Context: an optimization exercise on an open-source flow, tuned for small area. The choices shown serve that exercise and are no tape-out recipe.
Only simulation tests tie the RTL to the original design; equivalence was not proved.
The series may have gaps, and a smaller design here may also do less where the tests do not look.
Power is estimated from default activity; no workload was simulated.

### flow/run.sh
#!/bin/bash
# synth_recipe.tcl (not shown) runs the flow's synth.tcl, then flattens the netlist and writes it again
# the make line also repeats each setting of config.mk as NAME=value (left out here)
make -C /OpenROAD-flow-scripts/flow DESIGN_CONFIG=/design/flow/config.mk WORK_HOME=/design/flow/orfs CLKGATE_MAP_FILE= SYNTH_SCRIPT=/design/flow/synth_recipe.tcl finish
### flow/config.mk
export PLATFORM = sky130hd
export DESIGN_NAME = ws_systolic_array
export DESIGN_NICKNAME = ws_systolic_array
export VERILOG_FILES = /design/flow/design.v
export SDC_FILE = /design/flow/constraint.sdc
export NUM_CORES = 4
export LEC_CHECK = 0
export CAP_MARGIN = 20
export CORE_MARGIN = 2
export CORE_UTILIZATION = 40
export SLEW_MARGIN = 20
### flow/constraint.sdc
create_clock -name core_clock -period 7.5 [get_ports {clk}]
set_input_delay 1.5000 -clock core_clock [delete_from_list [all_inputs] [get_ports {clk}]]
set_output_delay 1.5000 -clock core_clock [all_outputs]
set_load 0.01 [all_outputs]
### flow/design.v
module processing_element # (
    parameter DATA_WIDTH = 8
)
(
    input                               clk     ,
    input                               rstn    ,
    input       [2*DATA_WIDTH-1 : 0]    i_psum  ,    
    input         [DATA_WIDTH-1 : 0]    i_fmap  ,    
    input         [DATA_WIDTH-1 : 0]    i_weight,    
    input                               i_load  ,    
    output      [2*DATA_WIDTH-1 : 0]    o_psum  ,    
    output        [DATA_WIDTH-1 : 0]    o_fmap  ,    
    output        [DATA_WIDTH-1 : 0]    o_weight     
);
    reg         [2*DATA_WIDTH-1 : 0]    r_psum;      
    reg           [DATA_WIDTH-1 : 0]    r_fmap;      
    reg           [DATA_WIDTH-1 : 0]    r_weight;    
    always @ (posedge clk) begin
        if      (!rstn)     r_psum <= 'h0;  
        else if (!i_load)   r_psum <= i_fmap * r_weight + i_psum;
        else if (i_load)    r_psum <= 'h0;
    end
    always @ (posedge clk) begin
        if      (!rstn)     r_fmap <= 'h0;
        else if (!i_load)   r_fmap <= i_fmap;
    end
    always @ (posedge clk) begin
        if      (!rstn)     r_weight <= 'h0;
        else if (i_load)    r_weight <= i_weight;
    end
    assign o_psum   = r_psum;
    assign o_fmap   = r_fmap;
    assign o_weight = r_weight;
endmodule
module ws_systolic_array # (
    parameter DATA_WIDTH = 8
)
(
    input                           clk         ,
    input                           rstn        ,
    input                           i_start     ,
    input       [DATA_WIDTH-1 : 0]  i_w_col_1   ,    
    input       [DATA_WIDTH-1 : 0]  i_w_col_2   ,    
    input       [DATA_WIDTH-1 : 0]  i_w_col_3   ,    
    input       [DATA_WIDTH-1 : 0]  i_w_col_4   ,    
    input       [DATA_WIDTH-1 : 0]  i_f_row_1   ,    
    input       [DATA_WIDTH-1 : 0]  i_f_row_2   ,    
    input       [DATA_WIDTH-1 : 0]  i_f_row_3   ,    
    input       [DATA_WIDTH-1 : 0]  i_f_row_4   ,    
    output    [2*DATA_WIDTH-1 : 0]  o_p_col_1   ,    
    output    [2*DATA_WIDTH-1 : 0]  o_p_col_2   ,    
    output    [2*DATA_WIDTH-1 : 0]  o_p_col_3   ,    
    output    [2*DATA_WIDTH-1 : 0]  o_p_col_4        
);
    parameter              [1 : 0]  ST_IDLE = 2'b00,     
                                    ST_LOAD = 2'b01,     
                                    ST_OPER = 2'b10;     
    wire        [DATA_WIDTH-1 : 0]  w_f_row_11, w_f_row_12, w_f_row_13;                  
    wire        [DATA_WIDTH-1 : 0]  w_f_row_21, w_f_row_22, w_f_row_23;                  
    wire        [DATA_WIDTH-1 : 0]  w_f_row_31, w_f_row_32, w_f_row_33;                  
    wire        [DATA_WIDTH-1 : 0]  w_f_row_41, w_f_row_42, w_f_row_43;                  
    wire        [DATA_WIDTH-1 : 0]  w_w_col_11, w_w_col_12, w_w_col_13, w_w_col_14;      
    wire        [DATA_WIDTH-1 : 0]  w_w_col_21, w_w_col_22, w_w_col_23, w_w_col_24;      
    wire        [DATA_WIDTH-1 : 0]  w_w_col_31, w_w_col_32, w_w_col_33, w_w_col_34;      
    wire      [2*DATA_WIDTH-1 : 0]  w_p_col_11, w_p_col_12, w_p_col_13, w_p_col_14;      
    wire      [2*DATA_WIDTH-1 : 0]  w_p_col_21, w_p_col_22, w_p_col_23, w_p_col_24;      
    wire      [2*DATA_WIDTH-1 : 0]  w_p_col_31, w_p_col_32, w_p_col_33, w_p_col_34;      
    reg                   [15 : 0]  pre_load;                    
    reg                    [1 : 0]  r_cnt;                       
    reg                    [1 : 0]  curr_state, next_state;      
    always @ (posedge clk) begin
        if (!rstn)  curr_state <= ST_IDLE;
        else        curr_state <= next_state;
    end
    always @ (posedge clk) begin
        if  (!rstn) 
            r_cnt <= 'h0;
        else if (curr_state == ST_LOAD)  
            r_cnt <= r_cnt + 1'b1;
        else                             
            r_cnt <= 'h0;
    end
    always @ (*) begin
        next_state  = ST_IDLE;
        pre_load    = 16'h00;
        case (curr_state)
            ST_IDLE :   next_state = (i_start) ? ST_LOAD : ST_IDLE;
            ST_LOAD :   begin
                            pre_load = 16'hFFFF;     
                            next_state = (r_cnt == 2'd3) ? ST_OPER : ST_LOAD;
                        end 
            ST_OPER :   begin
                            pre_load = 16'h0000;     
                            next_state = (i_start) ? ST_LOAD : ST_OPER;
                        end 
        endcase
    end
    processing_element # (.DATA_WIDTH(DATA_WIDTH)) PE_11 (
        .clk        (clk                    ),
        .rstn       (rstn                   ),
        .i_psum     ({ 2*DATA_WIDTH{1'b0} } ),
        .i_fmap     (i_f_row_1              ),
        .i_weight   (i_w_col_1              ),
        .i_load     (pre_load[0]            ),
        .o_psum     (w_p_col_11             ),
        .o_fmap     (w_f_row_11             ),
        .o_weight   (w_w_col_11             )
    );
    processing_element # (.DATA_WIDTH(DATA_WIDTH)) PE_12 (
        .clk        (clk                    ),
        .rstn       (rstn                   ),
        .i_psum     ({ 2*DATA_WIDTH{1'b0} } ),
        .i_fmap     (w_f_row_11             ),
        .i_weight   (i_w_col_2              ),
        .i_load     (pre_load[1]            ),
        .o_psum     (w_p_col_12             ),
        .o_fmap     (w_f_row_12             ),
        .o_weight   (w_w_col_12             )
    );
    processing_element # (.DATA_WIDTH(DATA_WIDTH)) PE_13 (
        .clk        (clk                    ),
        .rstn       (rstn                   ),
        .i_psum     ({ 2*DATA_WIDTH{1'b0} } ),
        .i_fmap     (w_f_row_12             ),
        .i_weight   (i_w_col_3              ),
        .i_load     (pre_load[2]            ),
        .o_psum     (w_p_col_13             ),
        .o_fmap     (w_f_row_13             ),
        .o_weight   (w_w_col_13             )
    );
    processing_element # (.DATA_WIDTH(DATA_WIDTH)) PE_14 (
        .clk        (clk                    ),
        .rstn       (rstn                   ),
        .i_psum     ({ 2*DATA_WIDTH{1'b0} } ),
        .i_fmap     (w_f_row_13             ),
        .i_weight   (i_w_col_4              ),
        .i_load     (pre_load[3]            ),
        .o_psum     (w_p_col_14             ),
        .o_fmap     (                       ),
        .o_weight   (w_w_col_14             )
    );
    processing_element # (.DATA_WIDTH(DATA_WIDTH)) PE_21 (
        .clk        (clk                    ),
        .rstn       (rstn                   ),
        .i_psum     (w_p_col_11             ),
        .i_fmap     (i_f_row_2              ),
        .i_weight   (w_w_col_11             ),
        .i_load     (pre_load[4]            ),
        .o_psum     (w_p_col_21             ),
        .o_fmap     (w_f_row_21             ),
        .o_weight   (w_w_col_21             )
    );
    processing_element # (.DATA_WIDTH(DATA_WIDTH)) PE_22 (
        .clk        (clk         ),
        .rstn       (rstn        ),
        .i_psum     (w_p_col_12  ),
        .i_fmap     (w_f_row_21  ),
        .i_weight   (w_w_col_12  ),
        .i_load     (pre_load[5] ),
        .o_psum     (w_p_col_22  ),
        .o_fmap     (w_f_row_22  ),
        .o_weight   (w_w_col_22  )
    );
    processing_element # (.DATA_WIDTH(DATA_WIDTH)) PE_23 (
        .clk        (clk         ),
        .rstn       (rstn        ),
        .i_psum     (w_p_col_13  ),
        .i_fmap     (w_f_row_22  ),
        .i_weight   (w_w_col_13  ),
        .i_load     (pre_load[6] ),
        .o_psum     (w_p_col_23  ),
        .o_fmap     (w_f_row_23  ),
        .o_weight   (w_w_col_23  )
    );
    processing_element # (.DATA_WIDTH(DATA_WIDTH)) PE_24 (
        .clk        (clk         ),
        .rstn       (rstn        ),
        .i_psum     (w_p_col_14  ),
        .i_fmap     (w_f_row_23  ),
        .i_weight   (w_w_col_14  ),
        .i_load     (pre_load[7] ),
        .o_psum     (w_p_col_24  ),
        .o_fmap     (            ),
        .o_weight   (w_w_col_24  )
    );
    processing_element # (.DATA_WIDTH(DATA_WIDTH)) PE_31 (
        .clk        (clk         ),
        .rstn       (rstn        ),
        .i_psum     (w_p_col_21  ),
        .i_fmap     (i_f_row_3   ),
        .i_weight   (w_w_col_21  ),
        .i_load     (pre_load[8] ),
        .o_psum     (w_p_col_31  ),
        .o_fmap     (w_f_row_31  ),
        .o_weight   (w_w_col_31  )
    );
    processing_element # (.DATA_WIDTH(DATA_WIDTH)) PE_32 (
        .clk        (clk         ),
        .rstn       (rstn        ),
        .i_psum     (w_p_col_22  ),
        .i_fmap     (w_f_row_31  ),
        .i_weight   (w_w_col_22  ),
        .i_load     (pre_load[9] ),
        .o_psum     (w_p_col_32  ),
        .o_fmap     (w_f_row_32  ),
        .o_weight   (w_w_col_32  )
    );
    processing_element # (.DATA_WIDTH(DATA_WIDTH)) PE_33 (
        .clk        (clk         ),
        .rstn       (rstn        ),
        .i_psum     (w_p_col_23  ),
        .i_fmap     (w_f_row_32  ),
        .i_weight   (w_w_col_23  ),
        .i_load     (pre_load[10]),
        .o_psum     (w_p_col_33  ),
        .o_fmap     (w_f_row_33  ),
        .o_weight   (w_w_col_33  )
    );
    processing_element # (.DATA_WIDTH(DATA_WIDTH)) PE_34 (
        .clk        (clk         ),
        .rstn       (rstn        ),
        .i_psum     (w_p_col_24  ),
        .i_fmap     (w_f_row_33  ),
        .i_weight   (w_w_col_24  ),
        .i_load     (pre_load[11]),
        .o_psum     (w_p_col_34  ),
        .o_fmap     (            ),
        .o_weight   (w_w_col_34  )
    );
    processing_element # (.DATA_WIDTH(DATA_WIDTH)) PE_41 (
        .clk        (clk         ),
        .rstn       (rstn        ),
        .i_psum     (w_p_col_31  ),
        .i_fmap     (i_f_row_4   ),
        .i_weight   (w_w_col_31  ),
        .i_load     (pre_load[12]),
        .o_psum     (o_p_col_1   ),
        .o_fmap     (w_f_row_41  ),
        .o_weight   (            )
    );
    processing_element # (.DATA_WIDTH(DATA_WIDTH)) PE_42 (
        .clk        (clk         ),
        .rstn       (rstn        ),
        .i_psum     (w_p_col_32  ),
        .i_fmap     (w_f_row_41  ),
        .i_weight   (w_w_col_32  ),
        .i_load     (pre_load[13]),
        .o_psum     (o_p_col_2   ),
        .o_fmap     (w_f_row_42  ),
        .o_weight   (            )
    );
    processing_element # (.DATA_WIDTH(DATA_WIDTH)) PE_43 (
        .clk        (clk         ),
        .rstn       (rstn        ),
        .i_psum     (w_p_col_33  ),
        .i_fmap     (w_f_row_42  ),
        .i_weight   (w_w_col_33  ),
        .i_load     (pre_load[14]),
        .o_psum     (o_p_col_3   ),
        .o_fmap     (w_f_row_43  ),
        .o_weight   (            )
    );
    processing_element # (.DATA_WIDTH(DATA_WIDTH)) PE_44 (
        .clk        (clk         ),
        .rstn       (rstn        ),
        .i_psum     (w_p_col_34  ),
        .i_fmap     (w_f_row_43  ),
        .i_weight   (w_w_col_34  ),
        .i_load     (pre_load[15]),
        .o_psum     (o_p_col_4   ),
        .o_fmap     (            ),
        .o_weight   (            )
    );
endmodule
==> impl_metrics.csv, run 1 <==
group,metric,value,unit
status,run_status,"complete, no violations",
synthesis,ys_warn_count,2,
sta,min_period_over_period,73.30,%
final_layout,design.final.nets,7144,
clock_network,cts_inserted_buffers,58,
grt,grtUsageTotal,16.59,%
critical_path,start_kind,"input pin",
grt,grt_first_pass_wirelength,185200,µm
sta,slew_violations,0,
grt,fraction_of_met1_tracks_used_by_global_routing,22.64,%
grt,met3_demand_to_capacity_share_in_global_routing,2.147,%
grt,initial_antenna_violation_count,0,
synthesis,yosys-top-cells-count,"1379 x sky130_fd_sc_hd__inv_1, 744 x sky130_fd_sc_hd__fa_1, 600 x sky130_fd_sc_hd__and2_1",
routing,viasPerCell,4.701,
critical_path,reg2reg_from,"PE_32.r_fmap[6]",
synthesis,synth_largest_area_cell,"sky130_fd_sc_hd__fa_1",
critical_path,critPathSlowestCell,"sky130_fd_sc_hd__clkdlybuf4s50_1",
final_layout,nFillCells,12630,
grt,grt_busiest_layer,"met2",
routing,met3_wirelength,3235,µm
hold_path,worstHoldStart,"r_cnt[0]",
routing,dr_total_vias,35540,
placement,hpwlAfterDp,85330,µm
placement,port-buffer-count,130,
clock_network,h-tree-depth,2,
sta,setup_tns,0,ps
sta,finalWorstSetupSlack,2002,ps
pwr,irDropWorstVdd,190.3,µV
clock_network,cts-root-buf,"sky130_fd_sc_hd__clkbuf_16",
routing,detail_route.wirelength.met1,52980,µm
synthesis,synth_cells,5832,
sta,final-setup-viol-count,0,
synthesis,synth.ff_latch_count,484,
critical_path,critical_path.n_buffers_inverters,4,
routing,detail_route.drc_violations,0,
routing,detail_route.wl_per_cell,14.19,µm
grt,global_route.usage.met2,28.18,%
routing,initialDrtViolationCount,1477,
critical_path,worst_setup_path_startpoint,"i_f_row_4[6]",
critical_path,worstSetupPathDepth,16,
synthesis,synthXorXnorAreaFrac,2.169,%
critical_path,regToRegSetupSlack,2820,ps
critical_path,cp.arrival,6090,ps
sta,final.min_clock_period,5498,ps
die,design.die.area,133100,µm²
clock_network,number_of_buffers_on_the_longest_clock_path,3,
critical_path,crit_path_required_time,8100,ps
hold_path,worst_hold_check_path_type,"reg -> reg",
synthesis,syn_avg_cell_area,8.933,µm²
clock_network,post_cts.repair.setup_buffers,0,
sta,slew_headroom,35.96,%
synthesis,register_area_share_after_synthesis,18.60,%
routing,drt_pre_antenna_iters,5,
critical_path,crit_family,"adder cells",
synthesis,synth.area.mux_share,0.1921,%
synthesis,synth-compound-area-share,9.453,%
final_layout,synthToLayoutAreaGrowth,8.831,%
clock_network,cts_sinks,484,
grt,maximum_number_of_pins_on_one_net_before_global_route_repair,179,
final_layout,most_common_cell_after_layout_fill_and_taps_aside,"sky130_fd_sc_hd__inv_1",
critical_path,worst_path_most_repeated_cell,"sky130_fd_sc_hd__fa_1",
die,initial_core_utilization,40.29,%
critical_path,worstRegToRegCells,15,
sta,finalClockSkew,17.73,ps
routing,route.antenna.remaining_nets,0,
hold_path,hold-path-endpoint,"r_cnt[0]",
placement,gp_routability_congestion,0.8334,
critical_path,timing_worst_setup_path_type,"in -> reg",
pwr,p_leak,28.84,nW
die,ioPinCount,131,
sta,worst_pin_slew,960.6,ps
final_layout,layout-drive-gt1-share,2.166,%
routing,highest_layer,"met4",
synthesis,postSynthNetCount,7208,
synthesis,async_reset_ff_share,0,%
clock_network,worst_setup_hold_path_clk_slew,60,ps
synthesis,synth_enable_flop_cells,0,
synthesis,main_combinational_cell_family_by_area_after_synthesis,"adder cells",
grt,first_global_vias,37170,
clock_network,clkLatencyLatePin,680,ps
final_layout,final_cell_mix,"1379 x sky130_fd_sc_hd__inv_1, 744 x sky130_fd_sc_hd__fa_1, 598 x sky130_fd_sc_hd__and2_1, 565 x sky130_fd_sc_hd__ha_1, 500 x sky130_fd_sc_hd__nand2_1",
routing,route.final.wire_length,107300,µm
die,die_w,364.9,µm
synthesis,synth-adder-area-share,42.16,%
routing,met2WireLength,49440,µm
critical_path,crit_fanout,9,
clock_network,postCtsHoldBufs,0,
synthesis,synth_area,52100,µm²
synthesis,synth_top_cells_by_area,"sky130_fd_sc_hd__fa_1 29%, sky130_fd_sc_hd__dfxtp_1 19%, sky130_fd_sc_hd__ha_1 14%, sky130_fd_sc_hd__inv_1 9.9%, sky130_fd_sc_hd__and2_1 7.2%",
die,fp-row-count,132,
critical_path,critical-path-max-stage-delay,740,ps
pwr,total_power,0.006488,W
sta,max_clock_freq,181.9,MHz
grt,grt_overflow,0,
run 1: power breakdown:
| group | internal (W) | switching (W) |
|---|---|---|
| logic | 0.000280 | 0.000402 |
| registers | 0.00265 | 0.000151 |
| clock network | 0.00178 | 0.00122 |
| total | 0.00471 | 0.00178 |
run 1: area by class of cell:
type / instances / area (µm²) / share of cell area (%)
diodes: 1 / 2.502 / 0.004414
clock buffers: 73 / 1588 / 2.800
clock inverters: 35 / 446.7 / 0.7878
inverters: 1379 / 5176 / 9.129
multi-input cells: 3708 / 36230 / 63.90
flip-flops and latches: 484 / 9689 / 17.09
well taps: 1742 / 2180 / 3.844
repair buffers: 137 / 1386 / 2.445
run 1: metrics by stage:
stage | util, % | hold slack [ps] | instance area (µm²) | std cells
2_1_floorplan | - | 398.4 | 52100 | 5832
3_3_place_gp | 42.27 | 410.7 | 54660 | 7450
3_5_place_dp | 42.27 | 430.4 | 54660 | 7450
4_1_cts | 43.84 | 439.1 | 56700 | 7558
5_1_grt | 43.84 | 463.5 | 56700 | 7558
6_report | 43.84 | 437.3 | 56700 | 7559
**Run 1: finished layout with every layer on**

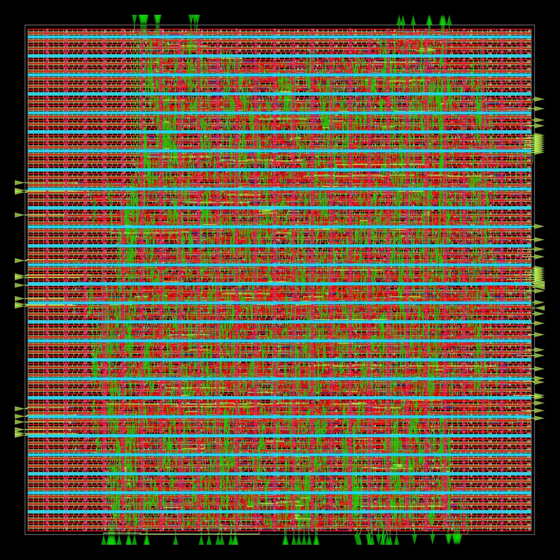
Final Cell Area: 56700 µm²
utilization after layout: 43.84%
vertical extent of the die: 364.9 µm

**Run 1: layout detail**

Window x 157 to 207, y 230 to 280 µm. Cells in gray, sequential cells in the stronger gray; small squares are vias.
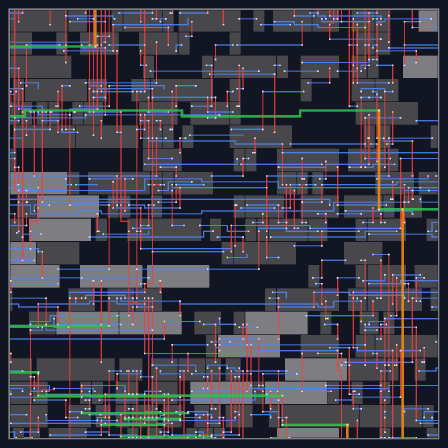
Key: met4 = orange; met1 = blue; met3 = green; met2 = red
164 logic cells have their middle in the window. Netlist names of flops here include `PE_23.r_fmap` (4), `PE_23.r_psum` (4), `PE_14.r_psum` (3). Most frequent: inv_1 (43), ha_1 (22), fa_1 (16). Sequential cells in the window: 14.

**Run 1: drive-strength map**

Drawn at 1.5 px/µm.
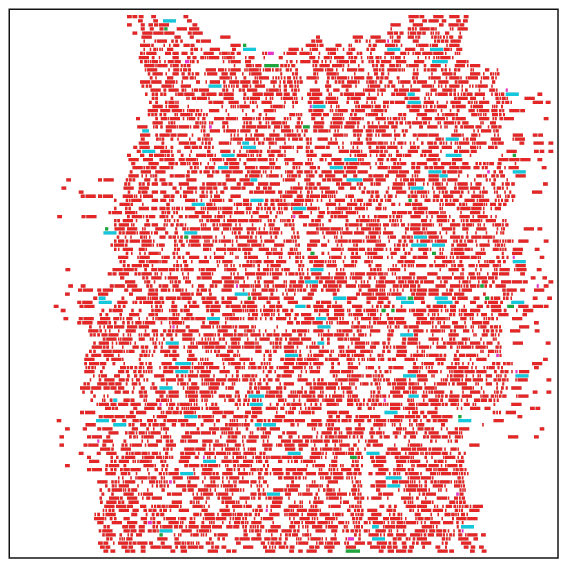
Key: drive 1 or less = red [cells 5690, share 98%]; drive 6 and up = cyan [cells 81, share 1.4%]; drive 2 = magenta [cells 24, share 0.41%]; drive 3 to 4 = green [cells 21, share 0.36%]

--- run 2 (changed files replaced; the others as in run 1) ---
==> flow/design.v <==
module processing_element # (
    parameter DATA_WIDTH = 8
)
(
    input       [4*DATA_WIDTH-1 : 0]    i_fmap  ,    
    input       [4*DATA_WIDTH-1 : 0]    i_weight,    
    input                   [3 : 0]     i_en    ,    
    output reg  [2*DATA_WIDTH-1 : 0]    o_sum
);
    integer r, i;
    reg [DATA_WIDTH-1 : 0] f, w;
    always @ (*) begin
        o_sum = 'h0;
        for (r = 0; r < 4; r = r + 1) begin
            f = i_fmap[r*DATA_WIDTH +: DATA_WIDTH] & {DATA_WIDTH{i_en[r]}};
            w = i_weight[r*DATA_WIDTH +: DATA_WIDTH];
            for (i = 0; i < DATA_WIDTH; i = i + 1)
                o_sum = o_sum + ({{DATA_WIDTH{1'b0}}, w & {DATA_WIDTH{f[i]}}} << i);
        end
    end
endmodule
module ws_systolic_array # (
    parameter DATA_WIDTH = 8
)
(
    input                           clk         ,
    input                           rstn        ,
    input                           i_start     ,
    input       [DATA_WIDTH-1 : 0]  i_w_col_1   ,    
    input       [DATA_WIDTH-1 : 0]  i_w_col_2   ,    
    input       [DATA_WIDTH-1 : 0]  i_w_col_3   ,    
    input       [DATA_WIDTH-1 : 0]  i_w_col_4   ,    
    input       [DATA_WIDTH-1 : 0]  i_f_row_1   ,    
    input       [DATA_WIDTH-1 : 0]  i_f_row_2   ,    
    input       [DATA_WIDTH-1 : 0]  i_f_row_3   ,    
    input       [DATA_WIDTH-1 : 0]  i_f_row_4   ,    
    output    [2*DATA_WIDTH-1 : 0]  o_p_col_1   ,    
    output    [2*DATA_WIDTH-1 : 0]  o_p_col_2   ,    
    output    [2*DATA_WIDTH-1 : 0]  o_p_col_3   ,    
    output    [2*DATA_WIDTH-1 : 0]  o_p_col_4        
);
    localparam DW = DATA_WIDTH;
    reg                 r_load;
    reg     [1 : 0]     r_cnt;
    always @ (posedge clk) begin
        if (!rstn) begin
            r_load <= 1'b0;
            r_cnt  <= 2'd0;
        end else if (r_load) begin
            r_cnt  <= r_cnt + 1'b1;
            if (r_cnt == 2'd3) r_load <= 1'b0;
        end else if (i_start) begin
            r_load <= 1'b1;
        end
    end
    wire z = r_load | ~rstn;     
    reg     [2 : 0]     r_clr;
    always @ (posedge clk)
        r_clr <= {r_clr[1:0], 1'b1} & {3{~z}};
    reg     [5 : 0]     r_shf;
    always @ (posedge clk) begin
        if (!rstn)          r_shf <= 6'd0;
        else if (!r_load)   r_shf <= {r_shf[4:0], 1'b1};
    end
    reg                 r_wok;
    always @ (posedge clk) begin
        if (!rstn)          r_wok <= 1'b0;
        else if (r_load)    r_wok <= 1'b1;
    end
    reg     [DW-1 : 0]  r_w [1:4][1:4];      
    wire    [DW-1 : 0]  w_in [1:4];
    assign w_in[1] = i_w_col_1;
    assign w_in[2] = i_w_col_2;
    assign w_in[3] = i_w_col_3;
    assign w_in[4] = i_w_col_4;
    integer r, c;
    always @ (posedge clk) begin
        if (r_load) begin
            for (c = 1; c <= 4; c = c + 1) begin
                r_w[1][c] <= w_in[c];
                for (r = 2; r <= 4; r = r + 1)
                    r_w[r][c] <= r_w[r-1][c];
            end
        end
    end
    reg     [DW-1 : 0]  r_f1 [1:6];
    reg     [DW-1 : 0]  r_f2 [1:5];
    reg     [DW-1 : 0]  r_f3 [1:4];
    reg     [DW-1 : 0]  r_f4 [1:3];
    always @ (posedge clk) begin
        if (!r_load) begin
            r_f1[1] <= i_f_row_1;  r_f1[2] <= r_f1[1];  r_f1[3] <= r_f1[2];
            r_f2[1] <= i_f_row_2;  r_f2[2] <= r_f2[1];  r_f2[3] <= r_f2[2];
            r_f3[1] <= i_f_row_3;  r_f3[2] <= r_f3[1];  r_f3[3] <= r_f3[2];
            r_f4[1] <= i_f_row_4;  r_f4[2] <= r_f4[1];  r_f4[3] <= r_f4[2];
        end
        r_f1[4] <= r_f1[3];  r_f1[5] <= r_f1[4];  r_f1[6] <= r_f1[5];
        r_f2[4] <= r_f2[3];  r_f2[5] <= r_f2[4];
        r_f3[4] <= r_f3[3];
    end
    wire    [5 : 0]     shf = r_shf;
    wire    [3 : 0]     live_row;                
    assign live_row[3] = ~z & r_wok;             
    assign live_row[2] = ~z & r_wok & r_clr[0];  
    assign live_row[1] = ~z & r_wok & r_clr[1];  
    assign live_row[0] = ~z & r_wok & r_clr[2];  
    wire    [DW-1 : 0]  tap [1:4][1:4];          
    wire    [3 : 0]     en  [1:4];               
    wire  [2*DW-1 : 0]  sum [1:4];
    assign tap[4][1] = i_f_row_4;
    assign tap[4][2] = r_f4[1];
    assign tap[4][3] = r_f4[2];
    assign tap[4][4] = r_f4[3];
    assign tap[3][1] = r_f3[1];
    assign tap[3][2] = r_f3[2];
    assign tap[3][3] = r_f3[3];
    assign tap[3][4] = r_f3[4];
    assign tap[2][1] = r_f2[2];
    assign tap[2][2] = r_f2[3];
    assign tap[2][3] = r_f2[4];
    assign tap[2][4] = r_f2[5];
    assign tap[1][1] = r_f1[3];
    assign tap[1][2] = r_f1[4];
    assign tap[1][3] = r_f1[5];
    assign tap[1][4] = r_f1[6];
    assign en[1] = live_row;
    assign en[2] = live_row & {shf[0], shf[1], shf[2], shf[3]};
    assign en[3] = live_row & {shf[1], shf[2], shf[3], shf[4]};
    assign en[4] = live_row & {shf[2], shf[3], shf[4], shf[5]};
    genvar gc;
    generate for (gc = 1; gc <= 4; gc = gc + 1) begin : g_col
        processing_element # (.DATA_WIDTH(DW)) u_mac (
            .i_fmap   ({tap[4][gc], tap[3][gc], tap[2][gc], tap[1][gc]}),
            .i_weight ({r_w[4][gc], r_w[3][gc], r_w[2][gc], r_w[1][gc]}),
            .i_en     (en[gc]),
            .o_sum    (sum[gc])
        );
    end endgenerate
    reg   [2*DW-1 : 0]  r_p [1:4];
    always @ (posedge clk) begin
        for (c = 1; c <= 4; c = c + 1)
            r_p[c] <= sum[c];
    end
    assign o_p_col_1 = r_p[1];
    assign o_p_col_2 = r_p[2];
    assign o_p_col_3 = r_p[3];
    assign o_p_col_4 = r_p[4];
endmodule
**Run 2: metal layers overlaid**

Drawn at 1.5 px/µm. Only two layers are drawn.
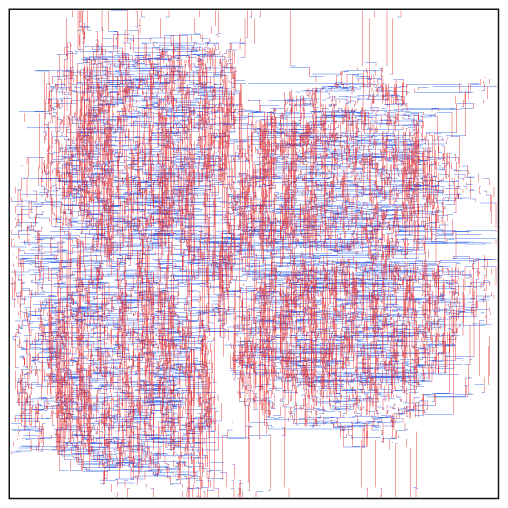
Key: met1 = blue [wire length 47.5 mm]; met2 = red [wire length 53.6 mm]

**Run 2: layout detail**

Window x 138 to 188, y 203 to 253 µm. Cells in gray, sequential cells in the stronger gray; small squares are vias.
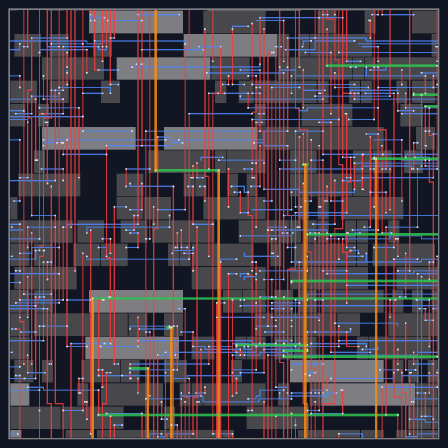
Key: met2 = red; met3 = green; met1 = blue; met4 = orange
143 logic cells have their middle in the window. Sequential cells in the window: 9. Most frequent: inv_1 (36), fa_1 (28), nand2_1 (16). Netlist names of flops here include `r_w` (9).

**Run 2: drive-strength map**

Drawn at 2 px/µm.
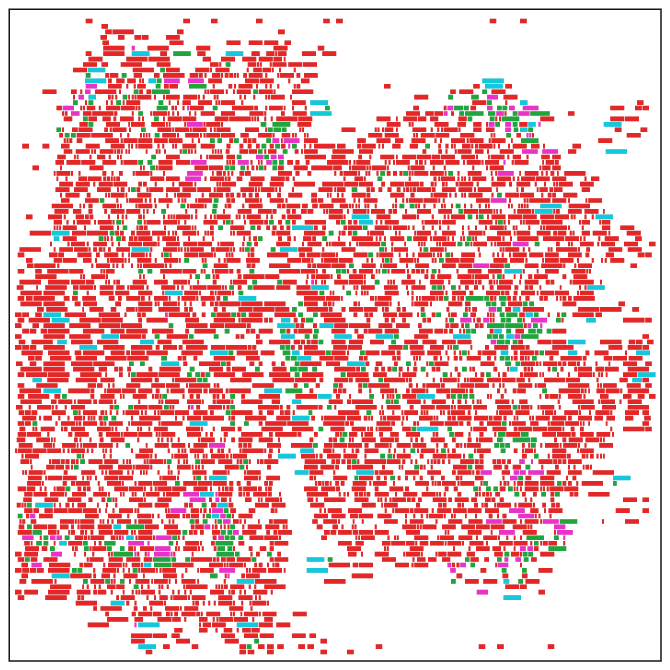
Key: drive 6 and up = cyan [cells 93, share 2.1%]; drive 2 = magenta [cells 107, share 2.4%]; drive 3 to 4 = green [cells 418, share 9.6%]; drive 1 or less = red [cells 3753, share 86%]

==> run 2 against run 1 <==
Compared with the run above: the layout now fails its checks (setup timing); setup slack got worse by 3100 ps; critical path depth increased by 14; sequential share of layout area increased by 1.8 points.
==> impl_metrics.csv, run 2 <==
group,metric,value,unit
status,run_status,"complete, but fails checks",
status,failed_checks,"setup timing",
pwr,irDropWorstVdd,168.8,µV
grt,first_global_vias,30330,
critical_path,timing_worst_setup_path_type,"in -> reg",
die,initial_core_utilization,40.42,%
critical_path,critical-path-max-stage-delay,570,ps
critical_path,critPathSlowestCell,"sky130_fd_sc_hd__fa_1",
final_layout,final_area,48940,µm²
synthesis,synth_top_cells_by_area,"sky130_fd_sc_hd__fa_1 43%, sky130_fd_sc_hd__edfxtp_1 16%, sky130_fd_sc_hd__inv_1 8.6%, sky130_fd_sc_hd__ha_1 6.5%, sky130_fd_sc_hd__dfxtp_1 6.1%",
grt,initial_antenna_violation_count,4,
clock_network,h-tree-depth,2,
synthesis,synth.ff_latch_count,349,
grt,grt_overflow,0,
critical_path,crit_family,"adder cells",
placement,port-buffer-count,130,
routing,drt_pre_antenna_iters,6,
die,fp-row-count,117,
sta,min_period_over_period,114.1,%
pwr,power.switching,0.001495,W
clock_network,postCtsHoldBufs,0,
placement,hpwlAfterDp,93120,µm
hold_path,hold-path-endpoint,"r_f2[5][1]",
grt,maximum_number_of_pins_on_one_net_before_global_route_repair,85,
pwr,total_power,0.005406,W
critical_path,critical_path.n_buffers_inverters,6,
critical_path,reg2reg_from,"r_load",
routing,detail_route.wirelength.met1,47500,µm
final_layout,final-clk-cell-share,3.405,%
routing,initialDrtViolationCount,1937,
final_layout,post-route-util,47.97,%
final_layout,nFillCells,9538,
final_layout,area_of_combinational_cells_with_multiple_inputs,28400,µm²
sta,finalWorstSetupSlack,-1057,ps
pwr,power.share.switching,27.65,%
critical_path,worstRegToRegCells,29,
synthesis,synth_enable_flop_cells,224,
sta,fin_worst_hold_slack,374.4,ps
routing,detail_route.wl_per_cell,19.33,µm
sta,slew_violations,0,
critical_path,worst_setup_path_startpoint,"rstn",
grt,grt_first_pass_wirelength,176700,µm
critical_path,crit_fanout,4,
routing,detail_route.drc_violations,0,
routing,highest_layer,"met4",
grt,met3_demand_to_capacity_share_in_global_routing,3.061,%
critical_path,crit_path_required_time,7990,ps
sta,finalClockSkew,66.17,ps
placement,gp_routability_congestion,0.9220,
pwr,maxPowerGroup,"registers",
sta,slew_headroom,44.13,%
pwr,share_clk_of_total_power,45.3,%
sta,worst_pin_slew,838.1,ps
hold_path,worstHoldStart,"r_f2[4][1]",
clock_network,cts_inserted_buffers,45,
grt,grtUsageTotal,21.72,%
final_layout,sh_seq_area,18.86,%
synthesis,synth_cells,3931,
synthesis,synthXorXnorAreaFrac,1.699,%
synthesis,synth-adder-area-share,49.18,%
sta,final-setup-viol-count,32,
final_layout,count_of_inserted_antenna_diode_cells,1,
routing,route.antenna.remaining_nets,0,
synthesis,synth_area,41240,µm²
final_layout,layoutNonFillerInstCount,5740,
synthesis,yosys-top-cells-count,"943 x sky130_fd_sc_hd__inv_1, 880 x sky130_fd_sc_hd__fa_1, 528 x sky130_fd_sc_hd__nand2_1",
clock_network,number_of_buffers_on_the_longest_clock_path,3,
final_layout,layout-drive-gt1-share,14.14,%
final_layout,design.final.nets,5495,
synthesis,synth.area.mux_share,0.1456,%
final_layout,inv_count,943,
pwr,p_leak,22.77,nW
die,die_w,325.1,µm
critical_path,regToRegSetupSlack,-410,ps
routing,met2WireLength,53620,µm
clock_network,clkLatencyLatePin,660,ps
synthesis,synth-compound-area-share,1.138,%
pwr,power_sequential,0.00248,W
grt,grt_busiest_layer,"met2",
run 2: cell types whose count changed after synthesis, moves of 64 or more:
| cell | change |
|---|---|
| sky130_fd_sc_hd__a21oi_1 | -64 |
| sky130_fd_sc_hd__a22o_1 | -224 |
| sky130_fd_sc_hd__and2_1 | -397 |
| sky130_fd_sc_hd__and3_1 | +241 |
| sky130_fd_sc_hd__clkbuf_1 | -189 |
| sky130_fd_sc_hd__dfxtp_1 | -359 |
| sky130_fd_sc_hd__edfxtp_1 | +224 |
| sky130_fd_sc_hd__fa_1 | +136 |
| sky130_fd_sc_hd__ha_1 | -352 |
| sky130_fd_sc_hd__inv_1 | -436 |
| sky130_fd_sc_hd__nand3_1 | +71 |
| sky130_fd_sc_hd__nor2_1 | -167 |
| sky130_fd_sc_hd__o21ai_0 | -97 |
run 2: worst max path at each step:
stage / to / slack, ps / depth (start not counted)
2_1_floorplan: r_p[3][14] / -1250 / 32
3_3_place_gp: r_p[3][14] / -2120 / 32
3_5_place_dp: r_p[3][14] / -2220 / 32
4_1_cts: r_p[3][14] / -1220 / 32
5_1_grt: r_p[3][14] / -1410 / 30
6_report: r_p[3][14] / -1060 / 30
**Run 2: finished layout with every layer on**

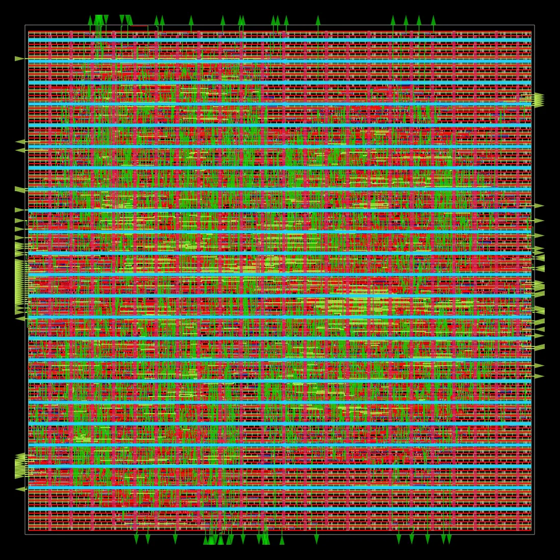

==> run 3: a larger rewrite; changed files in full <==
==> flow/design.v <==
module fa_cell (
    input   a,
    input   b,
    input   c,
    output  s,
    output  co
);
    assign s  = a ^ b ^ c;
    assign co = (a & b) | (a & c) | (b & c);
endmodule
module processing_element # (
    parameter DATA_WIDTH = 8
)
(
    input       [4*DATA_WIDTH-1 : 0]    i_fmap  ,    
    input       [4*DATA_WIDTH-1 : 0]    i_weight,    
    input                   [3 : 0]     i_en    ,    
    input                               i_clr   ,    
    output      [2*DATA_WIDTH-1 : 0]    o_sum
);
    wire [255:0] pp;
    wire [31:0]  fg = i_fmap & {{8{i_en[3]}}, {8{i_en[2]}}, {8{i_en[1]}}, {8{i_en[0]}}};
    genvar gr, gi, gj;
    generate for (gr = 0; gr < 4; gr = gr + 1) begin : g_r
        for (gi = 0; gi < 8; gi = gi + 1) begin : g_i
            for (gj = 0; gj < 8; gj = gj + 1) begin : g_j
                assign pp[gr*64 + gi*8 + gj] = ~(fg[gr*8 + gi] & i_weight[gr*8 + gj]);
            end
        end
    end endgenerate
    wire t0;
    wire t1;
    fa_cell u2 (.a(pp[0]), .b(pp[64]), .c(pp[128]), .s(t0), .co(t1));
    wire t3;
    wire t4;
    assign t3 = t0 ^ pp[192];
    assign t4 = t0 | pp[192];
    wire t5;
    wire t6;
    fa_cell u7 (.a(pp[1]), .b(pp[8]), .c(pp[65]), .s(t5), .co(t6));
    wire t8;
    wire t9;
    fa_cell u10 (.a(pp[72]), .b(pp[129]), .c(pp[136]), .s(t8), .co(t9));
    wire t11;
    wire t12;
    fa_cell u13 (.a(t1), .b(t5), .c(t8), .s(t11), .co(t12));
    wire t14;
    wire t15;
    fa_cell u16 (.a(t11), .b(pp[193]), .c(pp[200]), .s(t14), .co(t15));
    wire t17;
    wire t18;
    assign t17 = t4 ^ t14;
    assign t18 = t4 | t14;
    wire t19;
    wire t20;
    fa_cell u21 (.a(pp[2]), .b(pp[9]), .c(pp[16]), .s(t19), .co(t20));
    wire t22;
    wire t23;
    fa_cell u24 (.a(pp[66]), .b(pp[73]), .c(pp[80]), .s(t22), .co(t23));
    wire t25;
    wire t26;
    fa_cell u27 (.a(pp[130]), .b(pp[137]), .c(pp[144]), .s(t25), .co(t26));
    wire t28;
    wire t29;
    fa_cell u30 (.a(t6), .b(t9), .c(t19), .s(t28), .co(t29));
    wire t31;
    wire t32;
    fa_cell u33 (.a(t22), .b(t25), .c(t12), .s(t31), .co(t32));
    wire t34;
    wire t35;
    fa_cell u36 (.a(t28), .b(pp[194]), .c(pp[201]), .s(t34), .co(t35));
    wire t37;
    wire t38;
    fa_cell u39 (.a(pp[208]), .b(t31), .c(t15), .s(t37), .co(t38));
    wire t40;
    wire t41;
    fa_cell u42 (.a(t34), .b(t18), .c(t37), .s(t40), .co(t41));
    wire t43;
    wire t44;
    fa_cell u45 (.a(pp[3]), .b(pp[10]), .c(pp[17]), .s(t43), .co(t44));
    wire t46;
    wire t47;
    fa_cell u48 (.a(pp[24]), .b(pp[67]), .c(pp[74]), .s(t46), .co(t47));
    wire t49;
    wire t50;
    fa_cell u51 (.a(pp[81]), .b(pp[88]), .c(pp[131]), .s(t49), .co(t50));
    wire t52;
    wire t53;
    fa_cell u54 (.a(pp[138]), .b(pp[145]), .c(pp[152]), .s(t52), .co(t53));
    wire t55;
    wire t56;
    fa_cell u57 (.a(t20), .b(t23), .c(t26), .s(t55), .co(t56));
    wire t58;
    wire t59;
    fa_cell u60 (.a(t43), .b(t46), .c(t49), .s(t58), .co(t59));
    wire t61;
    wire t62;
    fa_cell u63 (.a(t52), .b(t29), .c(t55), .s(t61), .co(t62));
    wire t64;
    wire t65;
    fa_cell u66 (.a(t58), .b(pp[195]), .c(pp[202]), .s(t64), .co(t65));
    wire t67;
    wire t68;
    fa_cell u69 (.a(pp[209]), .b(pp[216]), .c(t32), .s(t67), .co(t68));
    wire t70;
    wire t71;
    fa_cell u72 (.a(t61), .b(t35), .c(t64), .s(t70), .co(t71));
    wire t73;
    wire t74;
    fa_cell u75 (.a(t67), .b(t38), .c(t70), .s(t73), .co(t74));
    wire t76;
    wire t77;
    assign t76 = t41 ^ t73;
    assign t77 = t41 | t73;
    wire t78;
    wire t79;
    fa_cell u80 (.a(pp[4]), .b(pp[11]), .c(pp[18]), .s(t78), .co(t79));
    wire t81;
    wire t82;
    fa_cell u83 (.a(pp[25]), .b(pp[32]), .c(pp[68]), .s(t81), .co(t82));
    wire t84;
    wire t85;
    fa_cell u86 (.a(pp[75]), .b(pp[82]), .c(pp[89]), .s(t84), .co(t85));
    wire t87;
    wire t88;
    fa_cell u89 (.a(pp[96]), .b(pp[132]), .c(pp[139]), .s(t87), .co(t88));
    wire t90;
    wire t91;
    fa_cell u92 (.a(pp[146]), .b(pp[153]), .c(pp[160]), .s(t90), .co(t91));
    wire t93;
    wire t94;
    fa_cell u95 (.a(t44), .b(t47), .c(t50), .s(t93), .co(t94));
    wire t96;
    wire t97;
    fa_cell u98 (.a(t53), .b(t78), .c(t81), .s(t96), .co(t97));
    wire t99;
    wire t100;
    fa_cell u101 (.a(t84), .b(t87), .c(t90), .s(t99), .co(t100));
    wire t102;
    wire t103;
    fa_cell u104 (.a(t56), .b(t59), .c(t93), .s(t102), .co(t103));
    wire t105;
    wire t106;
    fa_cell u107 (.a(t96), .b(t99), .c(pp[196]), .s(t105), .co(t106));
    wire t108;
    wire t109;
    fa_cell u110 (.a(pp[203]), .b(pp[210]), .c(pp[217]), .s(t108), .co(t109));
    wire t111;
    wire t112;
    fa_cell u113 (.a(pp[224]), .b(t62), .c(t102), .s(t111), .co(t112));
    wire t114;
    wire t115;
    fa_cell u116 (.a(t65), .b(t68), .c(t105), .s(t114), .co(t115));
    wire t117;
    wire t118;
    fa_cell u119 (.a(t108), .b(t111), .c(t71), .s(t117), .co(t118));
    wire t120;
    wire t121;
    fa_cell u122 (.a(t114), .b(t74), .c(t117), .s(t120), .co(t121));
    wire t123;
    wire t124;
    assign t123 = t77 ^ t120;
    assign t124 = t77 | t120;
    wire t125;
    wire t126;
    fa_cell u127 (.a(pp[5]), .b(pp[12]), .c(pp[19]), .s(t125), .co(t126));
    wire t128;
    wire t129;
    fa_cell u130 (.a(pp[26]), .b(pp[33]), .c(pp[40]), .s(t128), .co(t129));
    wire t131;
    wire t132;
    fa_cell u133 (.a(pp[69]), .b(pp[76]), .c(pp[83]), .s(t131), .co(t132));
    wire t134;
    wire t135;
    fa_cell u136 (.a(pp[90]), .b(pp[97]), .c(pp[104]), .s(t134), .co(t135));
    wire t137;
    wire t138;
    fa_cell u139 (.a(pp[133]), .b(pp[140]), .c(pp[147]), .s(t137), .co(t138));
    wire t140;
    wire t141;
    fa_cell u142 (.a(pp[154]), .b(pp[161]), .c(pp[168]), .s(t140), .co(t141));
    wire t143;
    wire t144;
    fa_cell u145 (.a(t79), .b(t82), .c(t85), .s(t143), .co(t144));
    wire t146;
    wire t147;
    fa_cell u148 (.a(t88), .b(t91), .c(t125), .s(t146), .co(t147));
    wire t149;
    wire t150;
    fa_cell u151 (.a(t128), .b(t131), .c(t134), .s(t149), .co(t150));
    wire t152;
    wire t153;
    fa_cell u154 (.a(t137), .b(t140), .c(t94), .s(t152), .co(t153));
    wire t155;
    wire t156;
    fa_cell u157 (.a(t97), .b(t100), .c(t143), .s(t155), .co(t156));
    wire t158;
    wire t159;
    fa_cell u160 (.a(t146), .b(t149), .c(pp[197]), .s(t158), .co(t159));
    wire t161;
    wire t162;
    fa_cell u163 (.a(pp[204]), .b(pp[211]), .c(pp[218]), .s(t161), .co(t162));
    wire t164;
    wire t165;
    fa_cell u166 (.a(pp[225]), .b(pp[232]), .c(t103), .s(t164), .co(t165));
    wire t167;
    wire t168;
    fa_cell u169 (.a(t152), .b(t155), .c(t106), .s(t167), .co(t168));
    wire t170;
    wire t171;
    fa_cell u172 (.a(t109), .b(t158), .c(t161), .s(t170), .co(t171));
    wire t173;
    wire t174;
    fa_cell u175 (.a(t112), .b(t164), .c(t115), .s(t173), .co(t174));
    wire t176;
    wire t177;
    fa_cell u178 (.a(t167), .b(t170), .c(t118), .s(t176), .co(t177));
    wire t179;
    wire t180;
    fa_cell u181 (.a(t173), .b(t121), .c(t176), .s(t179), .co(t180));
    wire t182;
    wire t183;
    assign t182 = t124 ^ t179;
    assign t183 = t124 | t179;
    wire t184;
    wire t185;
    fa_cell u186 (.a(pp[6]), .b(pp[13]), .c(pp[20]), .s(t184), .co(t185));
    wire t187;
    wire t188;
    fa_cell u189 (.a(pp[27]), .b(pp[34]), .c(pp[41]), .s(t187), .co(t188));
    wire t190;
    wire t191;
    fa_cell u192 (.a(pp[48]), .b(pp[70]), .c(pp[77]), .s(t190), .co(t191));
    wire t193;
    wire t194;
    fa_cell u195 (.a(pp[84]), .b(pp[91]), .c(pp[98]), .s(t193), .co(t194));
    wire t196;
    wire t197;
    fa_cell u198 (.a(pp[105]), .b(pp[112]), .c(pp[134]), .s(t196), .co(t197));
    wire t199;
    wire t200;
    fa_cell u201 (.a(pp[141]), .b(pp[148]), .c(pp[155]), .s(t199), .co(t200));
    wire t202;
    wire t203;
    fa_cell u204 (.a(pp[162]), .b(pp[169]), .c(pp[176]), .s(t202), .co(t203));
    wire t205;
    wire t206;
    fa_cell u207 (.a(t126), .b(t129), .c(t132), .s(t205), .co(t206));
    wire t208;
    wire t209;
    fa_cell u210 (.a(t135), .b(t138), .c(t141), .s(t208), .co(t209));
    wire t211;
    wire t212;
    fa_cell u213 (.a(t184), .b(t187), .c(t190), .s(t211), .co(t212));
    wire t214;
    wire t215;
    fa_cell u216 (.a(t193), .b(t196), .c(t199), .s(t214), .co(t215));
    wire t217;
    wire t218;
    fa_cell u219 (.a(t202), .b(t144), .c(t147), .s(t217), .co(t218));
    wire t220;
    wire t221;
    fa_cell u222 (.a(t150), .b(t205), .c(t208), .s(t220), .co(t221));
    wire t223;
    wire t224;
    fa_cell u225 (.a(t211), .b(t214), .c(pp[198]), .s(t223), .co(t224));
    wire t226;
    wire t227;
    fa_cell u228 (.a(pp[205]), .b(pp[212]), .c(pp[219]), .s(t226), .co(t227));
    wire t229;
    wire t230;
    fa_cell u231 (.a(pp[226]), .b(pp[233]), .c(pp[240]), .s(t229), .co(t230));
    wire t232;
    wire t233;
    fa_cell u234 (.a(t153), .b(t156), .c(t217), .s(t232), .co(t233));
    wire t235;
    wire t236;
    fa_cell u237 (.a(t220), .b(t159), .c(t162), .s(t235), .co(t236));
    wire t238;
    wire t239;
    fa_cell u240 (.a(t165), .b(t223), .c(t226), .s(t238), .co(t239));
    wire t241;
    wire t242;
    fa_cell u243 (.a(t229), .b(t232), .c(t168), .s(t241), .co(t242));
    wire t244;
    wire t245;
    fa_cell u246 (.a(t171), .b(t235), .c(t238), .s(t244), .co(t245));
    wire t247;
    wire t248;
    fa_cell u249 (.a(t174), .b(t241), .c(t244), .s(t247), .co(t248));
    wire t250;
    wire t251;
    fa_cell u252 (.a(t177), .b(t247), .c(t180), .s(t250), .co(t251));
    wire t253;
    wire t254;
    assign t253 = t183 ^ t250;
    assign t254 = t183 | t250;
    wire t255;
    wire t256;
    fa_cell u257 (.a(pp[7]), .b(pp[14]), .c(pp[21]), .s(t255), .co(t256));
    wire t258;
    wire t259;
    fa_cell u260 (.a(pp[28]), .b(pp[35]), .c(pp[42]), .s(t258), .co(t259));
    wire t261;
    wire t262;
    fa_cell u263 (.a(pp[49]), .b(pp[56]), .c(pp[71]), .s(t261), .co(t262));
    wire t264;
    wire t265;
    fa_cell u266 (.a(pp[78]), .b(pp[85]), .c(pp[92]), .s(t264), .co(t265));
    wire t267;
    wire t268;
    fa_cell u269 (.a(pp[99]), .b(pp[106]), .c(pp[113]), .s(t267), .co(t268));
    wire t270;
    wire t271;
    fa_cell u272 (.a(pp[120]), .b(pp[135]), .c(pp[142]), .s(t270), .co(t271));
    wire t273;
    wire t274;
    fa_cell u275 (.a(pp[149]), .b(pp[156]), .c(pp[163]), .s(t273), .co(t274));
    wire t276;
    wire t277;
    fa_cell u278 (.a(pp[170]), .b(pp[177]), .c(pp[184]), .s(t276), .co(t277));
    wire t279;
    wire t280;
    fa_cell u281 (.a(t185), .b(t188), .c(t191), .s(t279), .co(t280));
    wire t282;
    wire t283;
    fa_cell u284 (.a(t194), .b(t197), .c(t200), .s(t282), .co(t283));
    wire t285;
    wire t286;
    fa_cell u287 (.a(t203), .b(t255), .c(t258), .s(t285), .co(t286));
    wire t288;
    wire t289;
    fa_cell u290 (.a(t261), .b(t264), .c(t267), .s(t288), .co(t289));
    wire t291;
    wire t292;
    fa_cell u293 (.a(t270), .b(t273), .c(t276), .s(t291), .co(t292));
    wire t294;
    wire t295;
    fa_cell u296 (.a(t206), .b(t209), .c(t212), .s(t294), .co(t295));
    wire t297;
    wire t298;
    fa_cell u299 (.a(t215), .b(t279), .c(t282), .s(t297), .co(t298));
    wire t300;
    wire t301;
    fa_cell u302 (.a(t285), .b(t288), .c(t291), .s(t300), .co(t301));
    wire t303;
    wire t304;
    fa_cell u305 (.a(pp[199]), .b(pp[206]), .c(pp[213]), .s(t303), .co(t304));
    wire t306;
    wire t307;
    fa_cell u308 (.a(pp[220]), .b(pp[227]), .c(pp[234]), .s(t306), .co(t307));
    wire t309;
    wire t310;
    fa_cell u311 (.a(pp[241]), .b(pp[248]), .c(t218), .s(t309), .co(t310));
    wire t312;
    wire t313;
    fa_cell u314 (.a(t221), .b(t294), .c(t297), .s(t312), .co(t313));
    wire t315;
    wire t316;
    fa_cell u317 (.a(t300), .b(t224), .c(t227), .s(t315), .co(t316));
    wire t318;
    wire t319;
    fa_cell u320 (.a(t230), .b(t303), .c(t306), .s(t318), .co(t319));
    wire t321;
    wire t322;
    fa_cell u323 (.a(t233), .b(t309), .c(t312), .s(t321), .co(t322));
    wire t324;
    wire t325;
    fa_cell u326 (.a(t236), .b(t239), .c(t315), .s(t324), .co(t325));
    wire t327;
    wire t328;
    fa_cell u329 (.a(t318), .b(t321), .c(t242), .s(t327), .co(t328));
    wire t330;
    wire t331;
    fa_cell u332 (.a(t245), .b(t324), .c(t327), .s(t330), .co(t331));
    wire t333;
    wire t334;
    fa_cell u335 (.a(t248), .b(t330), .c(t251), .s(t333), .co(t334));
    wire t336;
    wire t337;
    assign t336 = t254 ^ t333;
    assign t337 = t254 | t333;
    wire t338;
    wire t339;
    fa_cell u340 (.a(pp[15]), .b(pp[22]), .c(pp[29]), .s(t338), .co(t339));
    wire t341;
    wire t342;
    fa_cell u343 (.a(pp[36]), .b(pp[43]), .c(pp[50]), .s(t341), .co(t342));
    wire t344;
    wire t345;
    fa_cell u346 (.a(pp[57]), .b(pp[79]), .c(pp[86]), .s(t344), .co(t345));
    wire t347;
    wire t348;
    fa_cell u349 (.a(pp[93]), .b(pp[100]), .c(pp[107]), .s(t347), .co(t348));
    wire t350;
    wire t351;
    fa_cell u352 (.a(pp[114]), .b(pp[121]), .c(pp[143]), .s(t350), .co(t351));
    wire t353;
    wire t354;
    fa_cell u355 (.a(pp[150]), .b(pp[157]), .c(pp[164]), .s(t353), .co(t354));
    wire t356;
    wire t357;
    fa_cell u358 (.a(pp[171]), .b(pp[178]), .c(pp[185]), .s(t356), .co(t357));
    wire t359;
    wire t360;
    fa_cell u361 (.a(t256), .b(t259), .c(t262), .s(t359), .co(t360));
    wire t362;
    wire t363;
    fa_cell u364 (.a(t265), .b(t268), .c(t271), .s(t362), .co(t363));
    wire t365;
    wire t366;
    fa_cell u367 (.a(t274), .b(t277), .c(t338), .s(t365), .co(t366));
    wire t368;
    wire t369;
    fa_cell u370 (.a(t341), .b(t344), .c(t347), .s(t368), .co(t369));
    wire t371;
    wire t372;
    fa_cell u373 (.a(t350), .b(t353), .c(t356), .s(t371), .co(t372));
    wire t374;
    wire t375;
    fa_cell u376 (.a(t280), .b(t283), .c(t286), .s(t374), .co(t375));
    wire t377;
    wire t378;
    fa_cell u379 (.a(t289), .b(t292), .c(t359), .s(t377), .co(t378));
    wire t380;
    wire t381;
    fa_cell u382 (.a(t362), .b(t365), .c(t368), .s(t380), .co(t381));
    wire t383;
    wire t384;
    fa_cell u385 (.a(t371), .b(pp[207]), .c(pp[214]), .s(t383), .co(t384));
    wire t386;
    wire t387;
    fa_cell u388 (.a(pp[221]), .b(pp[228]), .c(pp[235]), .s(t386), .co(t387));
    wire t389;
    wire t390;
    fa_cell u391 (.a(pp[242]), .b(pp[249]), .c(t295), .s(t389), .co(t390));
    wire t392;
    wire t393;
    fa_cell u394 (.a(t298), .b(t301), .c(t374), .s(t392), .co(t393));
    wire t395;
    wire t396;
    fa_cell u397 (.a(t377), .b(t380), .c(t304), .s(t395), .co(t396));
    wire t398;
    wire t399;
    fa_cell u400 (.a(t307), .b(t310), .c(t383), .s(t398), .co(t399));
    wire t401;
    wire t402;
    fa_cell u403 (.a(t386), .b(t313), .c(t389), .s(t401), .co(t402));
    wire t404;
    wire t405;
    fa_cell u406 (.a(t392), .b(t316), .c(t319), .s(t404), .co(t405));
    wire t407;
    wire t408;
    fa_cell u409 (.a(t395), .b(t398), .c(t322), .s(t407), .co(t408));
    wire t410;
    wire t411;
    fa_cell u412 (.a(t401), .b(t325), .c(t404), .s(t410), .co(t411));
    wire t413;
    wire t414;
    fa_cell u415 (.a(t407), .b(t328), .c(t410), .s(t413), .co(t414));
    wire t416;
    wire t417;
    fa_cell u418 (.a(t331), .b(t413), .c(t334), .s(t416), .co(t417));
    wire t419;
    wire t420;
    assign t419 = t337 ^ t416;
    assign t420 = t337 | t416;
    wire t421;
    wire t422;
    fa_cell u423 (.a(pp[23]), .b(pp[30]), .c(pp[37]), .s(t421), .co(t422));
    wire t424;
    wire t425;
    fa_cell u426 (.a(pp[44]), .b(pp[51]), .c(pp[58]), .s(t424), .co(t425));
    wire t427;
    wire t428;
    fa_cell u429 (.a(pp[87]), .b(pp[94]), .c(pp[101]), .s(t427), .co(t428));
    wire t430;
    wire t431;
    fa_cell u432 (.a(pp[108]), .b(pp[115]), .c(pp[122]), .s(t430), .co(t431));
    wire t433;
    wire t434;
    fa_cell u435 (.a(pp[151]), .b(pp[158]), .c(pp[165]), .s(t433), .co(t434));
    wire t436;
    wire t437;
    fa_cell u438 (.a(pp[172]), .b(pp[179]), .c(pp[186]), .s(t436), .co(t437));
    wire t439;
    wire t440;
    fa_cell u441 (.a(t339), .b(t342), .c(t345), .s(t439), .co(t440));
    wire t442;
    wire t443;
    fa_cell u444 (.a(t348), .b(t351), .c(t354), .s(t442), .co(t443));
    wire t445;
    wire t446;
    fa_cell u447 (.a(t357), .b(t421), .c(t424), .s(t445), .co(t446));
    wire t448;
    wire t449;
    fa_cell u450 (.a(t427), .b(t430), .c(t433), .s(t448), .co(t449));
    wire t451;
    wire t452;
    fa_cell u453 (.a(t436), .b(t360), .c(t363), .s(t451), .co(t452));
    wire t454;
    wire t455;
    fa_cell u456 (.a(t366), .b(t369), .c(t372), .s(t454), .co(t455));
    wire t457;
    wire t458;
    fa_cell u459 (.a(t439), .b(t442), .c(t445), .s(t457), .co(t458));
    wire t460;
    wire t461;
    fa_cell u462 (.a(t448), .b(pp[215]), .c(pp[222]), .s(t460), .co(t461));
    wire t463;
    wire t464;
    fa_cell u465 (.a(pp[229]), .b(pp[236]), .c(pp[243]), .s(t463), .co(t464));
    wire t466;
    wire t467;
    fa_cell u468 (.a(pp[250]), .b(t375), .c(t378), .s(t466), .co(t467));
    wire t469;
    wire t470;
    fa_cell u471 (.a(t451), .b(t381), .c(t454), .s(t469), .co(t470));
    wire t472;
    wire t473;
    fa_cell u474 (.a(t457), .b(t384), .c(t387), .s(t472), .co(t473));
    wire t475;
    wire t476;
    fa_cell u477 (.a(t390), .b(t460), .c(t463), .s(t475), .co(t476));
    wire t478;
    wire t479;
    fa_cell u480 (.a(t393), .b(t466), .c(t469), .s(t478), .co(t479));
    wire t481;
    wire t482;
    fa_cell u483 (.a(t396), .b(t399), .c(t472), .s(t481), .co(t482));
    wire t484;
    wire t485;
    fa_cell u486 (.a(t402), .b(t475), .c(t478), .s(t484), .co(t485));
    wire t487;
    wire t488;
    fa_cell u489 (.a(t405), .b(t481), .c(t408), .s(t487), .co(t488));
    wire t490;
    wire t491;
    fa_cell u492 (.a(t484), .b(t411), .c(t487), .s(t490), .co(t491));
    wire t493;
    wire t494;
    fa_cell u495 (.a(t414), .b(t490), .c(t417), .s(t493), .co(t494));
    wire t496;
    wire t497;
    assign t496 = t420 ^ t493;
    assign t497 = t420 | t493;
    wire t498;
    wire t499;
    fa_cell u500 (.a(pp[31]), .b(pp[38]), .c(pp[45]), .s(t498), .co(t499));
    wire t501;
    wire t502;
    fa_cell u503 (.a(pp[52]), .b(pp[59]), .c(pp[95]), .s(t501), .co(t502));
    wire t504;
    wire t505;
    fa_cell u506 (.a(pp[102]), .b(pp[109]), .c(pp[116]), .s(t504), .co(t505));
    wire t507;
    wire t508;
    fa_cell u509 (.a(pp[123]), .b(pp[159]), .c(pp[166]), .s(t507), .co(t508));
    wire t510;
    wire t511;
    fa_cell u512 (.a(pp[173]), .b(pp[180]), .c(pp[187]), .s(t510), .co(t511));
    wire t513;
    wire t514;
    fa_cell u515 (.a(t422), .b(t425), .c(t428), .s(t513), .co(t514));
    wire t516;
    wire t517;
    fa_cell u518 (.a(t431), .b(t434), .c(t437), .s(t516), .co(t517));
    wire t519;
    wire t520;
    fa_cell u521 (.a(t498), .b(t501), .c(t504), .s(t519), .co(t520));
    wire t522;
    wire t523;
    fa_cell u524 (.a(t507), .b(t510), .c(t440), .s(t522), .co(t523));
    wire t525;
    wire t526;
    fa_cell u527 (.a(t443), .b(t446), .c(t449), .s(t525), .co(t526));
    wire t528;
    wire t529;
    fa_cell u530 (.a(t513), .b(t516), .c(t519), .s(t528), .co(t529));
    wire t531;
    wire t532;
    fa_cell u533 (.a(pp[223]), .b(pp[230]), .c(pp[237]), .s(t531), .co(t532));
    wire t534;
    wire t535;
    fa_cell u536 (.a(pp[244]), .b(pp[251]), .c(t452), .s(t534), .co(t535));
    wire t537;
    wire t538;
    fa_cell u539 (.a(t455), .b(t522), .c(t458), .s(t537), .co(t538));
    wire t540;
    wire t541;
    fa_cell u542 (.a(t525), .b(t528), .c(t461), .s(t540), .co(t541));
    wire t543;
    wire t544;
    fa_cell u545 (.a(t464), .b(t467), .c(t531), .s(t543), .co(t544));
    wire t546;
    wire t547;
    fa_cell u548 (.a(t534), .b(t470), .c(t537), .s(t546), .co(t547));
    wire t549;
    wire t550;
    fa_cell u551 (.a(t473), .b(t476), .c(t540), .s(t549), .co(t550));
    wire t552;
    wire t553;
    fa_cell u554 (.a(t543), .b(t479), .c(t546), .s(t552), .co(t553));
    wire t555;
    wire t556;
    fa_cell u557 (.a(t482), .b(t549), .c(t485), .s(t555), .co(t556));
    wire t558;
    wire t559;
    fa_cell u560 (.a(t552), .b(t488), .c(t555), .s(t558), .co(t559));
    wire t561;
    wire t562;
    fa_cell u563 (.a(t491), .b(t558), .c(t494), .s(t561), .co(t562));
    wire t564;
    wire t565;
    assign t564 = t497 ^ t561;
    assign t565 = t497 | t561;
    wire t566;
    wire t567;
    fa_cell u568 (.a(pp[39]), .b(pp[46]), .c(pp[53]), .s(t566), .co(t567));
    wire t569;
    wire t570;
    fa_cell u571 (.a(pp[60]), .b(pp[103]), .c(pp[110]), .s(t569), .co(t570));
    wire t572;
    wire t573;
    fa_cell u574 (.a(pp[117]), .b(pp[124]), .c(pp[167]), .s(t572), .co(t573));
    wire t575;
    wire t576;
    fa_cell u577 (.a(pp[174]), .b(pp[181]), .c(pp[188]), .s(t575), .co(t576));
    wire t578;
    wire t579;
    fa_cell u580 (.a(t499), .b(t502), .c(t505), .s(t578), .co(t579));
    wire t581;
    wire t582;
    fa_cell u583 (.a(t508), .b(t511), .c(t566), .s(t581), .co(t582));
    wire t584;
    wire t585;
    fa_cell u586 (.a(t569), .b(t572), .c(t575), .s(t584), .co(t585));
    wire t587;
    wire t588;
    fa_cell u589 (.a(t514), .b(t517), .c(t520), .s(t587), .co(t588));
    wire t590;
    wire t591;
    fa_cell u592 (.a(t578), .b(t581), .c(t584), .s(t590), .co(t591));
    wire t593;
    wire t594;
    fa_cell u595 (.a(pp[231]), .b(pp[238]), .c(pp[245]), .s(t593), .co(t594));
    wire t596;
    wire t597;
    fa_cell u598 (.a(pp[252]), .b(t523), .c(t526), .s(t596), .co(t597));
    wire t599;
    wire t600;
    fa_cell u601 (.a(t529), .b(t587), .c(t590), .s(t599), .co(t600));
    wire t602;
    wire t603;
    fa_cell u604 (.a(t532), .b(t535), .c(t593), .s(t602), .co(t603));
    wire t605;
    wire t606;
    fa_cell u607 (.a(t538), .b(t596), .c(t599), .s(t605), .co(t606));
    wire t608;
    wire t609;
    fa_cell u610 (.a(t541), .b(t544), .c(t602), .s(t608), .co(t609));
    wire t611;
    wire t612;
    fa_cell u613 (.a(t547), .b(t605), .c(t550), .s(t611), .co(t612));
    wire t614;
    wire t615;
    fa_cell u616 (.a(t608), .b(t553), .c(t611), .s(t614), .co(t615));
    wire t617;
    wire t618;
    fa_cell u619 (.a(t556), .b(t614), .c(t559), .s(t617), .co(t618));
    wire t620;
    wire t621;
    fa_cell u622 (.a(t617), .b(t562), .c(t565), .s(t620), .co(t621));
    wire t623;
    wire t624;
    fa_cell u625 (.a(pp[47]), .b(pp[54]), .c(pp[61]), .s(t623), .co(t624));
    wire t626;
    wire t627;
    fa_cell u628 (.a(pp[111]), .b(pp[118]), .c(pp[125]), .s(t626), .co(t627));
    wire t629;
    wire t630;
    fa_cell u631 (.a(pp[175]), .b(pp[182]), .c(pp[189]), .s(t629), .co(t630));
    wire t632;
    wire t633;
    fa_cell u634 (.a(t567), .b(t570), .c(t573), .s(t632), .co(t633));
    wire t635;
    wire t636;
    fa_cell u637 (.a(t576), .b(t623), .c(t626), .s(t635), .co(t636));
    wire t638;
    wire t639;
    fa_cell u640 (.a(t629), .b(t579), .c(t582), .s(t638), .co(t639));
    wire t641;
    wire t642;
    fa_cell u643 (.a(t585), .b(t632), .c(t635), .s(t641), .co(t642));
    wire t644;
    wire t645;
    fa_cell u646 (.a(pp[239]), .b(pp[246]), .c(pp[253]), .s(t644), .co(t645));
    wire t647;
    wire t648;
    fa_cell u649 (.a(t588), .b(t591), .c(t638), .s(t647), .co(t648));
    wire t650;
    wire t651;
    fa_cell u652 (.a(t641), .b(t594), .c(t597), .s(t650), .co(t651));
    wire t653;
    wire t654;
    fa_cell u655 (.a(t644), .b(t600), .c(t647), .s(t653), .co(t654));
    wire t656;
    wire t657;
    fa_cell u658 (.a(t603), .b(t650), .c(t606), .s(t656), .co(t657));
    wire t659;
    wire t660;
    fa_cell u661 (.a(t653), .b(t609), .c(t656), .s(t659), .co(t660));
    wire t662;
    wire t663;
    fa_cell u664 (.a(t612), .b(t659), .c(t615), .s(t662), .co(t663));
    wire t665;
    wire t666;
    fa_cell u667 (.a(t662), .b(t618), .c(t621), .s(t665), .co(t666));
    wire t668;
    wire t669;
    fa_cell u670 (.a(pp[55]), .b(pp[62]), .c(pp[119]), .s(t668), .co(t669));
    wire t671;
    wire t672;
    fa_cell u673 (.a(pp[126]), .b(pp[183]), .c(pp[190]), .s(t671), .co(t672));
    wire t674;
    wire t675;
    fa_cell u676 (.a(t624), .b(t627), .c(t630), .s(t674), .co(t675));
    wire t677;
    wire t678;
    fa_cell u679 (.a(t668), .b(t671), .c(t633), .s(t677), .co(t678));
    wire t680;
    wire t681;
    fa_cell u682 (.a(t636), .b(t674), .c(pp[247]), .s(t680), .co(t681));
    wire t683;
    wire t684;
    fa_cell u685 (.a(pp[254]), .b(t639), .c(t677), .s(t683), .co(t684));
    wire t686;
    wire t687;
    fa_cell u688 (.a(t642), .b(t645), .c(t680), .s(t686), .co(t687));
    wire t689;
    wire t690;
    fa_cell u691 (.a(t648), .b(t683), .c(t651), .s(t689), .co(t690));
    wire t692;
    wire t693;
    fa_cell u694 (.a(t686), .b(t654), .c(t689), .s(t692), .co(t693));
    wire t695;
    wire t696;
    fa_cell u697 (.a(t657), .b(t692), .c(t660), .s(t695), .co(t696));
    wire t698;
    wire t699;
    fa_cell u700 (.a(t695), .b(t663), .c(t666), .s(t698), .co(t699));
    wire t701;
    wire t702;
    fa_cell u703 (.a(pp[63]), .b(pp[127]), .c(pp[191]), .s(t701), .co(t702));
    wire t704;
    wire t705;
    fa_cell u706 (.a(t669), .b(t672), .c(t701), .s(t704), .co(t705));
    wire t707;
    wire t708;
    fa_cell u709 (.a(t675), .b(t704), .c(pp[255]), .s(t707), .co(t708));
    wire t710;
    wire t711;
    fa_cell u712 (.a(t678), .b(t681), .c(t684), .s(t710), .co(t711));
    wire t713;
    wire t714;
    fa_cell u715 (.a(t707), .b(t687), .c(t710), .s(t713), .co(t714));
    wire t716;
    wire t717;
    fa_cell u718 (.a(t690), .b(t713), .c(t693), .s(t716), .co(t717));
    wire t719;
    wire t720;
    fa_cell u721 (.a(t716), .b(t696), .c(t699), .s(t719), .co(t720));
    wire t722;
    assign t722 = t702 ^ t705;
    wire t723;
    assign t723 = t722 ^ t708;
    wire t724;
    assign t724 = t723 ^ t711;
    wire t725;
    assign t725 = t724 ^ t714;
    wire t726;
    assign t726 = t725 ^ t717;
    wire t727;
    assign t727 = t726 ^ t720;
    assign o_sum[0] = ~i_clr & t3;
    assign o_sum[1] = ~i_clr & t17;
    assign o_sum[2] = ~i_clr & ~t40;
    assign o_sum[3] = ~i_clr & t76;
    assign o_sum[4] = ~i_clr & t123;
    assign o_sum[5] = ~i_clr & t182;
    assign o_sum[6] = ~i_clr & t253;
    assign o_sum[7] = ~i_clr & t336;
    assign o_sum[8] = ~i_clr & t419;
    assign o_sum[9] = ~i_clr & t496;
    assign o_sum[10] = ~i_clr & t564;
    assign o_sum[11] = ~i_clr & ~t620;
    assign o_sum[12] = ~i_clr & ~t665;
    assign o_sum[13] = ~i_clr & ~t698;
    assign o_sum[14] = ~i_clr & ~t719;
    assign o_sum[15] = ~i_clr & ~t727;
endmodule
module ws_systolic_array # (
    parameter DATA_WIDTH = 8
)
(
    input                           clk         ,
    input                           rstn        ,
    input                           i_start     ,
    input       [DATA_WIDTH-1 : 0]  i_w_col_1   ,    
    input       [DATA_WIDTH-1 : 0]  i_w_col_2   ,    
    input       [DATA_WIDTH-1 : 0]  i_w_col_3   ,    
    input       [DATA_WIDTH-1 : 0]  i_w_col_4   ,    
    input       [DATA_WIDTH-1 : 0]  i_f_row_1   ,    
    input       [DATA_WIDTH-1 : 0]  i_f_row_2   ,    
    input       [DATA_WIDTH-1 : 0]  i_f_row_3   ,    
    input       [DATA_WIDTH-1 : 0]  i_f_row_4   ,    
    output    [2*DATA_WIDTH-1 : 0]  o_p_col_1   ,    
    output    [2*DATA_WIDTH-1 : 0]  o_p_col_2   ,    
    output    [2*DATA_WIDTH-1 : 0]  o_p_col_3   ,    
    output    [2*DATA_WIDTH-1 : 0]  o_p_col_4        
);
    localparam DW = DATA_WIDTH;
    reg                 r_load;
    reg     [1 : 0]     r_cnt;
    always @ (posedge clk) begin
        if (!rstn) begin
            r_load <= 1'b0;
            r_cnt  <= 2'd0;
        end else if (r_load) begin
            r_cnt  <= r_cnt + 1'b1;
            if (r_cnt == 2'd3) r_load <= 1'b0;
        end else if (i_start) begin
            r_load <= 1'b1;
        end
    end
    wire z = r_load | ~rstn;     
    reg     [2 : 0]     r_clr;
    always @ (posedge clk)
        r_clr <= {r_clr[1:0], 1'b1} & {3{~z}};
    reg     [5 : 0]     r_shf;
    always @ (posedge clk) begin
        if (!rstn)          r_shf <= 6'd0;
        else if (!r_load)   r_shf <= {r_shf[4:0], 1'b1};
    end
    reg                 r_wok;
    always @ (posedge clk) begin
        if (!rstn)          r_wok <= 1'b0;
        else if (r_load)    r_wok <= 1'b1;
    end
    reg     [DW-1 : 0]  r_w [1:4][1:4];      
    wire    [DW-1 : 0]  w_in [1:4];
    assign w_in[1] = i_w_col_1;
    assign w_in[2] = i_w_col_2;
    assign w_in[3] = i_w_col_3;
    assign w_in[4] = i_w_col_4;
    integer r, c;
    always @ (posedge clk) begin
        if (r_load) begin
            for (c = 1; c <= 4; c = c + 1) begin
                r_w[1][c] <= w_in[c];
                for (r = 2; r <= 4; r = r + 1)
                    r_w[r][c] <= r_w[r-1][c];
            end
        end
    end
    reg     [DW-1 : 0]  r_f1 [1:6];
    reg     [DW-1 : 0]  r_f2 [1:5];
    reg     [DW-1 : 0]  r_f3 [1:4];
    reg     [DW-1 : 0]  r_f4 [1:3];
    always @ (posedge clk) begin
        if (!r_load) begin
            r_f1[1] <= i_f_row_1;  r_f1[2] <= r_f1[1];  r_f1[3] <= r_f1[2];
            r_f2[1] <= i_f_row_2;  r_f2[2] <= r_f2[1];  r_f2[3] <= r_f2[2];
            r_f3[1] <= i_f_row_3;  r_f3[2] <= r_f3[1];  r_f3[3] <= r_f3[2];
            r_f4[1] <= i_f_row_4;  r_f4[2] <= r_f4[1];  r_f4[3] <= r_f4[2];
        end
        r_f1[4] <= r_f1[3];  r_f1[5] <= r_f1[4];  r_f1[6] <= r_f1[5];
        r_f2[4] <= r_f2[3];  r_f2[5] <= r_f2[4];
        r_f3[4] <= r_f3[3];
    end
    wire    [5 : 0]     shf = r_shf;
    wire    [3 : 0]     live_row;                
    assign live_row[3] = r_wok;                  
    assign live_row[2] = r_wok & r_clr[0];       
    assign live_row[1] = r_wok & r_clr[1];       
    assign live_row[0] = r_wok & r_clr[2];       
    wire    [DW-1 : 0]  tap [1:4][1:4];          
    wire    [3 : 0]     en  [1:4];               
    wire  [2*DW-1 : 0]  sum [1:4];
    assign tap[4][1] = i_f_row_4;
    assign tap[4][2] = r_f4[1];
    assign tap[4][3] = r_f4[2];
    assign tap[4][4] = r_f4[3];
    assign tap[3][1] = r_f3[1];
    assign tap[3][2] = r_f3[2];
    assign tap[3][3] = r_f3[3];
    assign tap[3][4] = r_f3[4];
    assign tap[2][1] = r_f2[2];
    assign tap[2][2] = r_f2[3];
    assign tap[2][3] = r_f2[4];
    assign tap[2][4] = r_f2[5];
    assign tap[1][1] = r_f1[3];
    assign tap[1][2] = r_f1[4];
    assign tap[1][3] = r_f1[5];
    assign tap[1][4] = r_f1[6];
    assign en[1] = live_row;
    assign en[2] = live_row & {shf[0], shf[1], shf[2], shf[3]};
    assign en[3] = live_row & {shf[1], shf[2], shf[3], shf[4]};
    assign en[4] = live_row & {shf[2], shf[3], shf[4], shf[5]};
    genvar gc;
    generate for (gc = 1; gc <= 4; gc = gc + 1) begin : g_col
        processing_element # (.DATA_WIDTH(DW)) u_mac (
            .i_fmap   ({tap[4][gc], tap[3][gc], tap[2][gc], tap[1][gc]}),
            .i_weight ({r_w[4][gc], r_w[3][gc], r_w[2][gc], r_w[1][gc]}),
            .i_en     (en[gc]),
            .i_clr    (z),
            .o_sum    (sum[gc])
        );
    end endgenerate
    reg   [2*DW-1 : 0]  r_p [1:4];
    always @ (posedge clk) begin
        for (c = 1; c <= 4; c = c + 1)
            r_p[c] <= sum[c];
    end
    assign o_p_col_1 = r_p[1];
    assign o_p_col_2 = r_p[2];
    assign o_p_col_3 = r_p[3];
    assign o_p_col_4 = r_p[4];
endmodule
==> flow/config.mk <==
export PLATFORM = sky130hd
export DESIGN_NAME = ws_systolic_array
export DESIGN_NICKNAME = ws_systolic_array
export VERILOG_FILES = /design/flow/design.v
export SDC_FILE = /design/flow/constraint.sdc
export NUM_CORES = 4
export LEC_CHECK = 0
export CAP_MARGIN = 20
export CORE_MARGIN = 2
export CORE_UTILIZATION = 40
export SLEW_MARGIN = 20
export SYNTH_HIERARCHICAL = 1
export SYNTH_MINIMUM_KEEP_SIZE = 0
**Run 3: finished layout with every layer on**

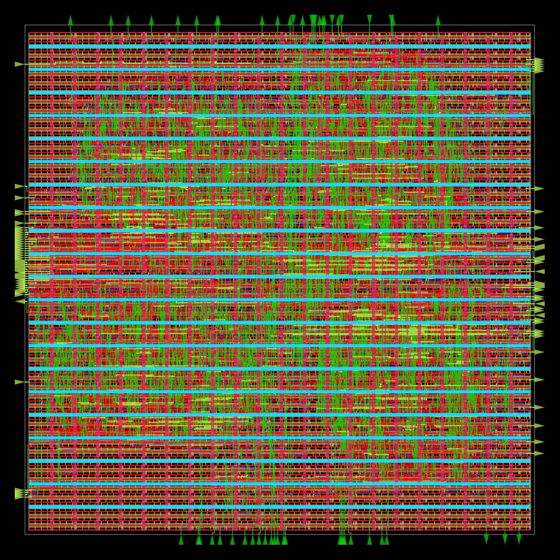
width of the chip: 301.0 µm
area of the die: 90600 µm²

**Run 3: drive-strength map**

Drawn at 2 px/µm.
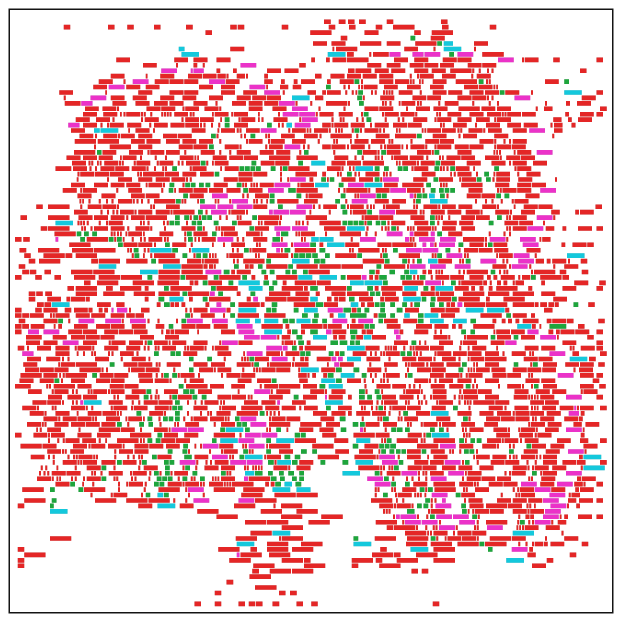
Key: drive 3 to 4 = green [cells 450, share 14%]; drive 6 and up = cyan [cells 94, share 2.9%]; drive 1 or less = red [cells 2536, share 78%]; drive 2 = magenta [cells 184, share 5.6%]

**Run 3: metal layers overlaid**

Drawn at 1.5 px/µm. Only two layers are drawn.
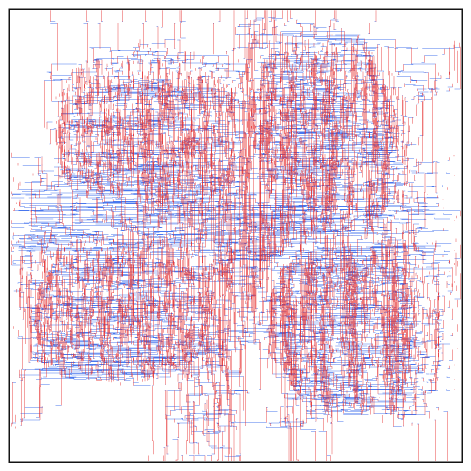
Key: met1 = blue [wire length 38.7 mm]; met2 = red [wire length 44.6 mm]

==> run 3 against run 2 <==
Compared with the run above: the layout still fails its checks (setup timing); sequential share of layout area up 2.9 points; combinational power up about 60%; die area down 14%; cell count down 23%; utilization up 0.91 points; clock-buffer cell count up 2; power up 0.72%; first-iteration DRC count down 26%; critical path type is now reg -> reg; largest cell class unchanged.
==> impl_metrics.csv, run 3 <==
group,metric,value,unit
critical_path,timing_worst_setup_path_type,"reg -> reg",
status,run_status,"complete, but fails checks",
synthesis,yosys-top-cells-count,"1020 x sky130_fd_sc_hd__nand2_1, 936 x sky130_fd_sc_hd__fa_1, 224 x sky130_fd_sc_hd__edfxtp_1",
critical_path,crit_family,"adder cells",
synthesis,synth_enable_flop_cells,224,
routing,detail_route.wirelength.met1,38710,µm
critical_path,worst_setup_path_startpoint,"r_wok",
synthesis,synth_top_cells_by_area,"sky130_fd_sc_hd__fa_1 53%, sky130_fd_sc_hd__edfxtp_1 19%, sky130_fd_sc_hd__nand2_1 11%, sky130_fd_sc_hd__dfxtp_1 7.1%, sky130_fd_sc_hd__and2_1 2.4%",
grt,initial_antenna_violation_count,0,
placement,port-buffer-count,130,
status,failed_checks,"setup timing",
sta,finalWorstSetupSlack,-826.9,ps
die,initial_core_utilization,40.54,%
critical_path,critical_path.n_buffers_inverters,5,
routing,drt_pre_antenna_iters,7,
critical_path,worstSetupPathDepth,27,
critical_path,critical-path-max-stage-delay,590,ps
grt,grtUsageTotal,21.75,%
sta,worst_pin_slew,1023,ps
routing,detail_route.wl_per_cell,20.98,µm
sta,slew_violations,0,
grt,maximum_number_of_pins_on_one_net_before_global_route_repair,88,
pwr,irDropWorstVdd,170.4,µV
critical_path,worst_path_most_repeated_cell,"sky130_fd_sc_hd__fa_2",
final_layout,final_area,42530,µm²
clock_network,h-tree-depth,2,
pwr,p_leak,10.53,nW
synthesis,synthDominantCellAreaShare,53.11,%
critical_path,worstRegToRegCells,27,
final_layout,area_of_combinational_cells_with_multiple_inputs,25440,µm²
synthesis,synth.ff_latch_count,349,
synthesis,synth_cells,2912,
die,fp-row-count,108,
hold_path,worstHoldStart,"r_f1[5][4]",
routing,highest_layer,"met4",
final_layout,sh_seq_area,21.72,%
final_layout,inv_count,54,
grt,grt_first_pass_wirelength,149000,µm
sta,slew_headroom,31.82,%
sta,fin_worst_hold_slack,349.7,ps
routing,met2WireLength,44630,µm
critical_path,crit_fanout,8,
critical_path,worstSetupEndpoint,"r_p[4][15]",
final_layout,final-clk-cell-share,3.665,%
critical_path,crit_path_required_time,8020,ps
grt,met3_demand_to_capacity_share_in_global_routing,3.694,%
routing,route.antenna.remaining_nets,0,
pwr,sequential_fraction_of_design_power,43.8,%
sta,final.min_clock_period,8327,ps
synthesis,synth_area,35280,µm²
final_layout,post-route-util,48.88,%
clock_network,cts_inserted_buffers,45,
final_layout,design.final.nets,4272,
clock_network,number_of_buffers_on_the_longest_clock_path,3,
final_layout,nFillCells,7807,
critical_path,critPathSlowestCell,"sky130_fd_sc_hd__fa_2",
clock_network,clkLatencyLatePin,620,ps
sta,min_period_over_period,111.0,%
clock_network,postCtsHoldBufs,0,
pwr,power.switching,0.001481,W
sta,final-setup-viol-count,12,
pwr,power.share.switching,27.19,%
sta,finalClockSkew,38.23,ps
routing,initialDrtViolationCount,1428,
final_layout,count_of_inserted_antenna_diode_cells,0,
grt,grt_overflow,0,
placement,gp_routability_congestion,0.9122,
critical_path,regToRegSetupSlack,-830,ps
hold_path,hold-path-endpoint,"r_f1[6][4]",
pwr,share_clk_of_total_power,42.3,%
pwr,power_sequential,0.00239,W
grt,first_global_vias,25460,
routing,met3_wirelength,6443,µm
-- run 3: cell types whose count changed after synthesis, sizes merged, moves of 20 or more --
cell / previous run / this run
xnor2: 66 / 8
clkbuf: 41 / 110
nand3: 96 / 0
fa: 880 / 936
o21ai: 20 / 0
and3: 324 / 13
and2: 212 / 137
inv: 943 / 54
ha: 213 / 41
a21oi: 21 / 0
nand2: 528 / 1020
buf: 118 / 153
nor2b: 17 / 46
-- run 3: logic make-up after synthesis --
family / count (synthesis) / synth area share (%)
AO/OA/AOI/OAI: 3 / 0.06383
flip-flops: 349 / 26.16
buffers and inverters: 317 / 3.497
adder cells (fa/ha/maj): 977 / 54.56
multiplexers: 6 / 0.1702
AND/OR/NAND/NOR: 1243 / 14.65
XOR/XNOR: 17 / 0.9043
-- run 3: metrics by stage --
step / total power [W] / setup slack, ps / setup TNS, ps
CTS: 0.005513 / -928.7 / -7392
detailed placement: 0.003163 / -1397 / -10120
global placement: 0.003161 / -1331 / -9401
floorplan: 0.002740 / -654.6 / -3509
finish: 0.005445 / -826.9 / -6434
global route: 0.005679 / -1116 / -10100
## Run 4: large edit since run 3, in outline
flow/design.v: 929 -> 959 lines; modules unchanged: 1
  processing_element: edited, 791 -> 822 lines
  ws_systolic_array: edited, 128 -> 127 lines
==> module ws_systolic_array as of run 4 <==
module ws_systolic_array # (
    parameter DATA_WIDTH = 8
)
(
    input                           clk         ,
    input                           rstn        ,
    input                           i_start     ,
    input       [DATA_WIDTH-1 : 0]  i_w_col_1   ,    
    input       [DATA_WIDTH-1 : 0]  i_w_col_2   ,    
    input       [DATA_WIDTH-1 : 0]  i_w_col_3   ,    
    input       [DATA_WIDTH-1 : 0]  i_w_col_4   ,    
    input       [DATA_WIDTH-1 : 0]  i_f_row_1   ,    
    input       [DATA_WIDTH-1 : 0]  i_f_row_2   ,    
    input       [DATA_WIDTH-1 : 0]  i_f_row_3   ,    
    input       [DATA_WIDTH-1 : 0]  i_f_row_4   ,    
    output    [2*DATA_WIDTH-1 : 0]  o_p_col_1   ,    
    output    [2*DATA_WIDTH-1 : 0]  o_p_col_2   ,    
    output    [2*DATA_WIDTH-1 : 0]  o_p_col_3   ,    
    output    [2*DATA_WIDTH-1 : 0]  o_p_col_4        
);
    localparam DW = DATA_WIDTH;
    reg                 r_load;
    reg     [1 : 0]     r_cnt;
    always @ (posedge clk) begin
        if (!rstn) begin
            r_load <= 1'b0;
            r_cnt  <= 2'd0;
        end else if (r_load) begin
            r_cnt  <= r_cnt + 1'b1;
            if (r_cnt == 2'd3) r_load <= 1'b0;
        end else if (i_start) begin
            r_load <= 1'b1;
        end
    end
    wire z = r_load | ~rstn;     
    reg     [2 : 0]     r_clr;
    reg     [5 : 0]     r_shf;
    reg                 r_wok;
    wire    [2 : 0]     clr_nx = {r_clr[1:0], 1'b1} & {3{~z}};
    wire    [5 : 0]     shf_nx = !rstn ? 6'd0 : (r_load ? r_shf : {r_shf[4:0], 1'b1});
    wire                wok_nx = rstn & (r_wok | r_load);
    always @ (posedge clk) begin
        r_clr <= clr_nx;
        r_shf <= shf_nx;
        r_wok <= wok_nx;
    end
    reg     [DW-1 : 0]  r_w [1:4][1:4];      
    wire    [DW-1 : 0]  w_in [1:4];
    assign w_in[1] = i_w_col_1;
    assign w_in[2] = i_w_col_2;
    assign w_in[3] = i_w_col_3;
    assign w_in[4] = i_w_col_4;
    integer r, c;
    always @ (posedge clk) begin
        if (r_load) begin
            for (c = 1; c <= 4; c = c + 1) begin
                r_w[1][c] <= w_in[c];
                for (r = 2; r <= 4; r = r + 1)
                    r_w[r][c] <= r_w[r-1][c];
            end
        end
    end
    reg     [DW-1 : 0]  r_f1 [1:6];
    reg     [DW-1 : 0]  r_f2 [1:5];
    reg     [DW-1 : 0]  r_f3 [1:4];
    reg     [DW-1 : 0]  r_f4 [1:3];
    always @ (posedge clk) begin
        if (!r_load) begin
            r_f1[1] <= i_f_row_1;  r_f1[2] <= r_f1[1];  r_f1[3] <= r_f1[2];
            r_f2[1] <= i_f_row_2;  r_f2[2] <= r_f2[1];  r_f2[3] <= r_f2[2];
            r_f3[1] <= i_f_row_3;  r_f3[2] <= r_f3[1];  r_f3[3] <= r_f3[2];
            r_f4[1] <= i_f_row_4;  r_f4[2] <= r_f4[1];  r_f4[3] <= r_f4[2];
        end
        r_f1[4] <= r_f1[3];  r_f1[5] <= r_f1[4];  r_f1[6] <= r_f1[5];
        r_f2[4] <= r_f2[3];  r_f2[5] <= r_f2[4];
        r_f3[4] <= r_f3[3];
    end
    wire    [3 : 0]     live_nx;                 
    assign live_nx[3] = wok_nx;                  
    assign live_nx[2] = wok_nx & clr_nx[0];      
    assign live_nx[1] = wok_nx & clr_nx[1];      
    assign live_nx[0] = wok_nx & clr_nx[2];      
    wire    [DW-1 : 0]  tap [1:4][1:4];          
    wire  [2*DW-1 : 0]  sum [1:4];
    assign tap[4][1] = i_f_row_4;
    assign tap[4][2] = r_f4[1];
    assign tap[4][3] = r_f4[2];
    assign tap[4][4] = r_f4[3];
    assign tap[3][1] = r_f3[1];
    assign tap[3][2] = r_f3[2];
    assign tap[3][3] = r_f3[3];
    assign tap[3][4] = r_f3[4];
    assign tap[2][1] = r_f2[2];
    assign tap[2][2] = r_f2[3];
    assign tap[2][3] = r_f2[4];
    assign tap[2][4] = r_f2[5];
    assign tap[1][1] = r_f1[3];
    assign tap[1][2] = r_f1[4];
    assign tap[1][3] = r_f1[5];
    assign tap[1][4] = r_f1[6];
    reg     [3 : 0]     r_en [1:4];              
    always @ (posedge clk) begin
        r_en[1] <= live_nx;
        r_en[2] <= live_nx & {shf_nx[0], shf_nx[1], shf_nx[2], shf_nx[3]};
        r_en[3] <= live_nx & {shf_nx[1], shf_nx[2], shf_nx[3], shf_nx[4]};
        r_en[4] <= live_nx & {shf_nx[2], shf_nx[3], shf_nx[4], shf_nx[5]};
    end
    genvar gc;
    generate for (gc = 1; gc <= 4; gc = gc + 1) begin : g_col
        processing_element # (.DATA_WIDTH(DW)) u_mac (
            .i_fmap   ({tap[4][gc], tap[3][gc], tap[2][gc], tap[1][gc]}),
            .i_weight ({r_w[4][gc], r_w[3][gc], r_w[2][gc], r_w[1][gc]}),
            .i_en     (r_en[gc]),
            .i_clr    (z),
            .o_sum    (sum[gc])
        );
    end endgenerate
    reg   [2*DW-1 : 0]  r_p [1:4];
    always @ (posedge clk) begin
        for (c = 1; c <= 4; c = c + 1)
            r_p[c] <= sum[c];
    end
    assign o_p_col_1 = r_p[1];
    assign o_p_col_2 = r_p[2];
    assign o_p_col_3 = r_p[3];
    assign o_p_col_4 = r_p[4];
endmodule
--- a/flow/config.mk
+++ b/flow/config.mk
@@ -9,4 +9,5 @@
 export CORE_MARGIN = 2
 export CORE_UTILIZATION = 40
+export GPL_TIMING_DRIVEN = 0
 export SLEW_MARGIN = 20
 export SYNTH_HIERARCHICAL = 1
==> run 4 against run 3 <==
Compared with the run above: now clean on timing, DRC and antenna; utilization is 3.4 points lower; routed wire length is 1.8% higher; largest power group unchanged; synthesized area is 1.5% higher; combinational power is 4.6% higher; highest routed layer is now met5; clock-buffer cell count is 3 lower; hold slack worse by 1.6 ps; sequential share of layout area is 1.9 points higher.
==> impl_metrics.csv, run 4 <==
group,metric,value,unit
status,run_status,"complete, no violations",
die,design.die.area,91950,µm²
grt,grt_first_pass_wirelength,149300,µm
pwr,power.switching,0.001483,W
critical_path,worstRegToRegCells,21,
critical_path,regToRegSetupSlack,240,ps
critical_path,crit_fanout,8,
sta,slew_headroom,48.49,%
hold_path,hold-path-endpoint,"r_f1[5][0]",
final_layout,final_area,40270,µm²
die,coreArea,88510,µm²
clock_network,h-tree-depth,2,
synthesis,synth_area,35820,µm²
routing,dr_total_vias,21600,
grt,maximum_number_of_pins_on_one_net_before_global_route_repair,84,
clock_network,cts_inserted_buffers,43,
synthesis,synth-compound-area-share,0.2865,%
critical_path,critical-path-max-stage-delay,550,ps
critical_path,worstSetupEndpoint,"r_p[1][15]",
sta,setup_tns,0,ps
grt,grtUsageTotal,21.71,%
sta,worst_pin_slew,772.7,ps
critical_path,timing_worst_setup_path_type,"reg -> reg",
grt,initial_antenna_violation_count,1,
sta,fin_worst_hold_slack,348.2,ps
sta,slew_violations,0,
synthesis,synthXorXnorAreaFrac,0.7092,%
sta,min_period_over_period,96.83,%
routing,initialDrtViolationCount,1460,
synthesis,main_combinational_cell_family_by_area_after_synthesis,"adder cells",
pwr,power_sequential,0.00242,W
grt,first_global_vias,24940,
sta,final.min_clock_period,7262,ps
critical_path,crit_family,"adder cells",
clock_network,postCtsHoldBufs,0,
hold_path,worstHoldStart,"r_f1[4][0]",
routing,detail_route.wl_per_cell,22.04,µm
pwr,share_clk_of_total_power,40.7,%
routing,route.antenna.remaining_nets,0,
pwr,p_leak,8.900,nW
pwr,irDropWorstVdd,152.1,µV
clock_network,clkLatencyLatePin,590,ps
clock_network,number_of_buffers_on_the_longest_clock_path,3,
sta,finalClockSkew,18.63,ps
synthesis,synth_cells,2972,
synthesis,synth_top_cells_by_area,"sky130_fd_sc_hd__fa_1 53%, sky130_fd_sc_hd__edfxtp_1 19%, sky130_fd_sc_hd__nand2_1 11%, sky130_fd_sc_hd__dfxtp_1 7.7%, sky130_fd_sc_hd__and2_1 2.4%",
synthesis,synth-simple-area-share,14.47,%
die,fp-row-count,109,
critical_path,critical_path.n_buffers_inverters,3,
synthesis,synth_enable_flop_cells,224,
final_layout,design.final.nets,4139,
critical_path,crit_path_required_time,7950,ps
die,initial_core_utilization,40.46,%
sta,final-setup-viol-count,0,
critical_path,worst_path_most_repeated_cell,"sky130_fd_sc_hd__fa_1",
critical_path,worstSetupPathDepth,21,
routing,drt_pre_antenna_iters,5,
grt,grt_overflow,0,
pwr,power.share.switching,27.42,%
synthesis,synth-adder-area-share,54.25,%
run 4: through the flow:
step	util [%]	worst slack [ps]	instances	total power [W]
4_1_cts	45.23	-37.13	4290	0.005495
5_1_grt	45.49	2.136	4282	0.005672
3_3_place_gp	43.58	-1269	4267	0.003245
3_5_place_dp	43.73	-1348	4272	0.003256
2_1_floorplan	-	83.18	2972	0.002894
6_report	45.49	237.6	4283	0.005407
run 4: area by class of cell:
class	instances	area (µm²)
diodes	1	2.502
plain buffers	177	754.5
clock buffers	56	1219
clock inverters	23	250.2
fillers	8161	48250
inverters	66	252.7
multi-input cells	2280	25260
flip-flops and latches	362	9522
well taps	1165	1458
repair buffers	153	1544
run 4: metal layers:
layer	track usage (%)	share of wire (%)	wire, µm	vias up
li1	-	-	-	9194
met1	28.99	41	39130	11520
met2	36.57	49	46490	723
met3	4.119	6.7	6296	158
met4	5.747	2.6	2467	2
met5	0	0.012	11	-
run 4: cell families (layout without fill, tap and decap cells):
group	after synthesis	in the layout
AND/OR/NAND/NOR	1239	1239
adder cells (fa/ha/maj)	989	989
flip-flops	362	362
buffers and inverters	330	475
XOR/XNOR	29	29
AO/OA/AOI/OAI	13	13
multiplexers	10	10
other	0	1
**Run 4: metal layers overlaid**

Drawn at 1.5 px/µm. Only two layers are drawn.
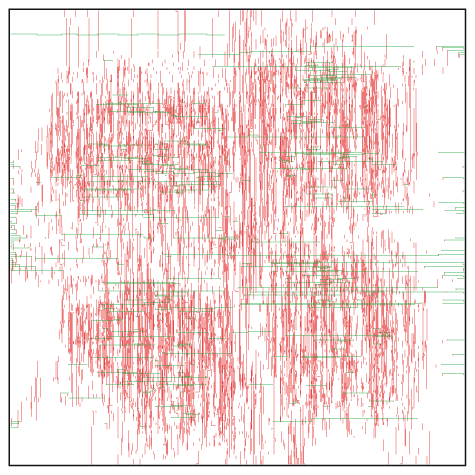
Key: met3 = green [wire length 6300 µm]; met2 = red [wire length 46.5 mm]

**Run 4: layout detail**

Window x 127 to 177, y 187 to 237 µm. Cells in gray, sequential cells in the stronger gray; small squares are vias.
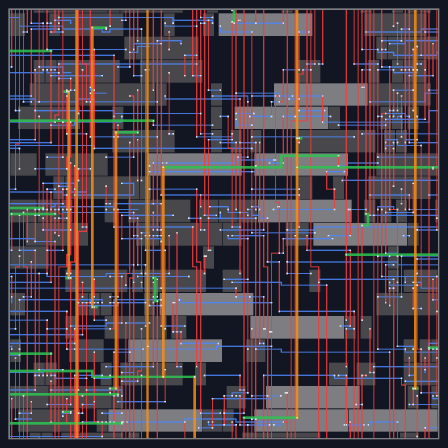
Key: met3 = green; met2 = red; met4 = orange; met1 = blue
Netlist names of flops here include `r_w` (10), `r_f4` (4). Sequential cells in the window: 14. 123 logic cells have their middle in the window. Most frequent: nand2_1 (44), fa_1 (27).

**Run 4: drive-strength map**

Drawn at 2 px/µm.
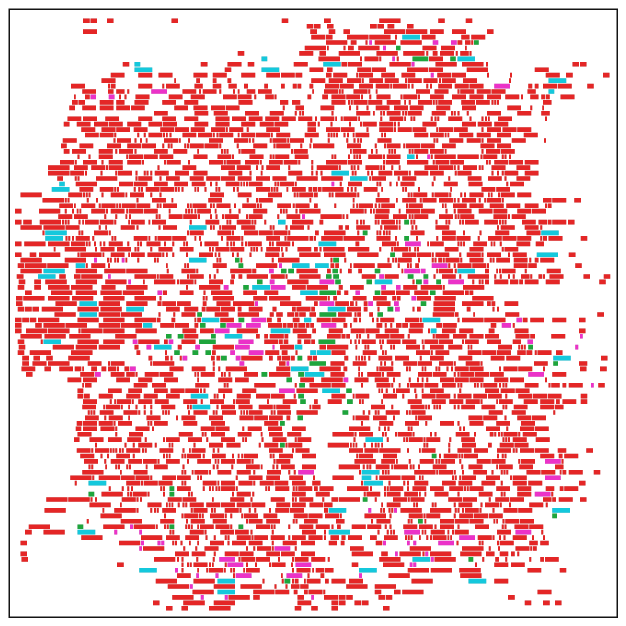
Key: drive 1 or less = red [cells 2867, share 92%]; drive 6 and up = cyan [cells 68, share 2.2%]; drive 3 to 4 = green [cells 73, share 2.3%]; drive 2 = magenta [cells 109, share 3.5%]

**Run 4: finished layout with every layer on**

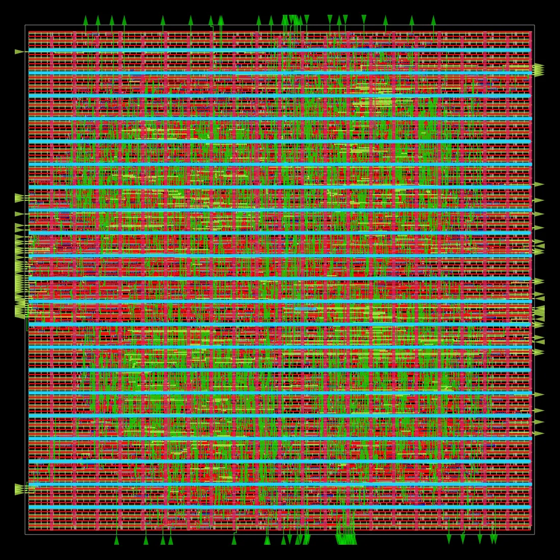

==> run 4 -> run 5 <==
--- a/flow/config.mk
+++ b/flow/config.mk
@@ -8,7 +8,6 @@
 export CAP_MARGIN = 20
 export CORE_MARGIN = 2
 export CORE_UTILIZATION = 40
-export GPL_TIMING_DRIVEN = 0
 export SLEW_MARGIN = 20
 export SYNTH_HIERARCHICAL = 1
 export SYNTH_MINIMUM_KEEP_SIZE = 0
**Run 5: finished layout with every layer on**

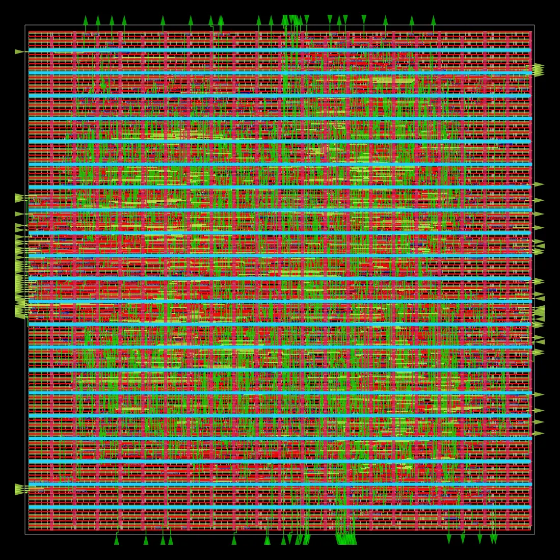
placement row count: 109
post-route non-filler standard cell count: 4270
area of the die: 91950 µm²
vertical extent of the die: 303.2 µm

**Run 5: metal layers overlaid**

Drawn at 1.5 px/µm. Only two layers are drawn.
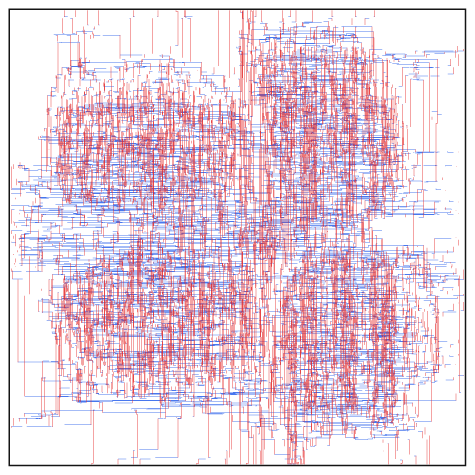
Key: met2 = red [wire length 45.3 mm]; met1 = blue [wire length 39.1 mm]

==> run 5 against run 4 <==
Compared with the run above: die area is the same; clock-buffer cell count grew 5; power grew 0.90%.
==> impl_metrics.csv, run 5 <==
group,metric,value,unit
status,run_status,"complete, no violations",
placement,placed_cells,4185,
synthesis,yosysMostFrequentCell,"sky130_fd_sc_hd__nand2_1",
grt,grtUsageTotal,21.73,%
grt,maximum_number_of_pins_on_one_net_before_global_route_repair,68,
critical_path,crit_path_required_time,7950,ps
sta,slew_violations,0,
synthesis,synthXorXnorAreaFrac,0.7092,%
critical_path,worst_path_most_repeated_cell,"sky130_fd_sc_hd__fa_1",
pwr,power_sequential,0.00250,W
routing,detail_route.wl_per_cell,22.14,µm
sta,finalWorstSetupSlack,188.5,ps
clock_network,number_of_buffers_on_the_longest_clock_path,3,
placement,placed_cell_area,38960,µm²
die,coreArea,88510,µm²
sta,finalClockSkew,29.16,ps
sta,final-setup-viol-count,0,
routing,drt_pre_antenna_iters,6,
final_layout,nFillCells,7984,
sta,max_clock_freq,136.8,MHz
grt,grt_overflow,0,
pwr,power.share.switching,28.00,%
pwr,p_leak,9.281,nW
synthesis,main_combinational_cell_family_by_area_after_synthesis,"adder cells",
critical_path,critPathSlowestCell,"sky130_fd_sc_hd__clkdlybuf4s50_1",
sta,setup_tns,0,ps
clock_network,cts_inserted_buffers,46,
die,ioPinCount,131,
synthesis,synth_area,35820,µm²
critical_path,crit_family,"adder cells",
final_layout,final_area,40540,µm²
critical_path,crit_fanout,4,
routing,dr_total_vias,21790,
grt,first_global_vias,24620,
sta,worst_pin_slew,913.9,ps
synthesis,synth_cells,2972,
pwr,share_clk_of_total_power,40.9,%
placement,pre_cts_ws,-774.3,ps
synthesis,synth-simple-area-share,14.47,%
synthesis,synth_top_cells_by_area,"sky130_fd_sc_hd__fa_1 53%, sky130_fd_sc_hd__edfxtp_1 19%, sky130_fd_sc_hd__nand2_1 11%, sky130_fd_sc_hd__dfxtp_1 7.7%, sky130_fd_sc_hd__and2_1 2.4%",
sta,min_period_over_period,97.49,%
die,initial_core_utilization,40.46,%
sta,fin_worst_hold_slack,345.4,ps
critical_path,critical_path.n_buffers_inverters,3,
clock_network,clkLatencyLatePin,620,ps
final_layout,post-route-util,45.80,%
pwr,power.switching,0.001527,W
pwr,total_power,0.005455,W
final_layout,design.final.nets,4124,
critical_path,timing_worst_setup_path_type,"in -> reg",
critical_path,critical-path-max-stage-delay,620,ps
clock_network,h-tree-depth,2,
synthesis,synth-compound-area-share,0.2865,%
synthesis,synth_enable_flop_cells,224,
grt,initial_antenna_violation_count,1,
final_layout,count_of_inserted_antenna_diode_cells,0,
sta,slew_headroom,39.07,%
sta,final.min_clock_period,7312,ps
synthesis,synth-adder-area-share,54.25,%
**Run 5: drive-strength map**

Drawn at 2 px/µm.
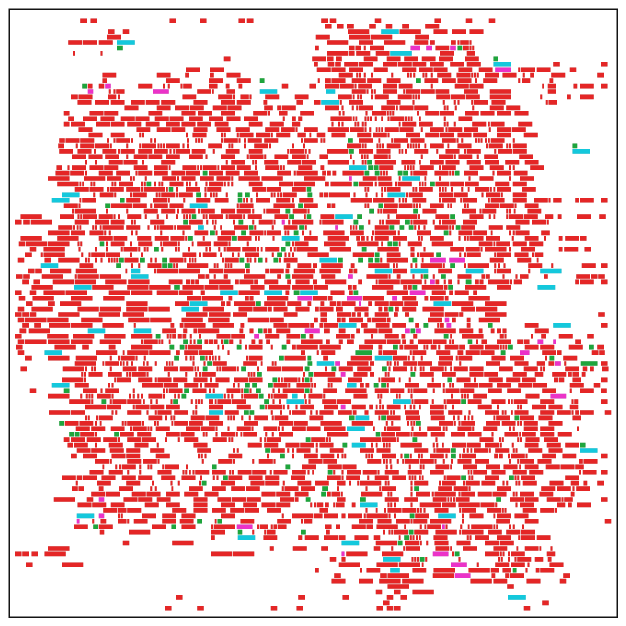
Key: drive 6 and up = cyan [cells 59, share 1.9%]; drive 1 or less = red [cells 2807, share 90%]; drive 2 = magenta [cells 42, share 1.4%]; drive 3 to 4 = green [cells 197, share 6.3%]

## run 5: timing repair
| item | CTS | global route |
|---|---|---|
| resized for setup | 7 | 28 |
| setup endpoints to repair | 3 | 10 |
| hold buffers | 0 | 0 |
| pin swaps | 0 | 3 |
## run 5: metal layers
metal	up-vias	global-route usage, %	share of wire, %	wire length (µm)
li1	9171	-	-	-
met3	177	3.313	7.2	6832
met4	0	6.451	3.4	3237
met2	906	35.62	48	45330
met1	11530	30.13	41	39120
met5	-	0	0	0
## run 5: path summary, 6_finish.rpt
path	depth (start not counted)	endpoint	startpoint	slack, ps
setup / recovery	20	r_p[1][15]	i_f_row_4[4]	190
hold / removal	0	r_f1[5][4]	r_f1[4][4]	350
setup reg to reg	22	r_p[1][15]	r_f3[1][0]	250
hold reg to reg	0	r_f1[5][4]	r_f1[4][4]	350
## run 5: cell type report
type	count	area [µm²]	share of cell area, %
Clock buffer	61	1290	3.182
Clock inverter	24	225.2	0.5556
Inverter	66	250.2	0.6173
Multi-Input combinational cell	2280	25120	61.98
Sequential cell	362	9500	23.44
Tap cell	1165	1458	3.596
Timing Repair Buffer	312	2689	6.633
--- run 6: outline of the changes from run 5 ---
flow/design.v: 959 -> 973 lines; modules unchanged: 2
  pp_cell: new, 7 lines
  xnor_cell: new, 7 lines
  processing_element: edited, 822 -> 822 lines
==> module xnor_cell as of run 6 <==
module xnor_cell (
    input   a,
    input   b,
    output  y
);
    assign y = ~(a ^ b);
endmodule
==> module pp_cell as of run 6 <==
module pp_cell (
    input   a,
    input   b,
    output  y
);
    assign y = ~(a & b);
endmodule
--- a/flow/config.mk
+++ b/flow/config.mk
@@ -9,4 +9,5 @@
 export CORE_MARGIN = 2
 export CORE_UTILIZATION = 40
+export GPL_TIMING_DRIVEN = 0
 export SLEW_MARGIN = 20
 export SYNTH_HIERARCHICAL = 1
==> run 6 against run 5 <==
Compared with the run above: largest cell class unchanged; sequential share of layout area increased by 0.86 points; cell count decreased by 4.8%; flip-flop and latch count is the same; fmax rose by 1.2%; utilization down 0.12 points; register-to-register slack improved by 30 ps; power grew 0.90%; routed wire length is 0.50% higher.
==> impl_metrics.csv, run 6 <==
group,metric,value,unit
grt,first_global_vias,25420,
critical_path,crit_fanout,8,
synthesis,yosysMostFrequentCell,"sky130_fd_sc_hd__nand2_1",
placement,pre_cts_ws,-584.0,ps
die,design.die.area,88990,µm²
final_layout,leading_cell_category_by_total_area,"multi-input combinational cells",
critical_path,reg2reg_from,"r_en[3][0]",
pwr,p_leak,7.588,nW
synthesis,synth_cells,2704,
sta,fin_worst_hold_slack,350.2,ps
pwr,power.share.switching,27.98,%
final_layout,buffers_excl_clock,146,
sta,worst_pin_slew,828.4,ps
grt,initial_antenna_violation_count,1,
critical_path,critPathSlowestCell,"sky130_fd_sc_hd__fa_1",
final_layout,final-clk-cell-share,4.034,%
grt,maximum_number_of_pins_on_one_net_before_global_route_repair,63,
final_layout,design.final.nets,3893,
final_layout,count_of_inserted_antenna_diode_cells,1,
synthesis,synth_area,34650,µm²
critical_path,critical_path.n_buffers_inverters,0,
placement,placed_cell_area,37480,µm²
grt,grt_overflow,0,
final_layout,sh_seq_area,24.29,%
pwr,total_power,0.005504,W
final_layout,multi_input_gate_share_of_total_cell_area,64.26,%
sta,final.min_clock_period,7224,ps
clock_network,clkLatencyLatePin,600,ps
critical_path,timing_worst_setup_path_type,"reg -> reg",
die,coreArea,85550,µm²
critical_path,regToRegSetupSlack,280,ps
sta,final-setup-viol-count,0,
clock_network,number_of_buffers_on_the_longest_clock_path,3,
sta,min_period_over_period,96.33,%
sta,slew_violations,0,
routing,detail_route.wl_per_cell,23.36,µm
pwr,power_sequential,0.00252,W
final_layout,buffer_area_share,3.717,%
sta,setup_tns,0,ps
die,fp-row-count,107,
pwr,share_clk_of_total_power,42.0,%
sta,max_clock_freq,138.4,MHz
critical_path,crit_family,"adder cells",
die,well_tap_cell_count,1144,
routing,drt_pre_antenna_iters,6,
placement,placed_cells,3982,
final_layout,nFillCells,7641,
critical_path,worst_path_most_repeated_cell,"sky130_fd_sc_hd__fa_1",
pwr,power.switching,0.001540,W
die,ioPinCount,131,
hold_path,hold-path-endpoint,"r_f2[5][4]",
status,run_status,"complete, no violations",
critical_path,worstSetupPathDepth,18,
die,vertical_extent_of_the_die,298.3,µm
final_layout,multiInputCombCellCount,2328,
routing,dr_total_vias,21580,
sta,finalClockSkew,19.82,ps
synthesis,synth_top_cells_by_area,"sky130_fd_sc_hd__fa_1 54%, sky130_fd_sc_hd__edfxtp_1 19%, sky130_fd_sc_hd__nand2_1 11%, sky130_fd_sc_hd__dfxtp_1 8.0%, sky130_fd_sc_hd__and2_1 2.5%",
final_layout,post-route-util,45.68,%
critical_path,worst_r2r_dst,"r_p[3][15]",
clock_network,cts_resized,0,
synthesis,synth_enable_flop_cells,224,
final_layout,layout.sequential_cells,362,
final_layout,final_area,39080,µm²
==> run 6: changes by cell type after synthesis, sizes merged, moves of 8 or more <==
| cell | before | now |
|---|---|---|
| clkbuf | 137 | 9 |
| buf | 127 | 3 |
| inv | 66 | 2 |
| ha | 49 | 1 |
| xnor2 | 20 | 68 |
| nor2 | 16 | 56 |
| nor2b | 47 | 15 |
| or2 | 0 | 28 |
| or3 | 0 | 16 |
| and2b | 8 | 0 |
==> run 6: kinds of logic after synthesis <==
group	Yosys count	share of synthesized area [%]
simple gates	1287	15.55
fa+ha+maj	941	54.35
flops	362	27.39
xor+xnor	73	1.845
compound gates	17	0.3828
buf+inv	14	0.2058
mux	10	0.2889
==> run 6: per-layer routing <==
metal / global-route usage (%) / vias up / routed length (µm) / part of all wire (%)
li1: - / 8828 / - / -
met1: 29.21 / 11600 / 38050 / 40
met2: 37.31 / 973 / 47290 / 50
met3: 3.850 / 181 / 6617 / 7.0
met4: 7.107 / 0 / 3043 / 3.2
met5: 0.1587 / - / 0 / 0
==> run 6: worst reg2reg max path, delay by kind of cell, from the launching register on <==
kind	cells	cell delay, ps
xor+xnor	2	300
simple gates	4	1000
mux	1	250
fa+ha+maj	11	5150
flops	1	420
**Run 6: drive-strength map**

Drawn at 2 px/µm.
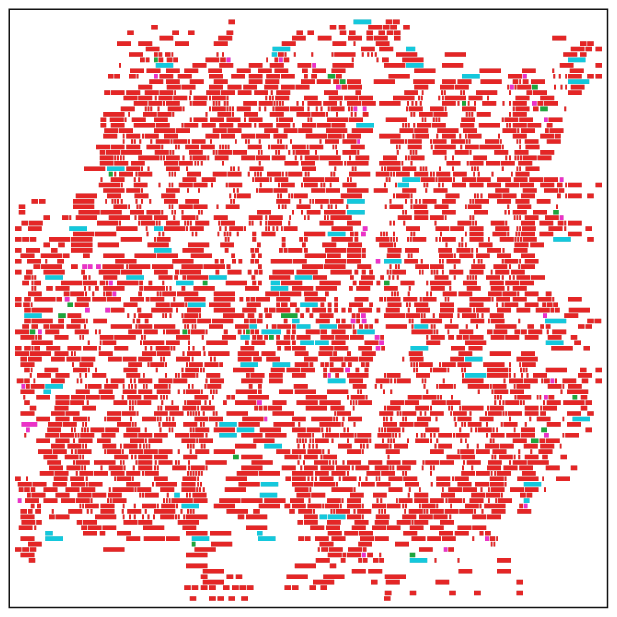
Key: drive 2 = magenta [cells 48, share 1.6%]; drive 3 to 4 = green [cells 23, share 0.79%]; drive 6 and up = cyan [cells 70, share 2.4%]; drive 1 or less = red [cells 2781, share 95%]

**Run 6: layout detail**

Window x 124 to 174, y 184 to 234 µm. Cells in gray, sequential cells in the stronger gray; small squares are vias.
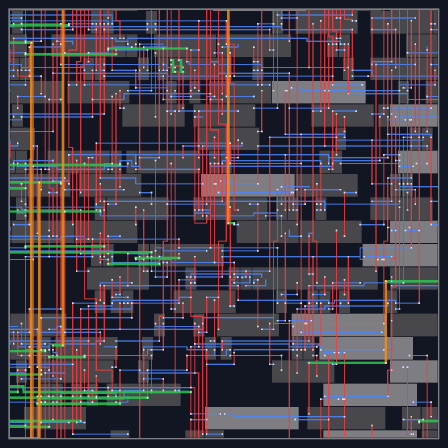
Key: met2 = red; met1 = blue; met3 = green; met4 = orange
Most frequent: nand2_1 (73), fa_1 (39), edfxtp_1 (9). Sequential cells in the window: 10. Netlist names of flops here include `r_w` (6), `r_f4` (3). 127 logic cells have their middle in the window.

**Run 6: metal layers overlaid**

Drawn at 1.5 px/µm. Only two layers are drawn.
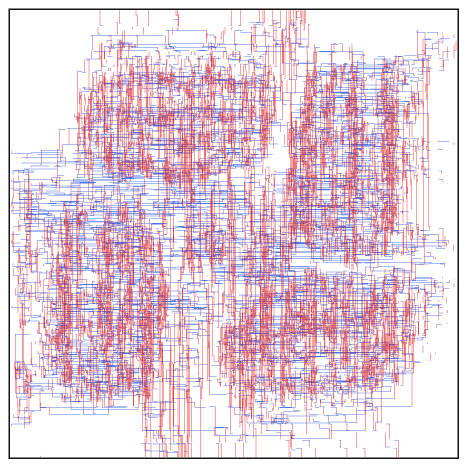
Key: met2 = red [wire length 47.3 mm]; met1 = blue [wire length 38.1 mm]

**Run 6: finished layout with every layer on**

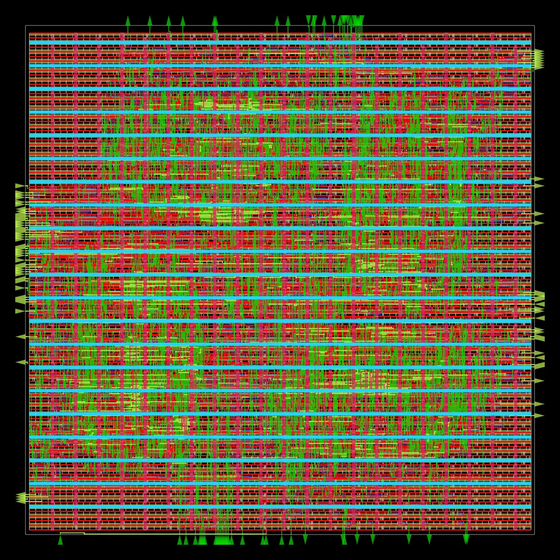

==> run 6 -> run 7 <==
--- a/flow/config.mk
+++ b/flow/config.mk
@@ -8,7 +8,6 @@
 export CAP_MARGIN = 20
 export CORE_MARGIN = 2
 export CORE_UTILIZATION = 40
-export GPL_TIMING_DRIVEN = 0
 export SLEW_MARGIN = 20
 export SYNTH_HIERARCHICAL = 1
 export SYNTH_MINIMUM_KEEP_SIZE = 0
**Run 7: finished layout with every layer on**

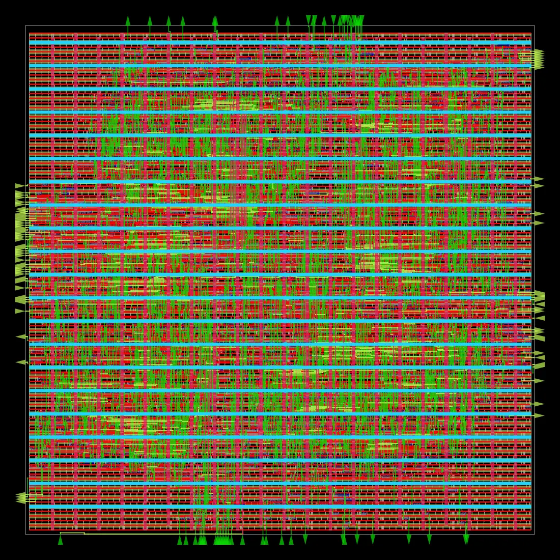
final WL: 96440 µm
utilization after layout: 46.27%
Final Cell Area: 39580 µm²
area of the die: 88990 µm²

**Run 7: layout detail**

Window x 124 to 174, y 184 to 234 µm. Cells in gray, sequential cells in the stronger gray; small squares are vias.
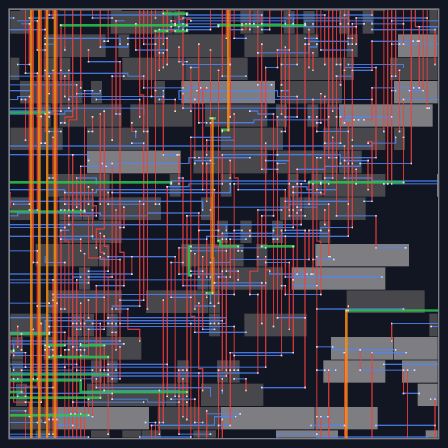
Key: met3 = green; met1 = blue; met4 = orange; met2 = red
Most frequent: nand2_1 (61), fa_1 (35), edfxtp_1 (7). 111 logic cells have their middle in the window. Sequential cells in the window: 12. Netlist names of flops here include `r_w` (5), `r_f3` (4), `r_f2` (2).

**Run 7: metal layers overlaid**

Drawn at 1.5 px/µm. Only two layers are drawn.
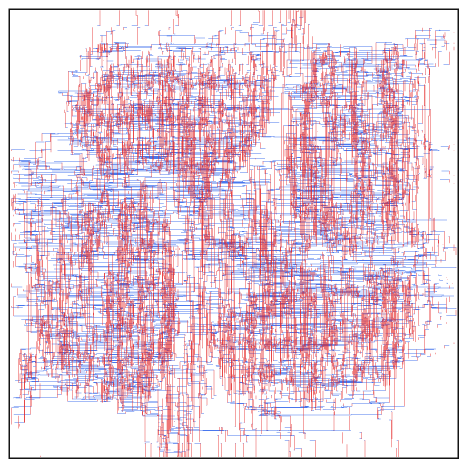
Key: met1 = blue [wire length 39.7 mm]; met2 = red [wire length 47.2 mm]

==> run 7 against run 6 <==
Compared with the run above: design area rose by 1.3%; combinational power grew 7.1%; non-clock buffer count up 75; largest power group unchanged; register-to-register slack better by 50 ps; largest cell class unchanged; critical endpoint is now r_p[2][15]; highest routed layer unchanged; clock skew is 1.1 ps higher; clock-buffer cell count rose by 6; via count increased by 0.80%; synthesized cell count stayed put; sequential share of layout area is 0.31 points lower; synthesized area did not move; global-route usage grew 0.36 points; utilization increased by 0.59 points.
==> impl_metrics.csv, run 7 <==
group,metric,value,unit
synthesis,main_combinational_cell_family_by_area_after_synthesis,"adder cells",
sta,max_clock_freq,139.5,MHz
synthesis,syn_avg_cell_area,12.81,µm²
synthesis,ys_types,27,
synthesis,synth-compound-area-share,0.3828,%
critical_path,path_cells,"and2_1, nand2_1, fa_1, fa_1, fa_1, fa_1, fa_1, fa_1, fa_1, fa_1, fa_1, fa_1, or2_2, fa_1, mux2i_1, xnor2_1, xnor2_1, nor2_1",
critical_path,crit_path_required_time,7960,ps
critical_path,critical-path-max-stage-delay,550,ps
pwr,p_leak,7.950,nW
synthesis,ys_warn_count,21,
synthesis,synth_area,34650,µm²
clock_network,cts-root-buf,"sky130_fd_sc_hd__clkbuf_16",
pwr,total_power,0.005515,W
clock_network,worst_setup_hold_path_clk_slew,70,ps
hold_path,worst_hold_check_path_type,"reg -> reg",
synthesis,postSynthNetCount,3712,
routing,viasPerCell,5.252,
final_layout,nFillCells,7721,
final_layout,area.sequential,9493,µm²
synthesis,synth_ff_type,"sky130_fd_sc_hd__edfxtp_1",
placement,gp_routability_congestion,0.9737,
clock_network,cts_inserted_buffers,45,
synthesis,async_reset_ff_share,0,%
grt,grtUsageTotal,22.49,%
final_layout,synthToLayoutAreaGrowth,14.24,%
critical_path,crit_family,"adder cells",
sta,slew_headroom,28.68,%
grt,maximum_number_of_pins_on_one_net_before_global_route_repair,83,
die,fp-row-count,107,
synthesis,synth.ff_latch_count,362,
die,coreArea,85550,µm²
synthesis,synthDominantCellAreaShare,54.31,%
synthesis,yosys-top-cells-count,"1024 x sky130_fd_sc_hd__nand2_1, 940 x sky130_fd_sc_hd__fa_1, 224 x sky130_fd_sc_hd__edfxtp_1",
synthesis,synthXorXnorAreaFrac,1.845,%
routing,initialDrtViolationCount,1342,
final_layout,area_of_combinational_cells_with_multiple_inputs,25090,µm²
critical_path,critical_path.endpoint_type,"flop",
final_layout,max_flop_register,"r_w",
placement,placed_cells,4057,
routing,drt_pre_antenna_iters,8,
sta,rsz0062_at_grt,"no",
final_layout,largestRegisters,"r_w: 128 flops, r_p: 64 flops, r_f1: 48 flops",
final_layout,layoutNonFillerInstCount,4141,
grt,initial_antenna_violation_count,1,
sta,worst_pin_slew,1068,ps
critical_path,crit_fanout,8,
final_layout,most_common_cell_after_layout_fill_and_taps_aside,"sky130_fd_sc_hd__nand2_1",
die,die_w,298.3,µm
placement,port-buffer-count,130,
sta,min_period_over_period,95.60,%
routing,dr_total_vias,21750,
critical_path,worst_path_most_repeated_cell,"sky130_fd_sc_hd__fa_1",
final_layout,largest_register_ff_count,128,
sta,final-setup-viol-count,0,
die,vertical_extent_of_the_die,298.3,µm
clock_network,cts_resized,0,
sta,finalWorstSetupSlack,330.2,ps
sta,timing.final.hold_violations,0,
die,initial_core_utilization,40.50,%
synthesis,yosysMostFrequentCell,"sky130_fd_sc_hd__nand2_1",
status,run_status,"complete, no violations",
clock_network,number_of_buffers_on_the_longest_clock_path,3,
critical_path,critical_path.n_buffers_inverters,0,
job,maximum_capacitance_violations,0,
clock_network,post_cts.repair.setup_buffers,0,
critical_path,timing_worst_setup_path_type,"reg -> reg",
final_layout,design.final.nets,3968,
clock_network,cts_sinks,362,
routing,detail_route.wl_per_cell,23.29,µm
clock_network,h-tree-depth,2,
final_layout,layout-drive-gt1-share,6.874,%
routing,route.antenna.remaining_nets,0,
sta,fin_worst_hold_slack,364.2,ps
critical_path,regToRegSetupSlack,330,ps
synthesis,synth-simple-area-share,15.55,%
synthesis,synth-adder-area-share,54.35,%
synthesis,synth_largest_area_cell,"sky130_fd_sc_hd__fa_1",
final_layout,final_cell_mix,"1024 x sky130_fd_sc_hd__nand2_1, 940 x sky130_fd_sc_hd__fa_1, 224 x sky130_fd_sc_hd__edfxtp_1, 137 x sky130_fd_sc_hd__and2_1, 137 x sky130_fd_sc_hd__dfxtp_1",
sta,setup_tns,0,ps
synthesis,synth.area.mux_share,0.2889,%
sta,finalClockSkew,20.90,ps
pwr,irDropWorstVdd,174.9,µV
pwr,power_per_cell_area,139.3,nW/µm²
synthesis,synth_top_cells_by_area,"sky130_fd_sc_hd__fa_1 54%, sky130_fd_sc_hd__edfxtp_1 19%, sky130_fd_sc_hd__nand2_1 11%, sky130_fd_sc_hd__dfxtp_1 8.0%, sky130_fd_sc_hd__and2_1 2.5%",
clock_network,tritoncts,"built",
synthesis,register_area_share_after_synthesis,27.39,%
synthesis,synth_enable_flop_cells,224,
critical_path,start_kind,"flop",
critical_path,critPathSlowestCell,"sky130_fd_sc_hd__fa_1",
placement,hpwlAfterDp,80500,µm
clock_network,postCtsHoldBufs,0,
placement,placed_cell_area,38030,µm²
sta,final.min_clock_period,7170,ps
grt,grt_first_pass_wirelength,151700,µm
sta,slew_violations,0,
grt,first_global_vias,25540,
clock_network,clkLatencyLatePin,610,ps
placement,pre_cts_ws,-336.1,ps
grt,grt_overflow,0,
routing,detail_route.drc_violations,0,
die,ioPinCount,131,
synthesis,synth_cells,2704,
critical_path,cp.arrival,7630,ps
final_layout,count_of_inserted_antenna_diode_cells,0,
==> run 7: final timing paths <==
| kind | startpoint | to | depth (start not counted) |
|---|---|---|---|
| max reg2reg | r_en[2][0] | r_p[2][15] | 18 |
| min | r_f2[4][7] | r_f2[5][7] | 0 |
| max | r_en[2][0] | r_p[2][15] | 18 |
| min reg2reg | r_f2[4][7] | r_f2[5][7] | 0 |
==> run 7: cell type report <==
type | instances | share of cell area, %
clock buffers | 63 | 3.275
clock inverters | 21 | 0.6385
inverters | 2 | 0.02529
multi-input cells | 2328 | 63.39
flip-flops and latches | 362 | 23.98
well taps | 1144 | 3.616
repair buffers | 221 | 5.076
==> run 7: power by group <==
| group | switching [W] | internal (W) |
|---|---|---|
| registers | 0.000205 | 0.00231 |
| logic | 0.000386 | 0.000337 |
| clock network | 0.000947 | 0.00133 |
| total | 0.00154 | 0.00398 |
==> run 7: per-layer routing <==
| layer | share of wire (%) | GRT usage (%) | up-vias |
|---|---|---|---|
| met2 | 49 | 37.41 | 897 |
| li1 | - | - | 8965 |
| met1 | 41 | 30.26 | 11720 |
| met3 | 6.6 | 3.573 | 169 |
| met5 | 0 | 0 | - |
| met4 | 3.3 | 7.514 | 0 |
==> run 7 -> run 8 <==
==> flow/flow/run.sh (new file) <==
#!/bin/bash
# The standard layout (standard.sh, unchanged synthesis), with two changes:
# the port buffers use the smallest buffer cell, and the clock tree is built
# without dummy loads.  make's output goes to standard.log.
set -euo pipefail
cd "$(dirname "$0")/.."
bash standard.sh \
  "BUFFER_PORTS_ARGS=-buffer_cell sky130_fd_sc_hd__buf_1" \
  "CTS_ARGS=-sink_clustering_enable -repair_clock_nets -dont_use_dummy_load" \
  finish > standard.log 2>&1
==> flow/standard.sh (new file) <==
#!/bin/bash
# synth_recipe.tcl (not shown) runs the flow's synth.tcl, then flattens the netlist and writes it again
# the make line also repeats each setting of config.mk as NAME=value (left out here)
make -C /OpenROAD-flow-scripts/flow DESIGN_CONFIG=/design/flow/config.mk WORK_HOME=/design/flow/orfs CLKGATE_MAP_FILE= SYNTH_SCRIPT=/design/flow/synth_recipe.tcl "${@:-finish}"
removed: flow/run.sh
==> run 8 against run 7 <==
Compared with the run above: via count down 2.1%; largest power group unchanged; hold slack lost 16 ps; sequential share of layout area grew 0.98 points; still clean on timing, DRC and antenna; utilization is 1.8 points lower; critical endpoint unchanged; design area shrank 3.9%; flip-flop and latch count unchanged; critical path depth did not move; non-clock buffer count decreased by 38; synthesized area did not move; clock-buffer cell count decreased by 18.
==> impl_metrics.csv, run 8 <==
group,metric,value,unit
status,run_status,"complete, no violations",
placement,pre_cts_ws,165.2,ps
sta,rsz0062_at_grt,"no",
critical_path,worst_path_most_repeated_cell,"sky130_fd_sc_hd__fa_1",
hold_path,worstHoldStart,"r_f2[4][7]",
synthesis,synth-simple-area-share,15.55,%
pwr,power.switching,0.001386,W
pwr,power.share.switching,27.76,%
grt,first_global_vias,24050,
pwr,total_power,0.004994,W
placement,hpwlAfterDp,75730,µm
synthesis,yosysMostFrequentCell,"sky130_fd_sc_hd__nand2_1",
critical_path,start_kind,"flop",
pwr,power.combinational.fraction,12.4,%
placement,placed_cells,4019,
sta,timing.final.hold_violations,0,
clock_network,tritoncts,"built",
critical_path,worstSetupEndpoint,"r_p[2][15]",
pwr,power_report.internal_total,0.003608,W
synthesis,yosys-top-cells-count,"1024 x sky130_fd_sc_hd__nand2_1, 940 x sky130_fd_sc_hd__fa_1, 224 x sky130_fd_sc_hd__edfxtp_1",
sta,fin_worst_hold_slack,348.1,ps
critical_path,cp.arrival,7630,ps
clock_network,clkLatencyLatePin,600,ps
routing,met3_wirelength,7049,µm
clock_network,cts_sinks,362,
critical_path,worst_setup_path_startpoint,"r_en[2][0]",
sta,slew_violations,0,
grt,grtUsageTotal,21.36,%
critical_path,regToRegSetupSlack,300,ps
sta,final-setup-viol-count,0,
hold_path,worst_hold_check_path_type,"reg -> reg",
clock_network,cts_resized,0,
grt,initial_antenna_violation_count,1,
final_layout,max_flop_register,"r_w",
synthesis,synth_ff_type,"sky130_fd_sc_hd__edfxtp_1",
synthesis,register_area_share_after_synthesis,27.39,%
die,ioPinCount,131,
synthesis,synth_cells,2704,
critical_path,path_cells,"and2_1, nand2_1, fa_1, fa_1, fa_1, fa_1, fa_1, fa_1, fa_1, fa_1, fa_1, fa_1, or2_2, fa_1, mux2i_1, xnor2_1, xnor2_1, nor2_1",
routing,met2WireLength,43740,µm
synthesis,synth.ff_latch_count,362,
die,design.die.area,88990,µm²
final_layout,most_common_cell_after_layout_fill_and_taps_aside,"sky130_fd_sc_hd__nand2_1",
grt,global_route.usage.met2,34.53,%
sta,finalWorstSetupSlack,300.4,ps
critical_path,crit_path_required_time,7930,ps
final_layout,synthToLayoutAreaGrowth,9.771,%
die,coreArea,85550,µm²
sta,finalClockSkew,58.76,ps
sta,final.min_clock_period,7200,ps
pwr,p_leak,7.230,nW
synthesis,synth_area,34650,µm²
pwr,power_per_cell_area,131.3,nW/µm²
critical_path,crit_family,"adder cells",
synthesis,synth_enable_flop_cells,224,
synthesis,postSynthNetCount,3712,
clock_network,cts-root-buf,"sky130_fd_sc_hd__clkbuf_16",
synthesis,synth_top_cells_by_area,"sky130_fd_sc_hd__fa_1 54%, sky130_fd_sc_hd__edfxtp_1 19%, sky130_fd_sc_hd__nand2_1 11%, sky130_fd_sc_hd__dfxtp_1 8.0%, sky130_fd_sc_hd__and2_1 2.5%",
synthesis,synth-compound-area-share,0.3828,%
critical_path,crit_fanout,8,
synthesis,synthXorXnorAreaFrac,1.845,%
clock_network,post_cts.repair.setup_buffers,0,
routing,route.final.wire_length,91310,µm
synthesis,async_reset_ff_share,0,%
clock_network,postCtsHoldBufs,0,
==> run 8: cell types whose count changed in the layout (fill, tap and decap cells not counted), sizes merged <==
cell,previous run,this run
clkdlybuf4s50,130,0
buf,91,183
clkbuf,63,45
clkinv,9,0
inv,9,2
bufinv,3,0
clkinvlp,2,0
==> run 8: area by class of cell <==
cell class	instances	area [µm²]	share of cell area, %
Timing Repair Buffer	183	885.9	2.329
Inverter	2	10.01	0.02632
Multi-Input combinational cell	2328	25090	65.96
Sequential cell	362	9493	24.96
Clock buffer	45	1126	2.961
Tap cell	1144	1431	3.763
==> run 8: power groups by stage <==
| stage | Sequential (W) | Clock (W) | Combinational [W] |
|---|---|---|---|
| after CTS | 0.00252 | 0.00193 | 0.000629 |
| final | 0.00252 | 0.00186 | 0.000617 |
| after detailed placement | 0.00256 | 0 | 0.000621 |
| after global routing | 0.00254 | 0.00199 | 0.000700 |
| after global placement | 0.00256 | 0 | 0.000621 |
| after floorplan | 0.00248 | 0 | 0.000406 |
==> run 8: logic make-up (layout without fill, tap and decap cells) <==
group,Yosys count,count (layout)
compound gates,17,17
xor+xnor,73,73
fa+ha+maj,941,941
buf+inv,14,230
flops,362,362
mux,10,10
simple gates,1287,1287
**Run 8: layout detail**

Window x 124 to 174, y 184 to 234 µm. Cells in gray, sequential cells in the stronger gray; small squares are vias.
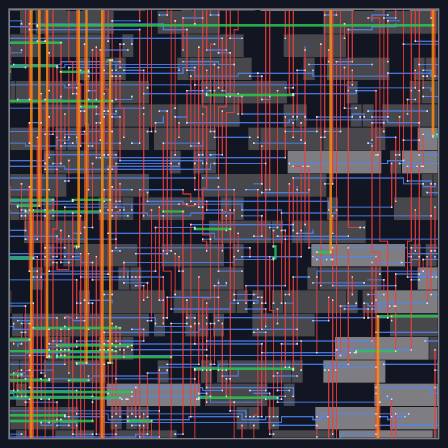
Key: met2 = red; met1 = blue; met3 = green; met4 = orange
Most frequent: nand2_1 (74), fa_1 (44), edfxtp_1 (6). 130 logic cells have their middle in the window. Sequential cells in the window: 9. Netlist names of flops here include `r_w` (4), `r_f3` (2), `r_f4` (2).

**Run 8: finished layout with every layer on**

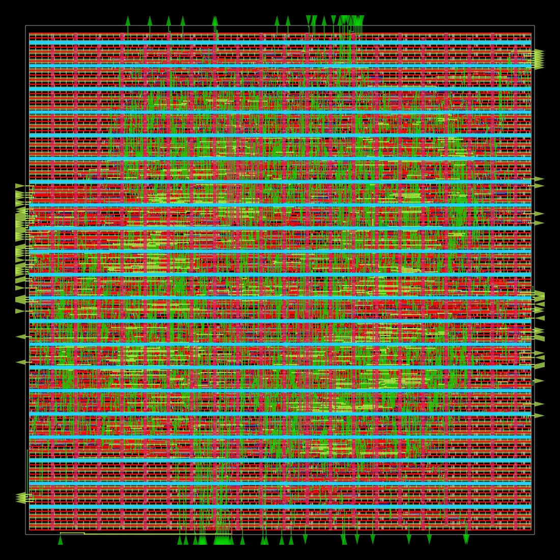
Final Cell Area: 38040 µm²
placement row count: 107
post-route non-filler standard cell count: 4064

**Run 8: drive-strength map**

Drawn at 2 px/µm.
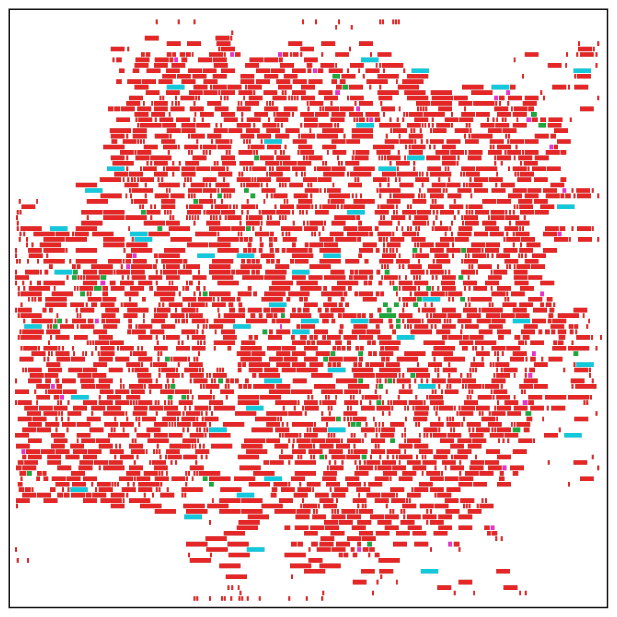
Key: drive 3 to 4 = green [cells 63, share 2.2%]; drive 1 or less = red [cells 2783, share 95%]; drive 6 and up = cyan [cells 45, share 1.5%]; drive 2 = magenta [cells 29, share 0.99%]

==> afterwards: timing with drivers on the ports <==
The results above use ideal ports. As a check the final layouts listed here were re-extracted and re-timed, cells and wires unchanged.
Step 1, drivers: a clkbuf_16 drives clk and a buf_2 each remaining input, both assumed.
Step 2, shift: input delay + t, output delay - t, t = (earliest + latest rising clock arrival at the registers) / 2. This alone moves slack from input paths to output paths.
a / b / c = no drivers / after step 1 / after step 2; a / b = the first two.
run | t (ns) | setup slack, ns | worst data-port slew with drivers (ns)
run 1 | 0.738 | 2.002 / 1.972 / 1.234 | 0.10
run 2 | 0.701 | -1.057 / -1.057 / -1.758 | 0.08
run 3 | 0.661 | -0.827 / -0.827 / -1.295 | 0.06
run 4 | 0.643 | 0.238 / 0.238 / -0.359 | 0.14
run 5 | 0.670 | 0.188 / 0.232 / -0.438 | 0.12
run 6 | 0.652 | 0.276 / 0.276 / -0.360 | 0.14
run 7 | 0.660 | 0.330 / 0.330 / -0.281 | 0.04
run 8 | 0.627 | 0.300 / 0.300 / 0.207 | 0.05
With both steps, setup timing fails in run 4, run 5, run 6 and run 7, where it was met with ideal ports. The setup slack of run 1, which loses most, moves by -0.030 ns with the drivers and by -0.768 ns with both steps.
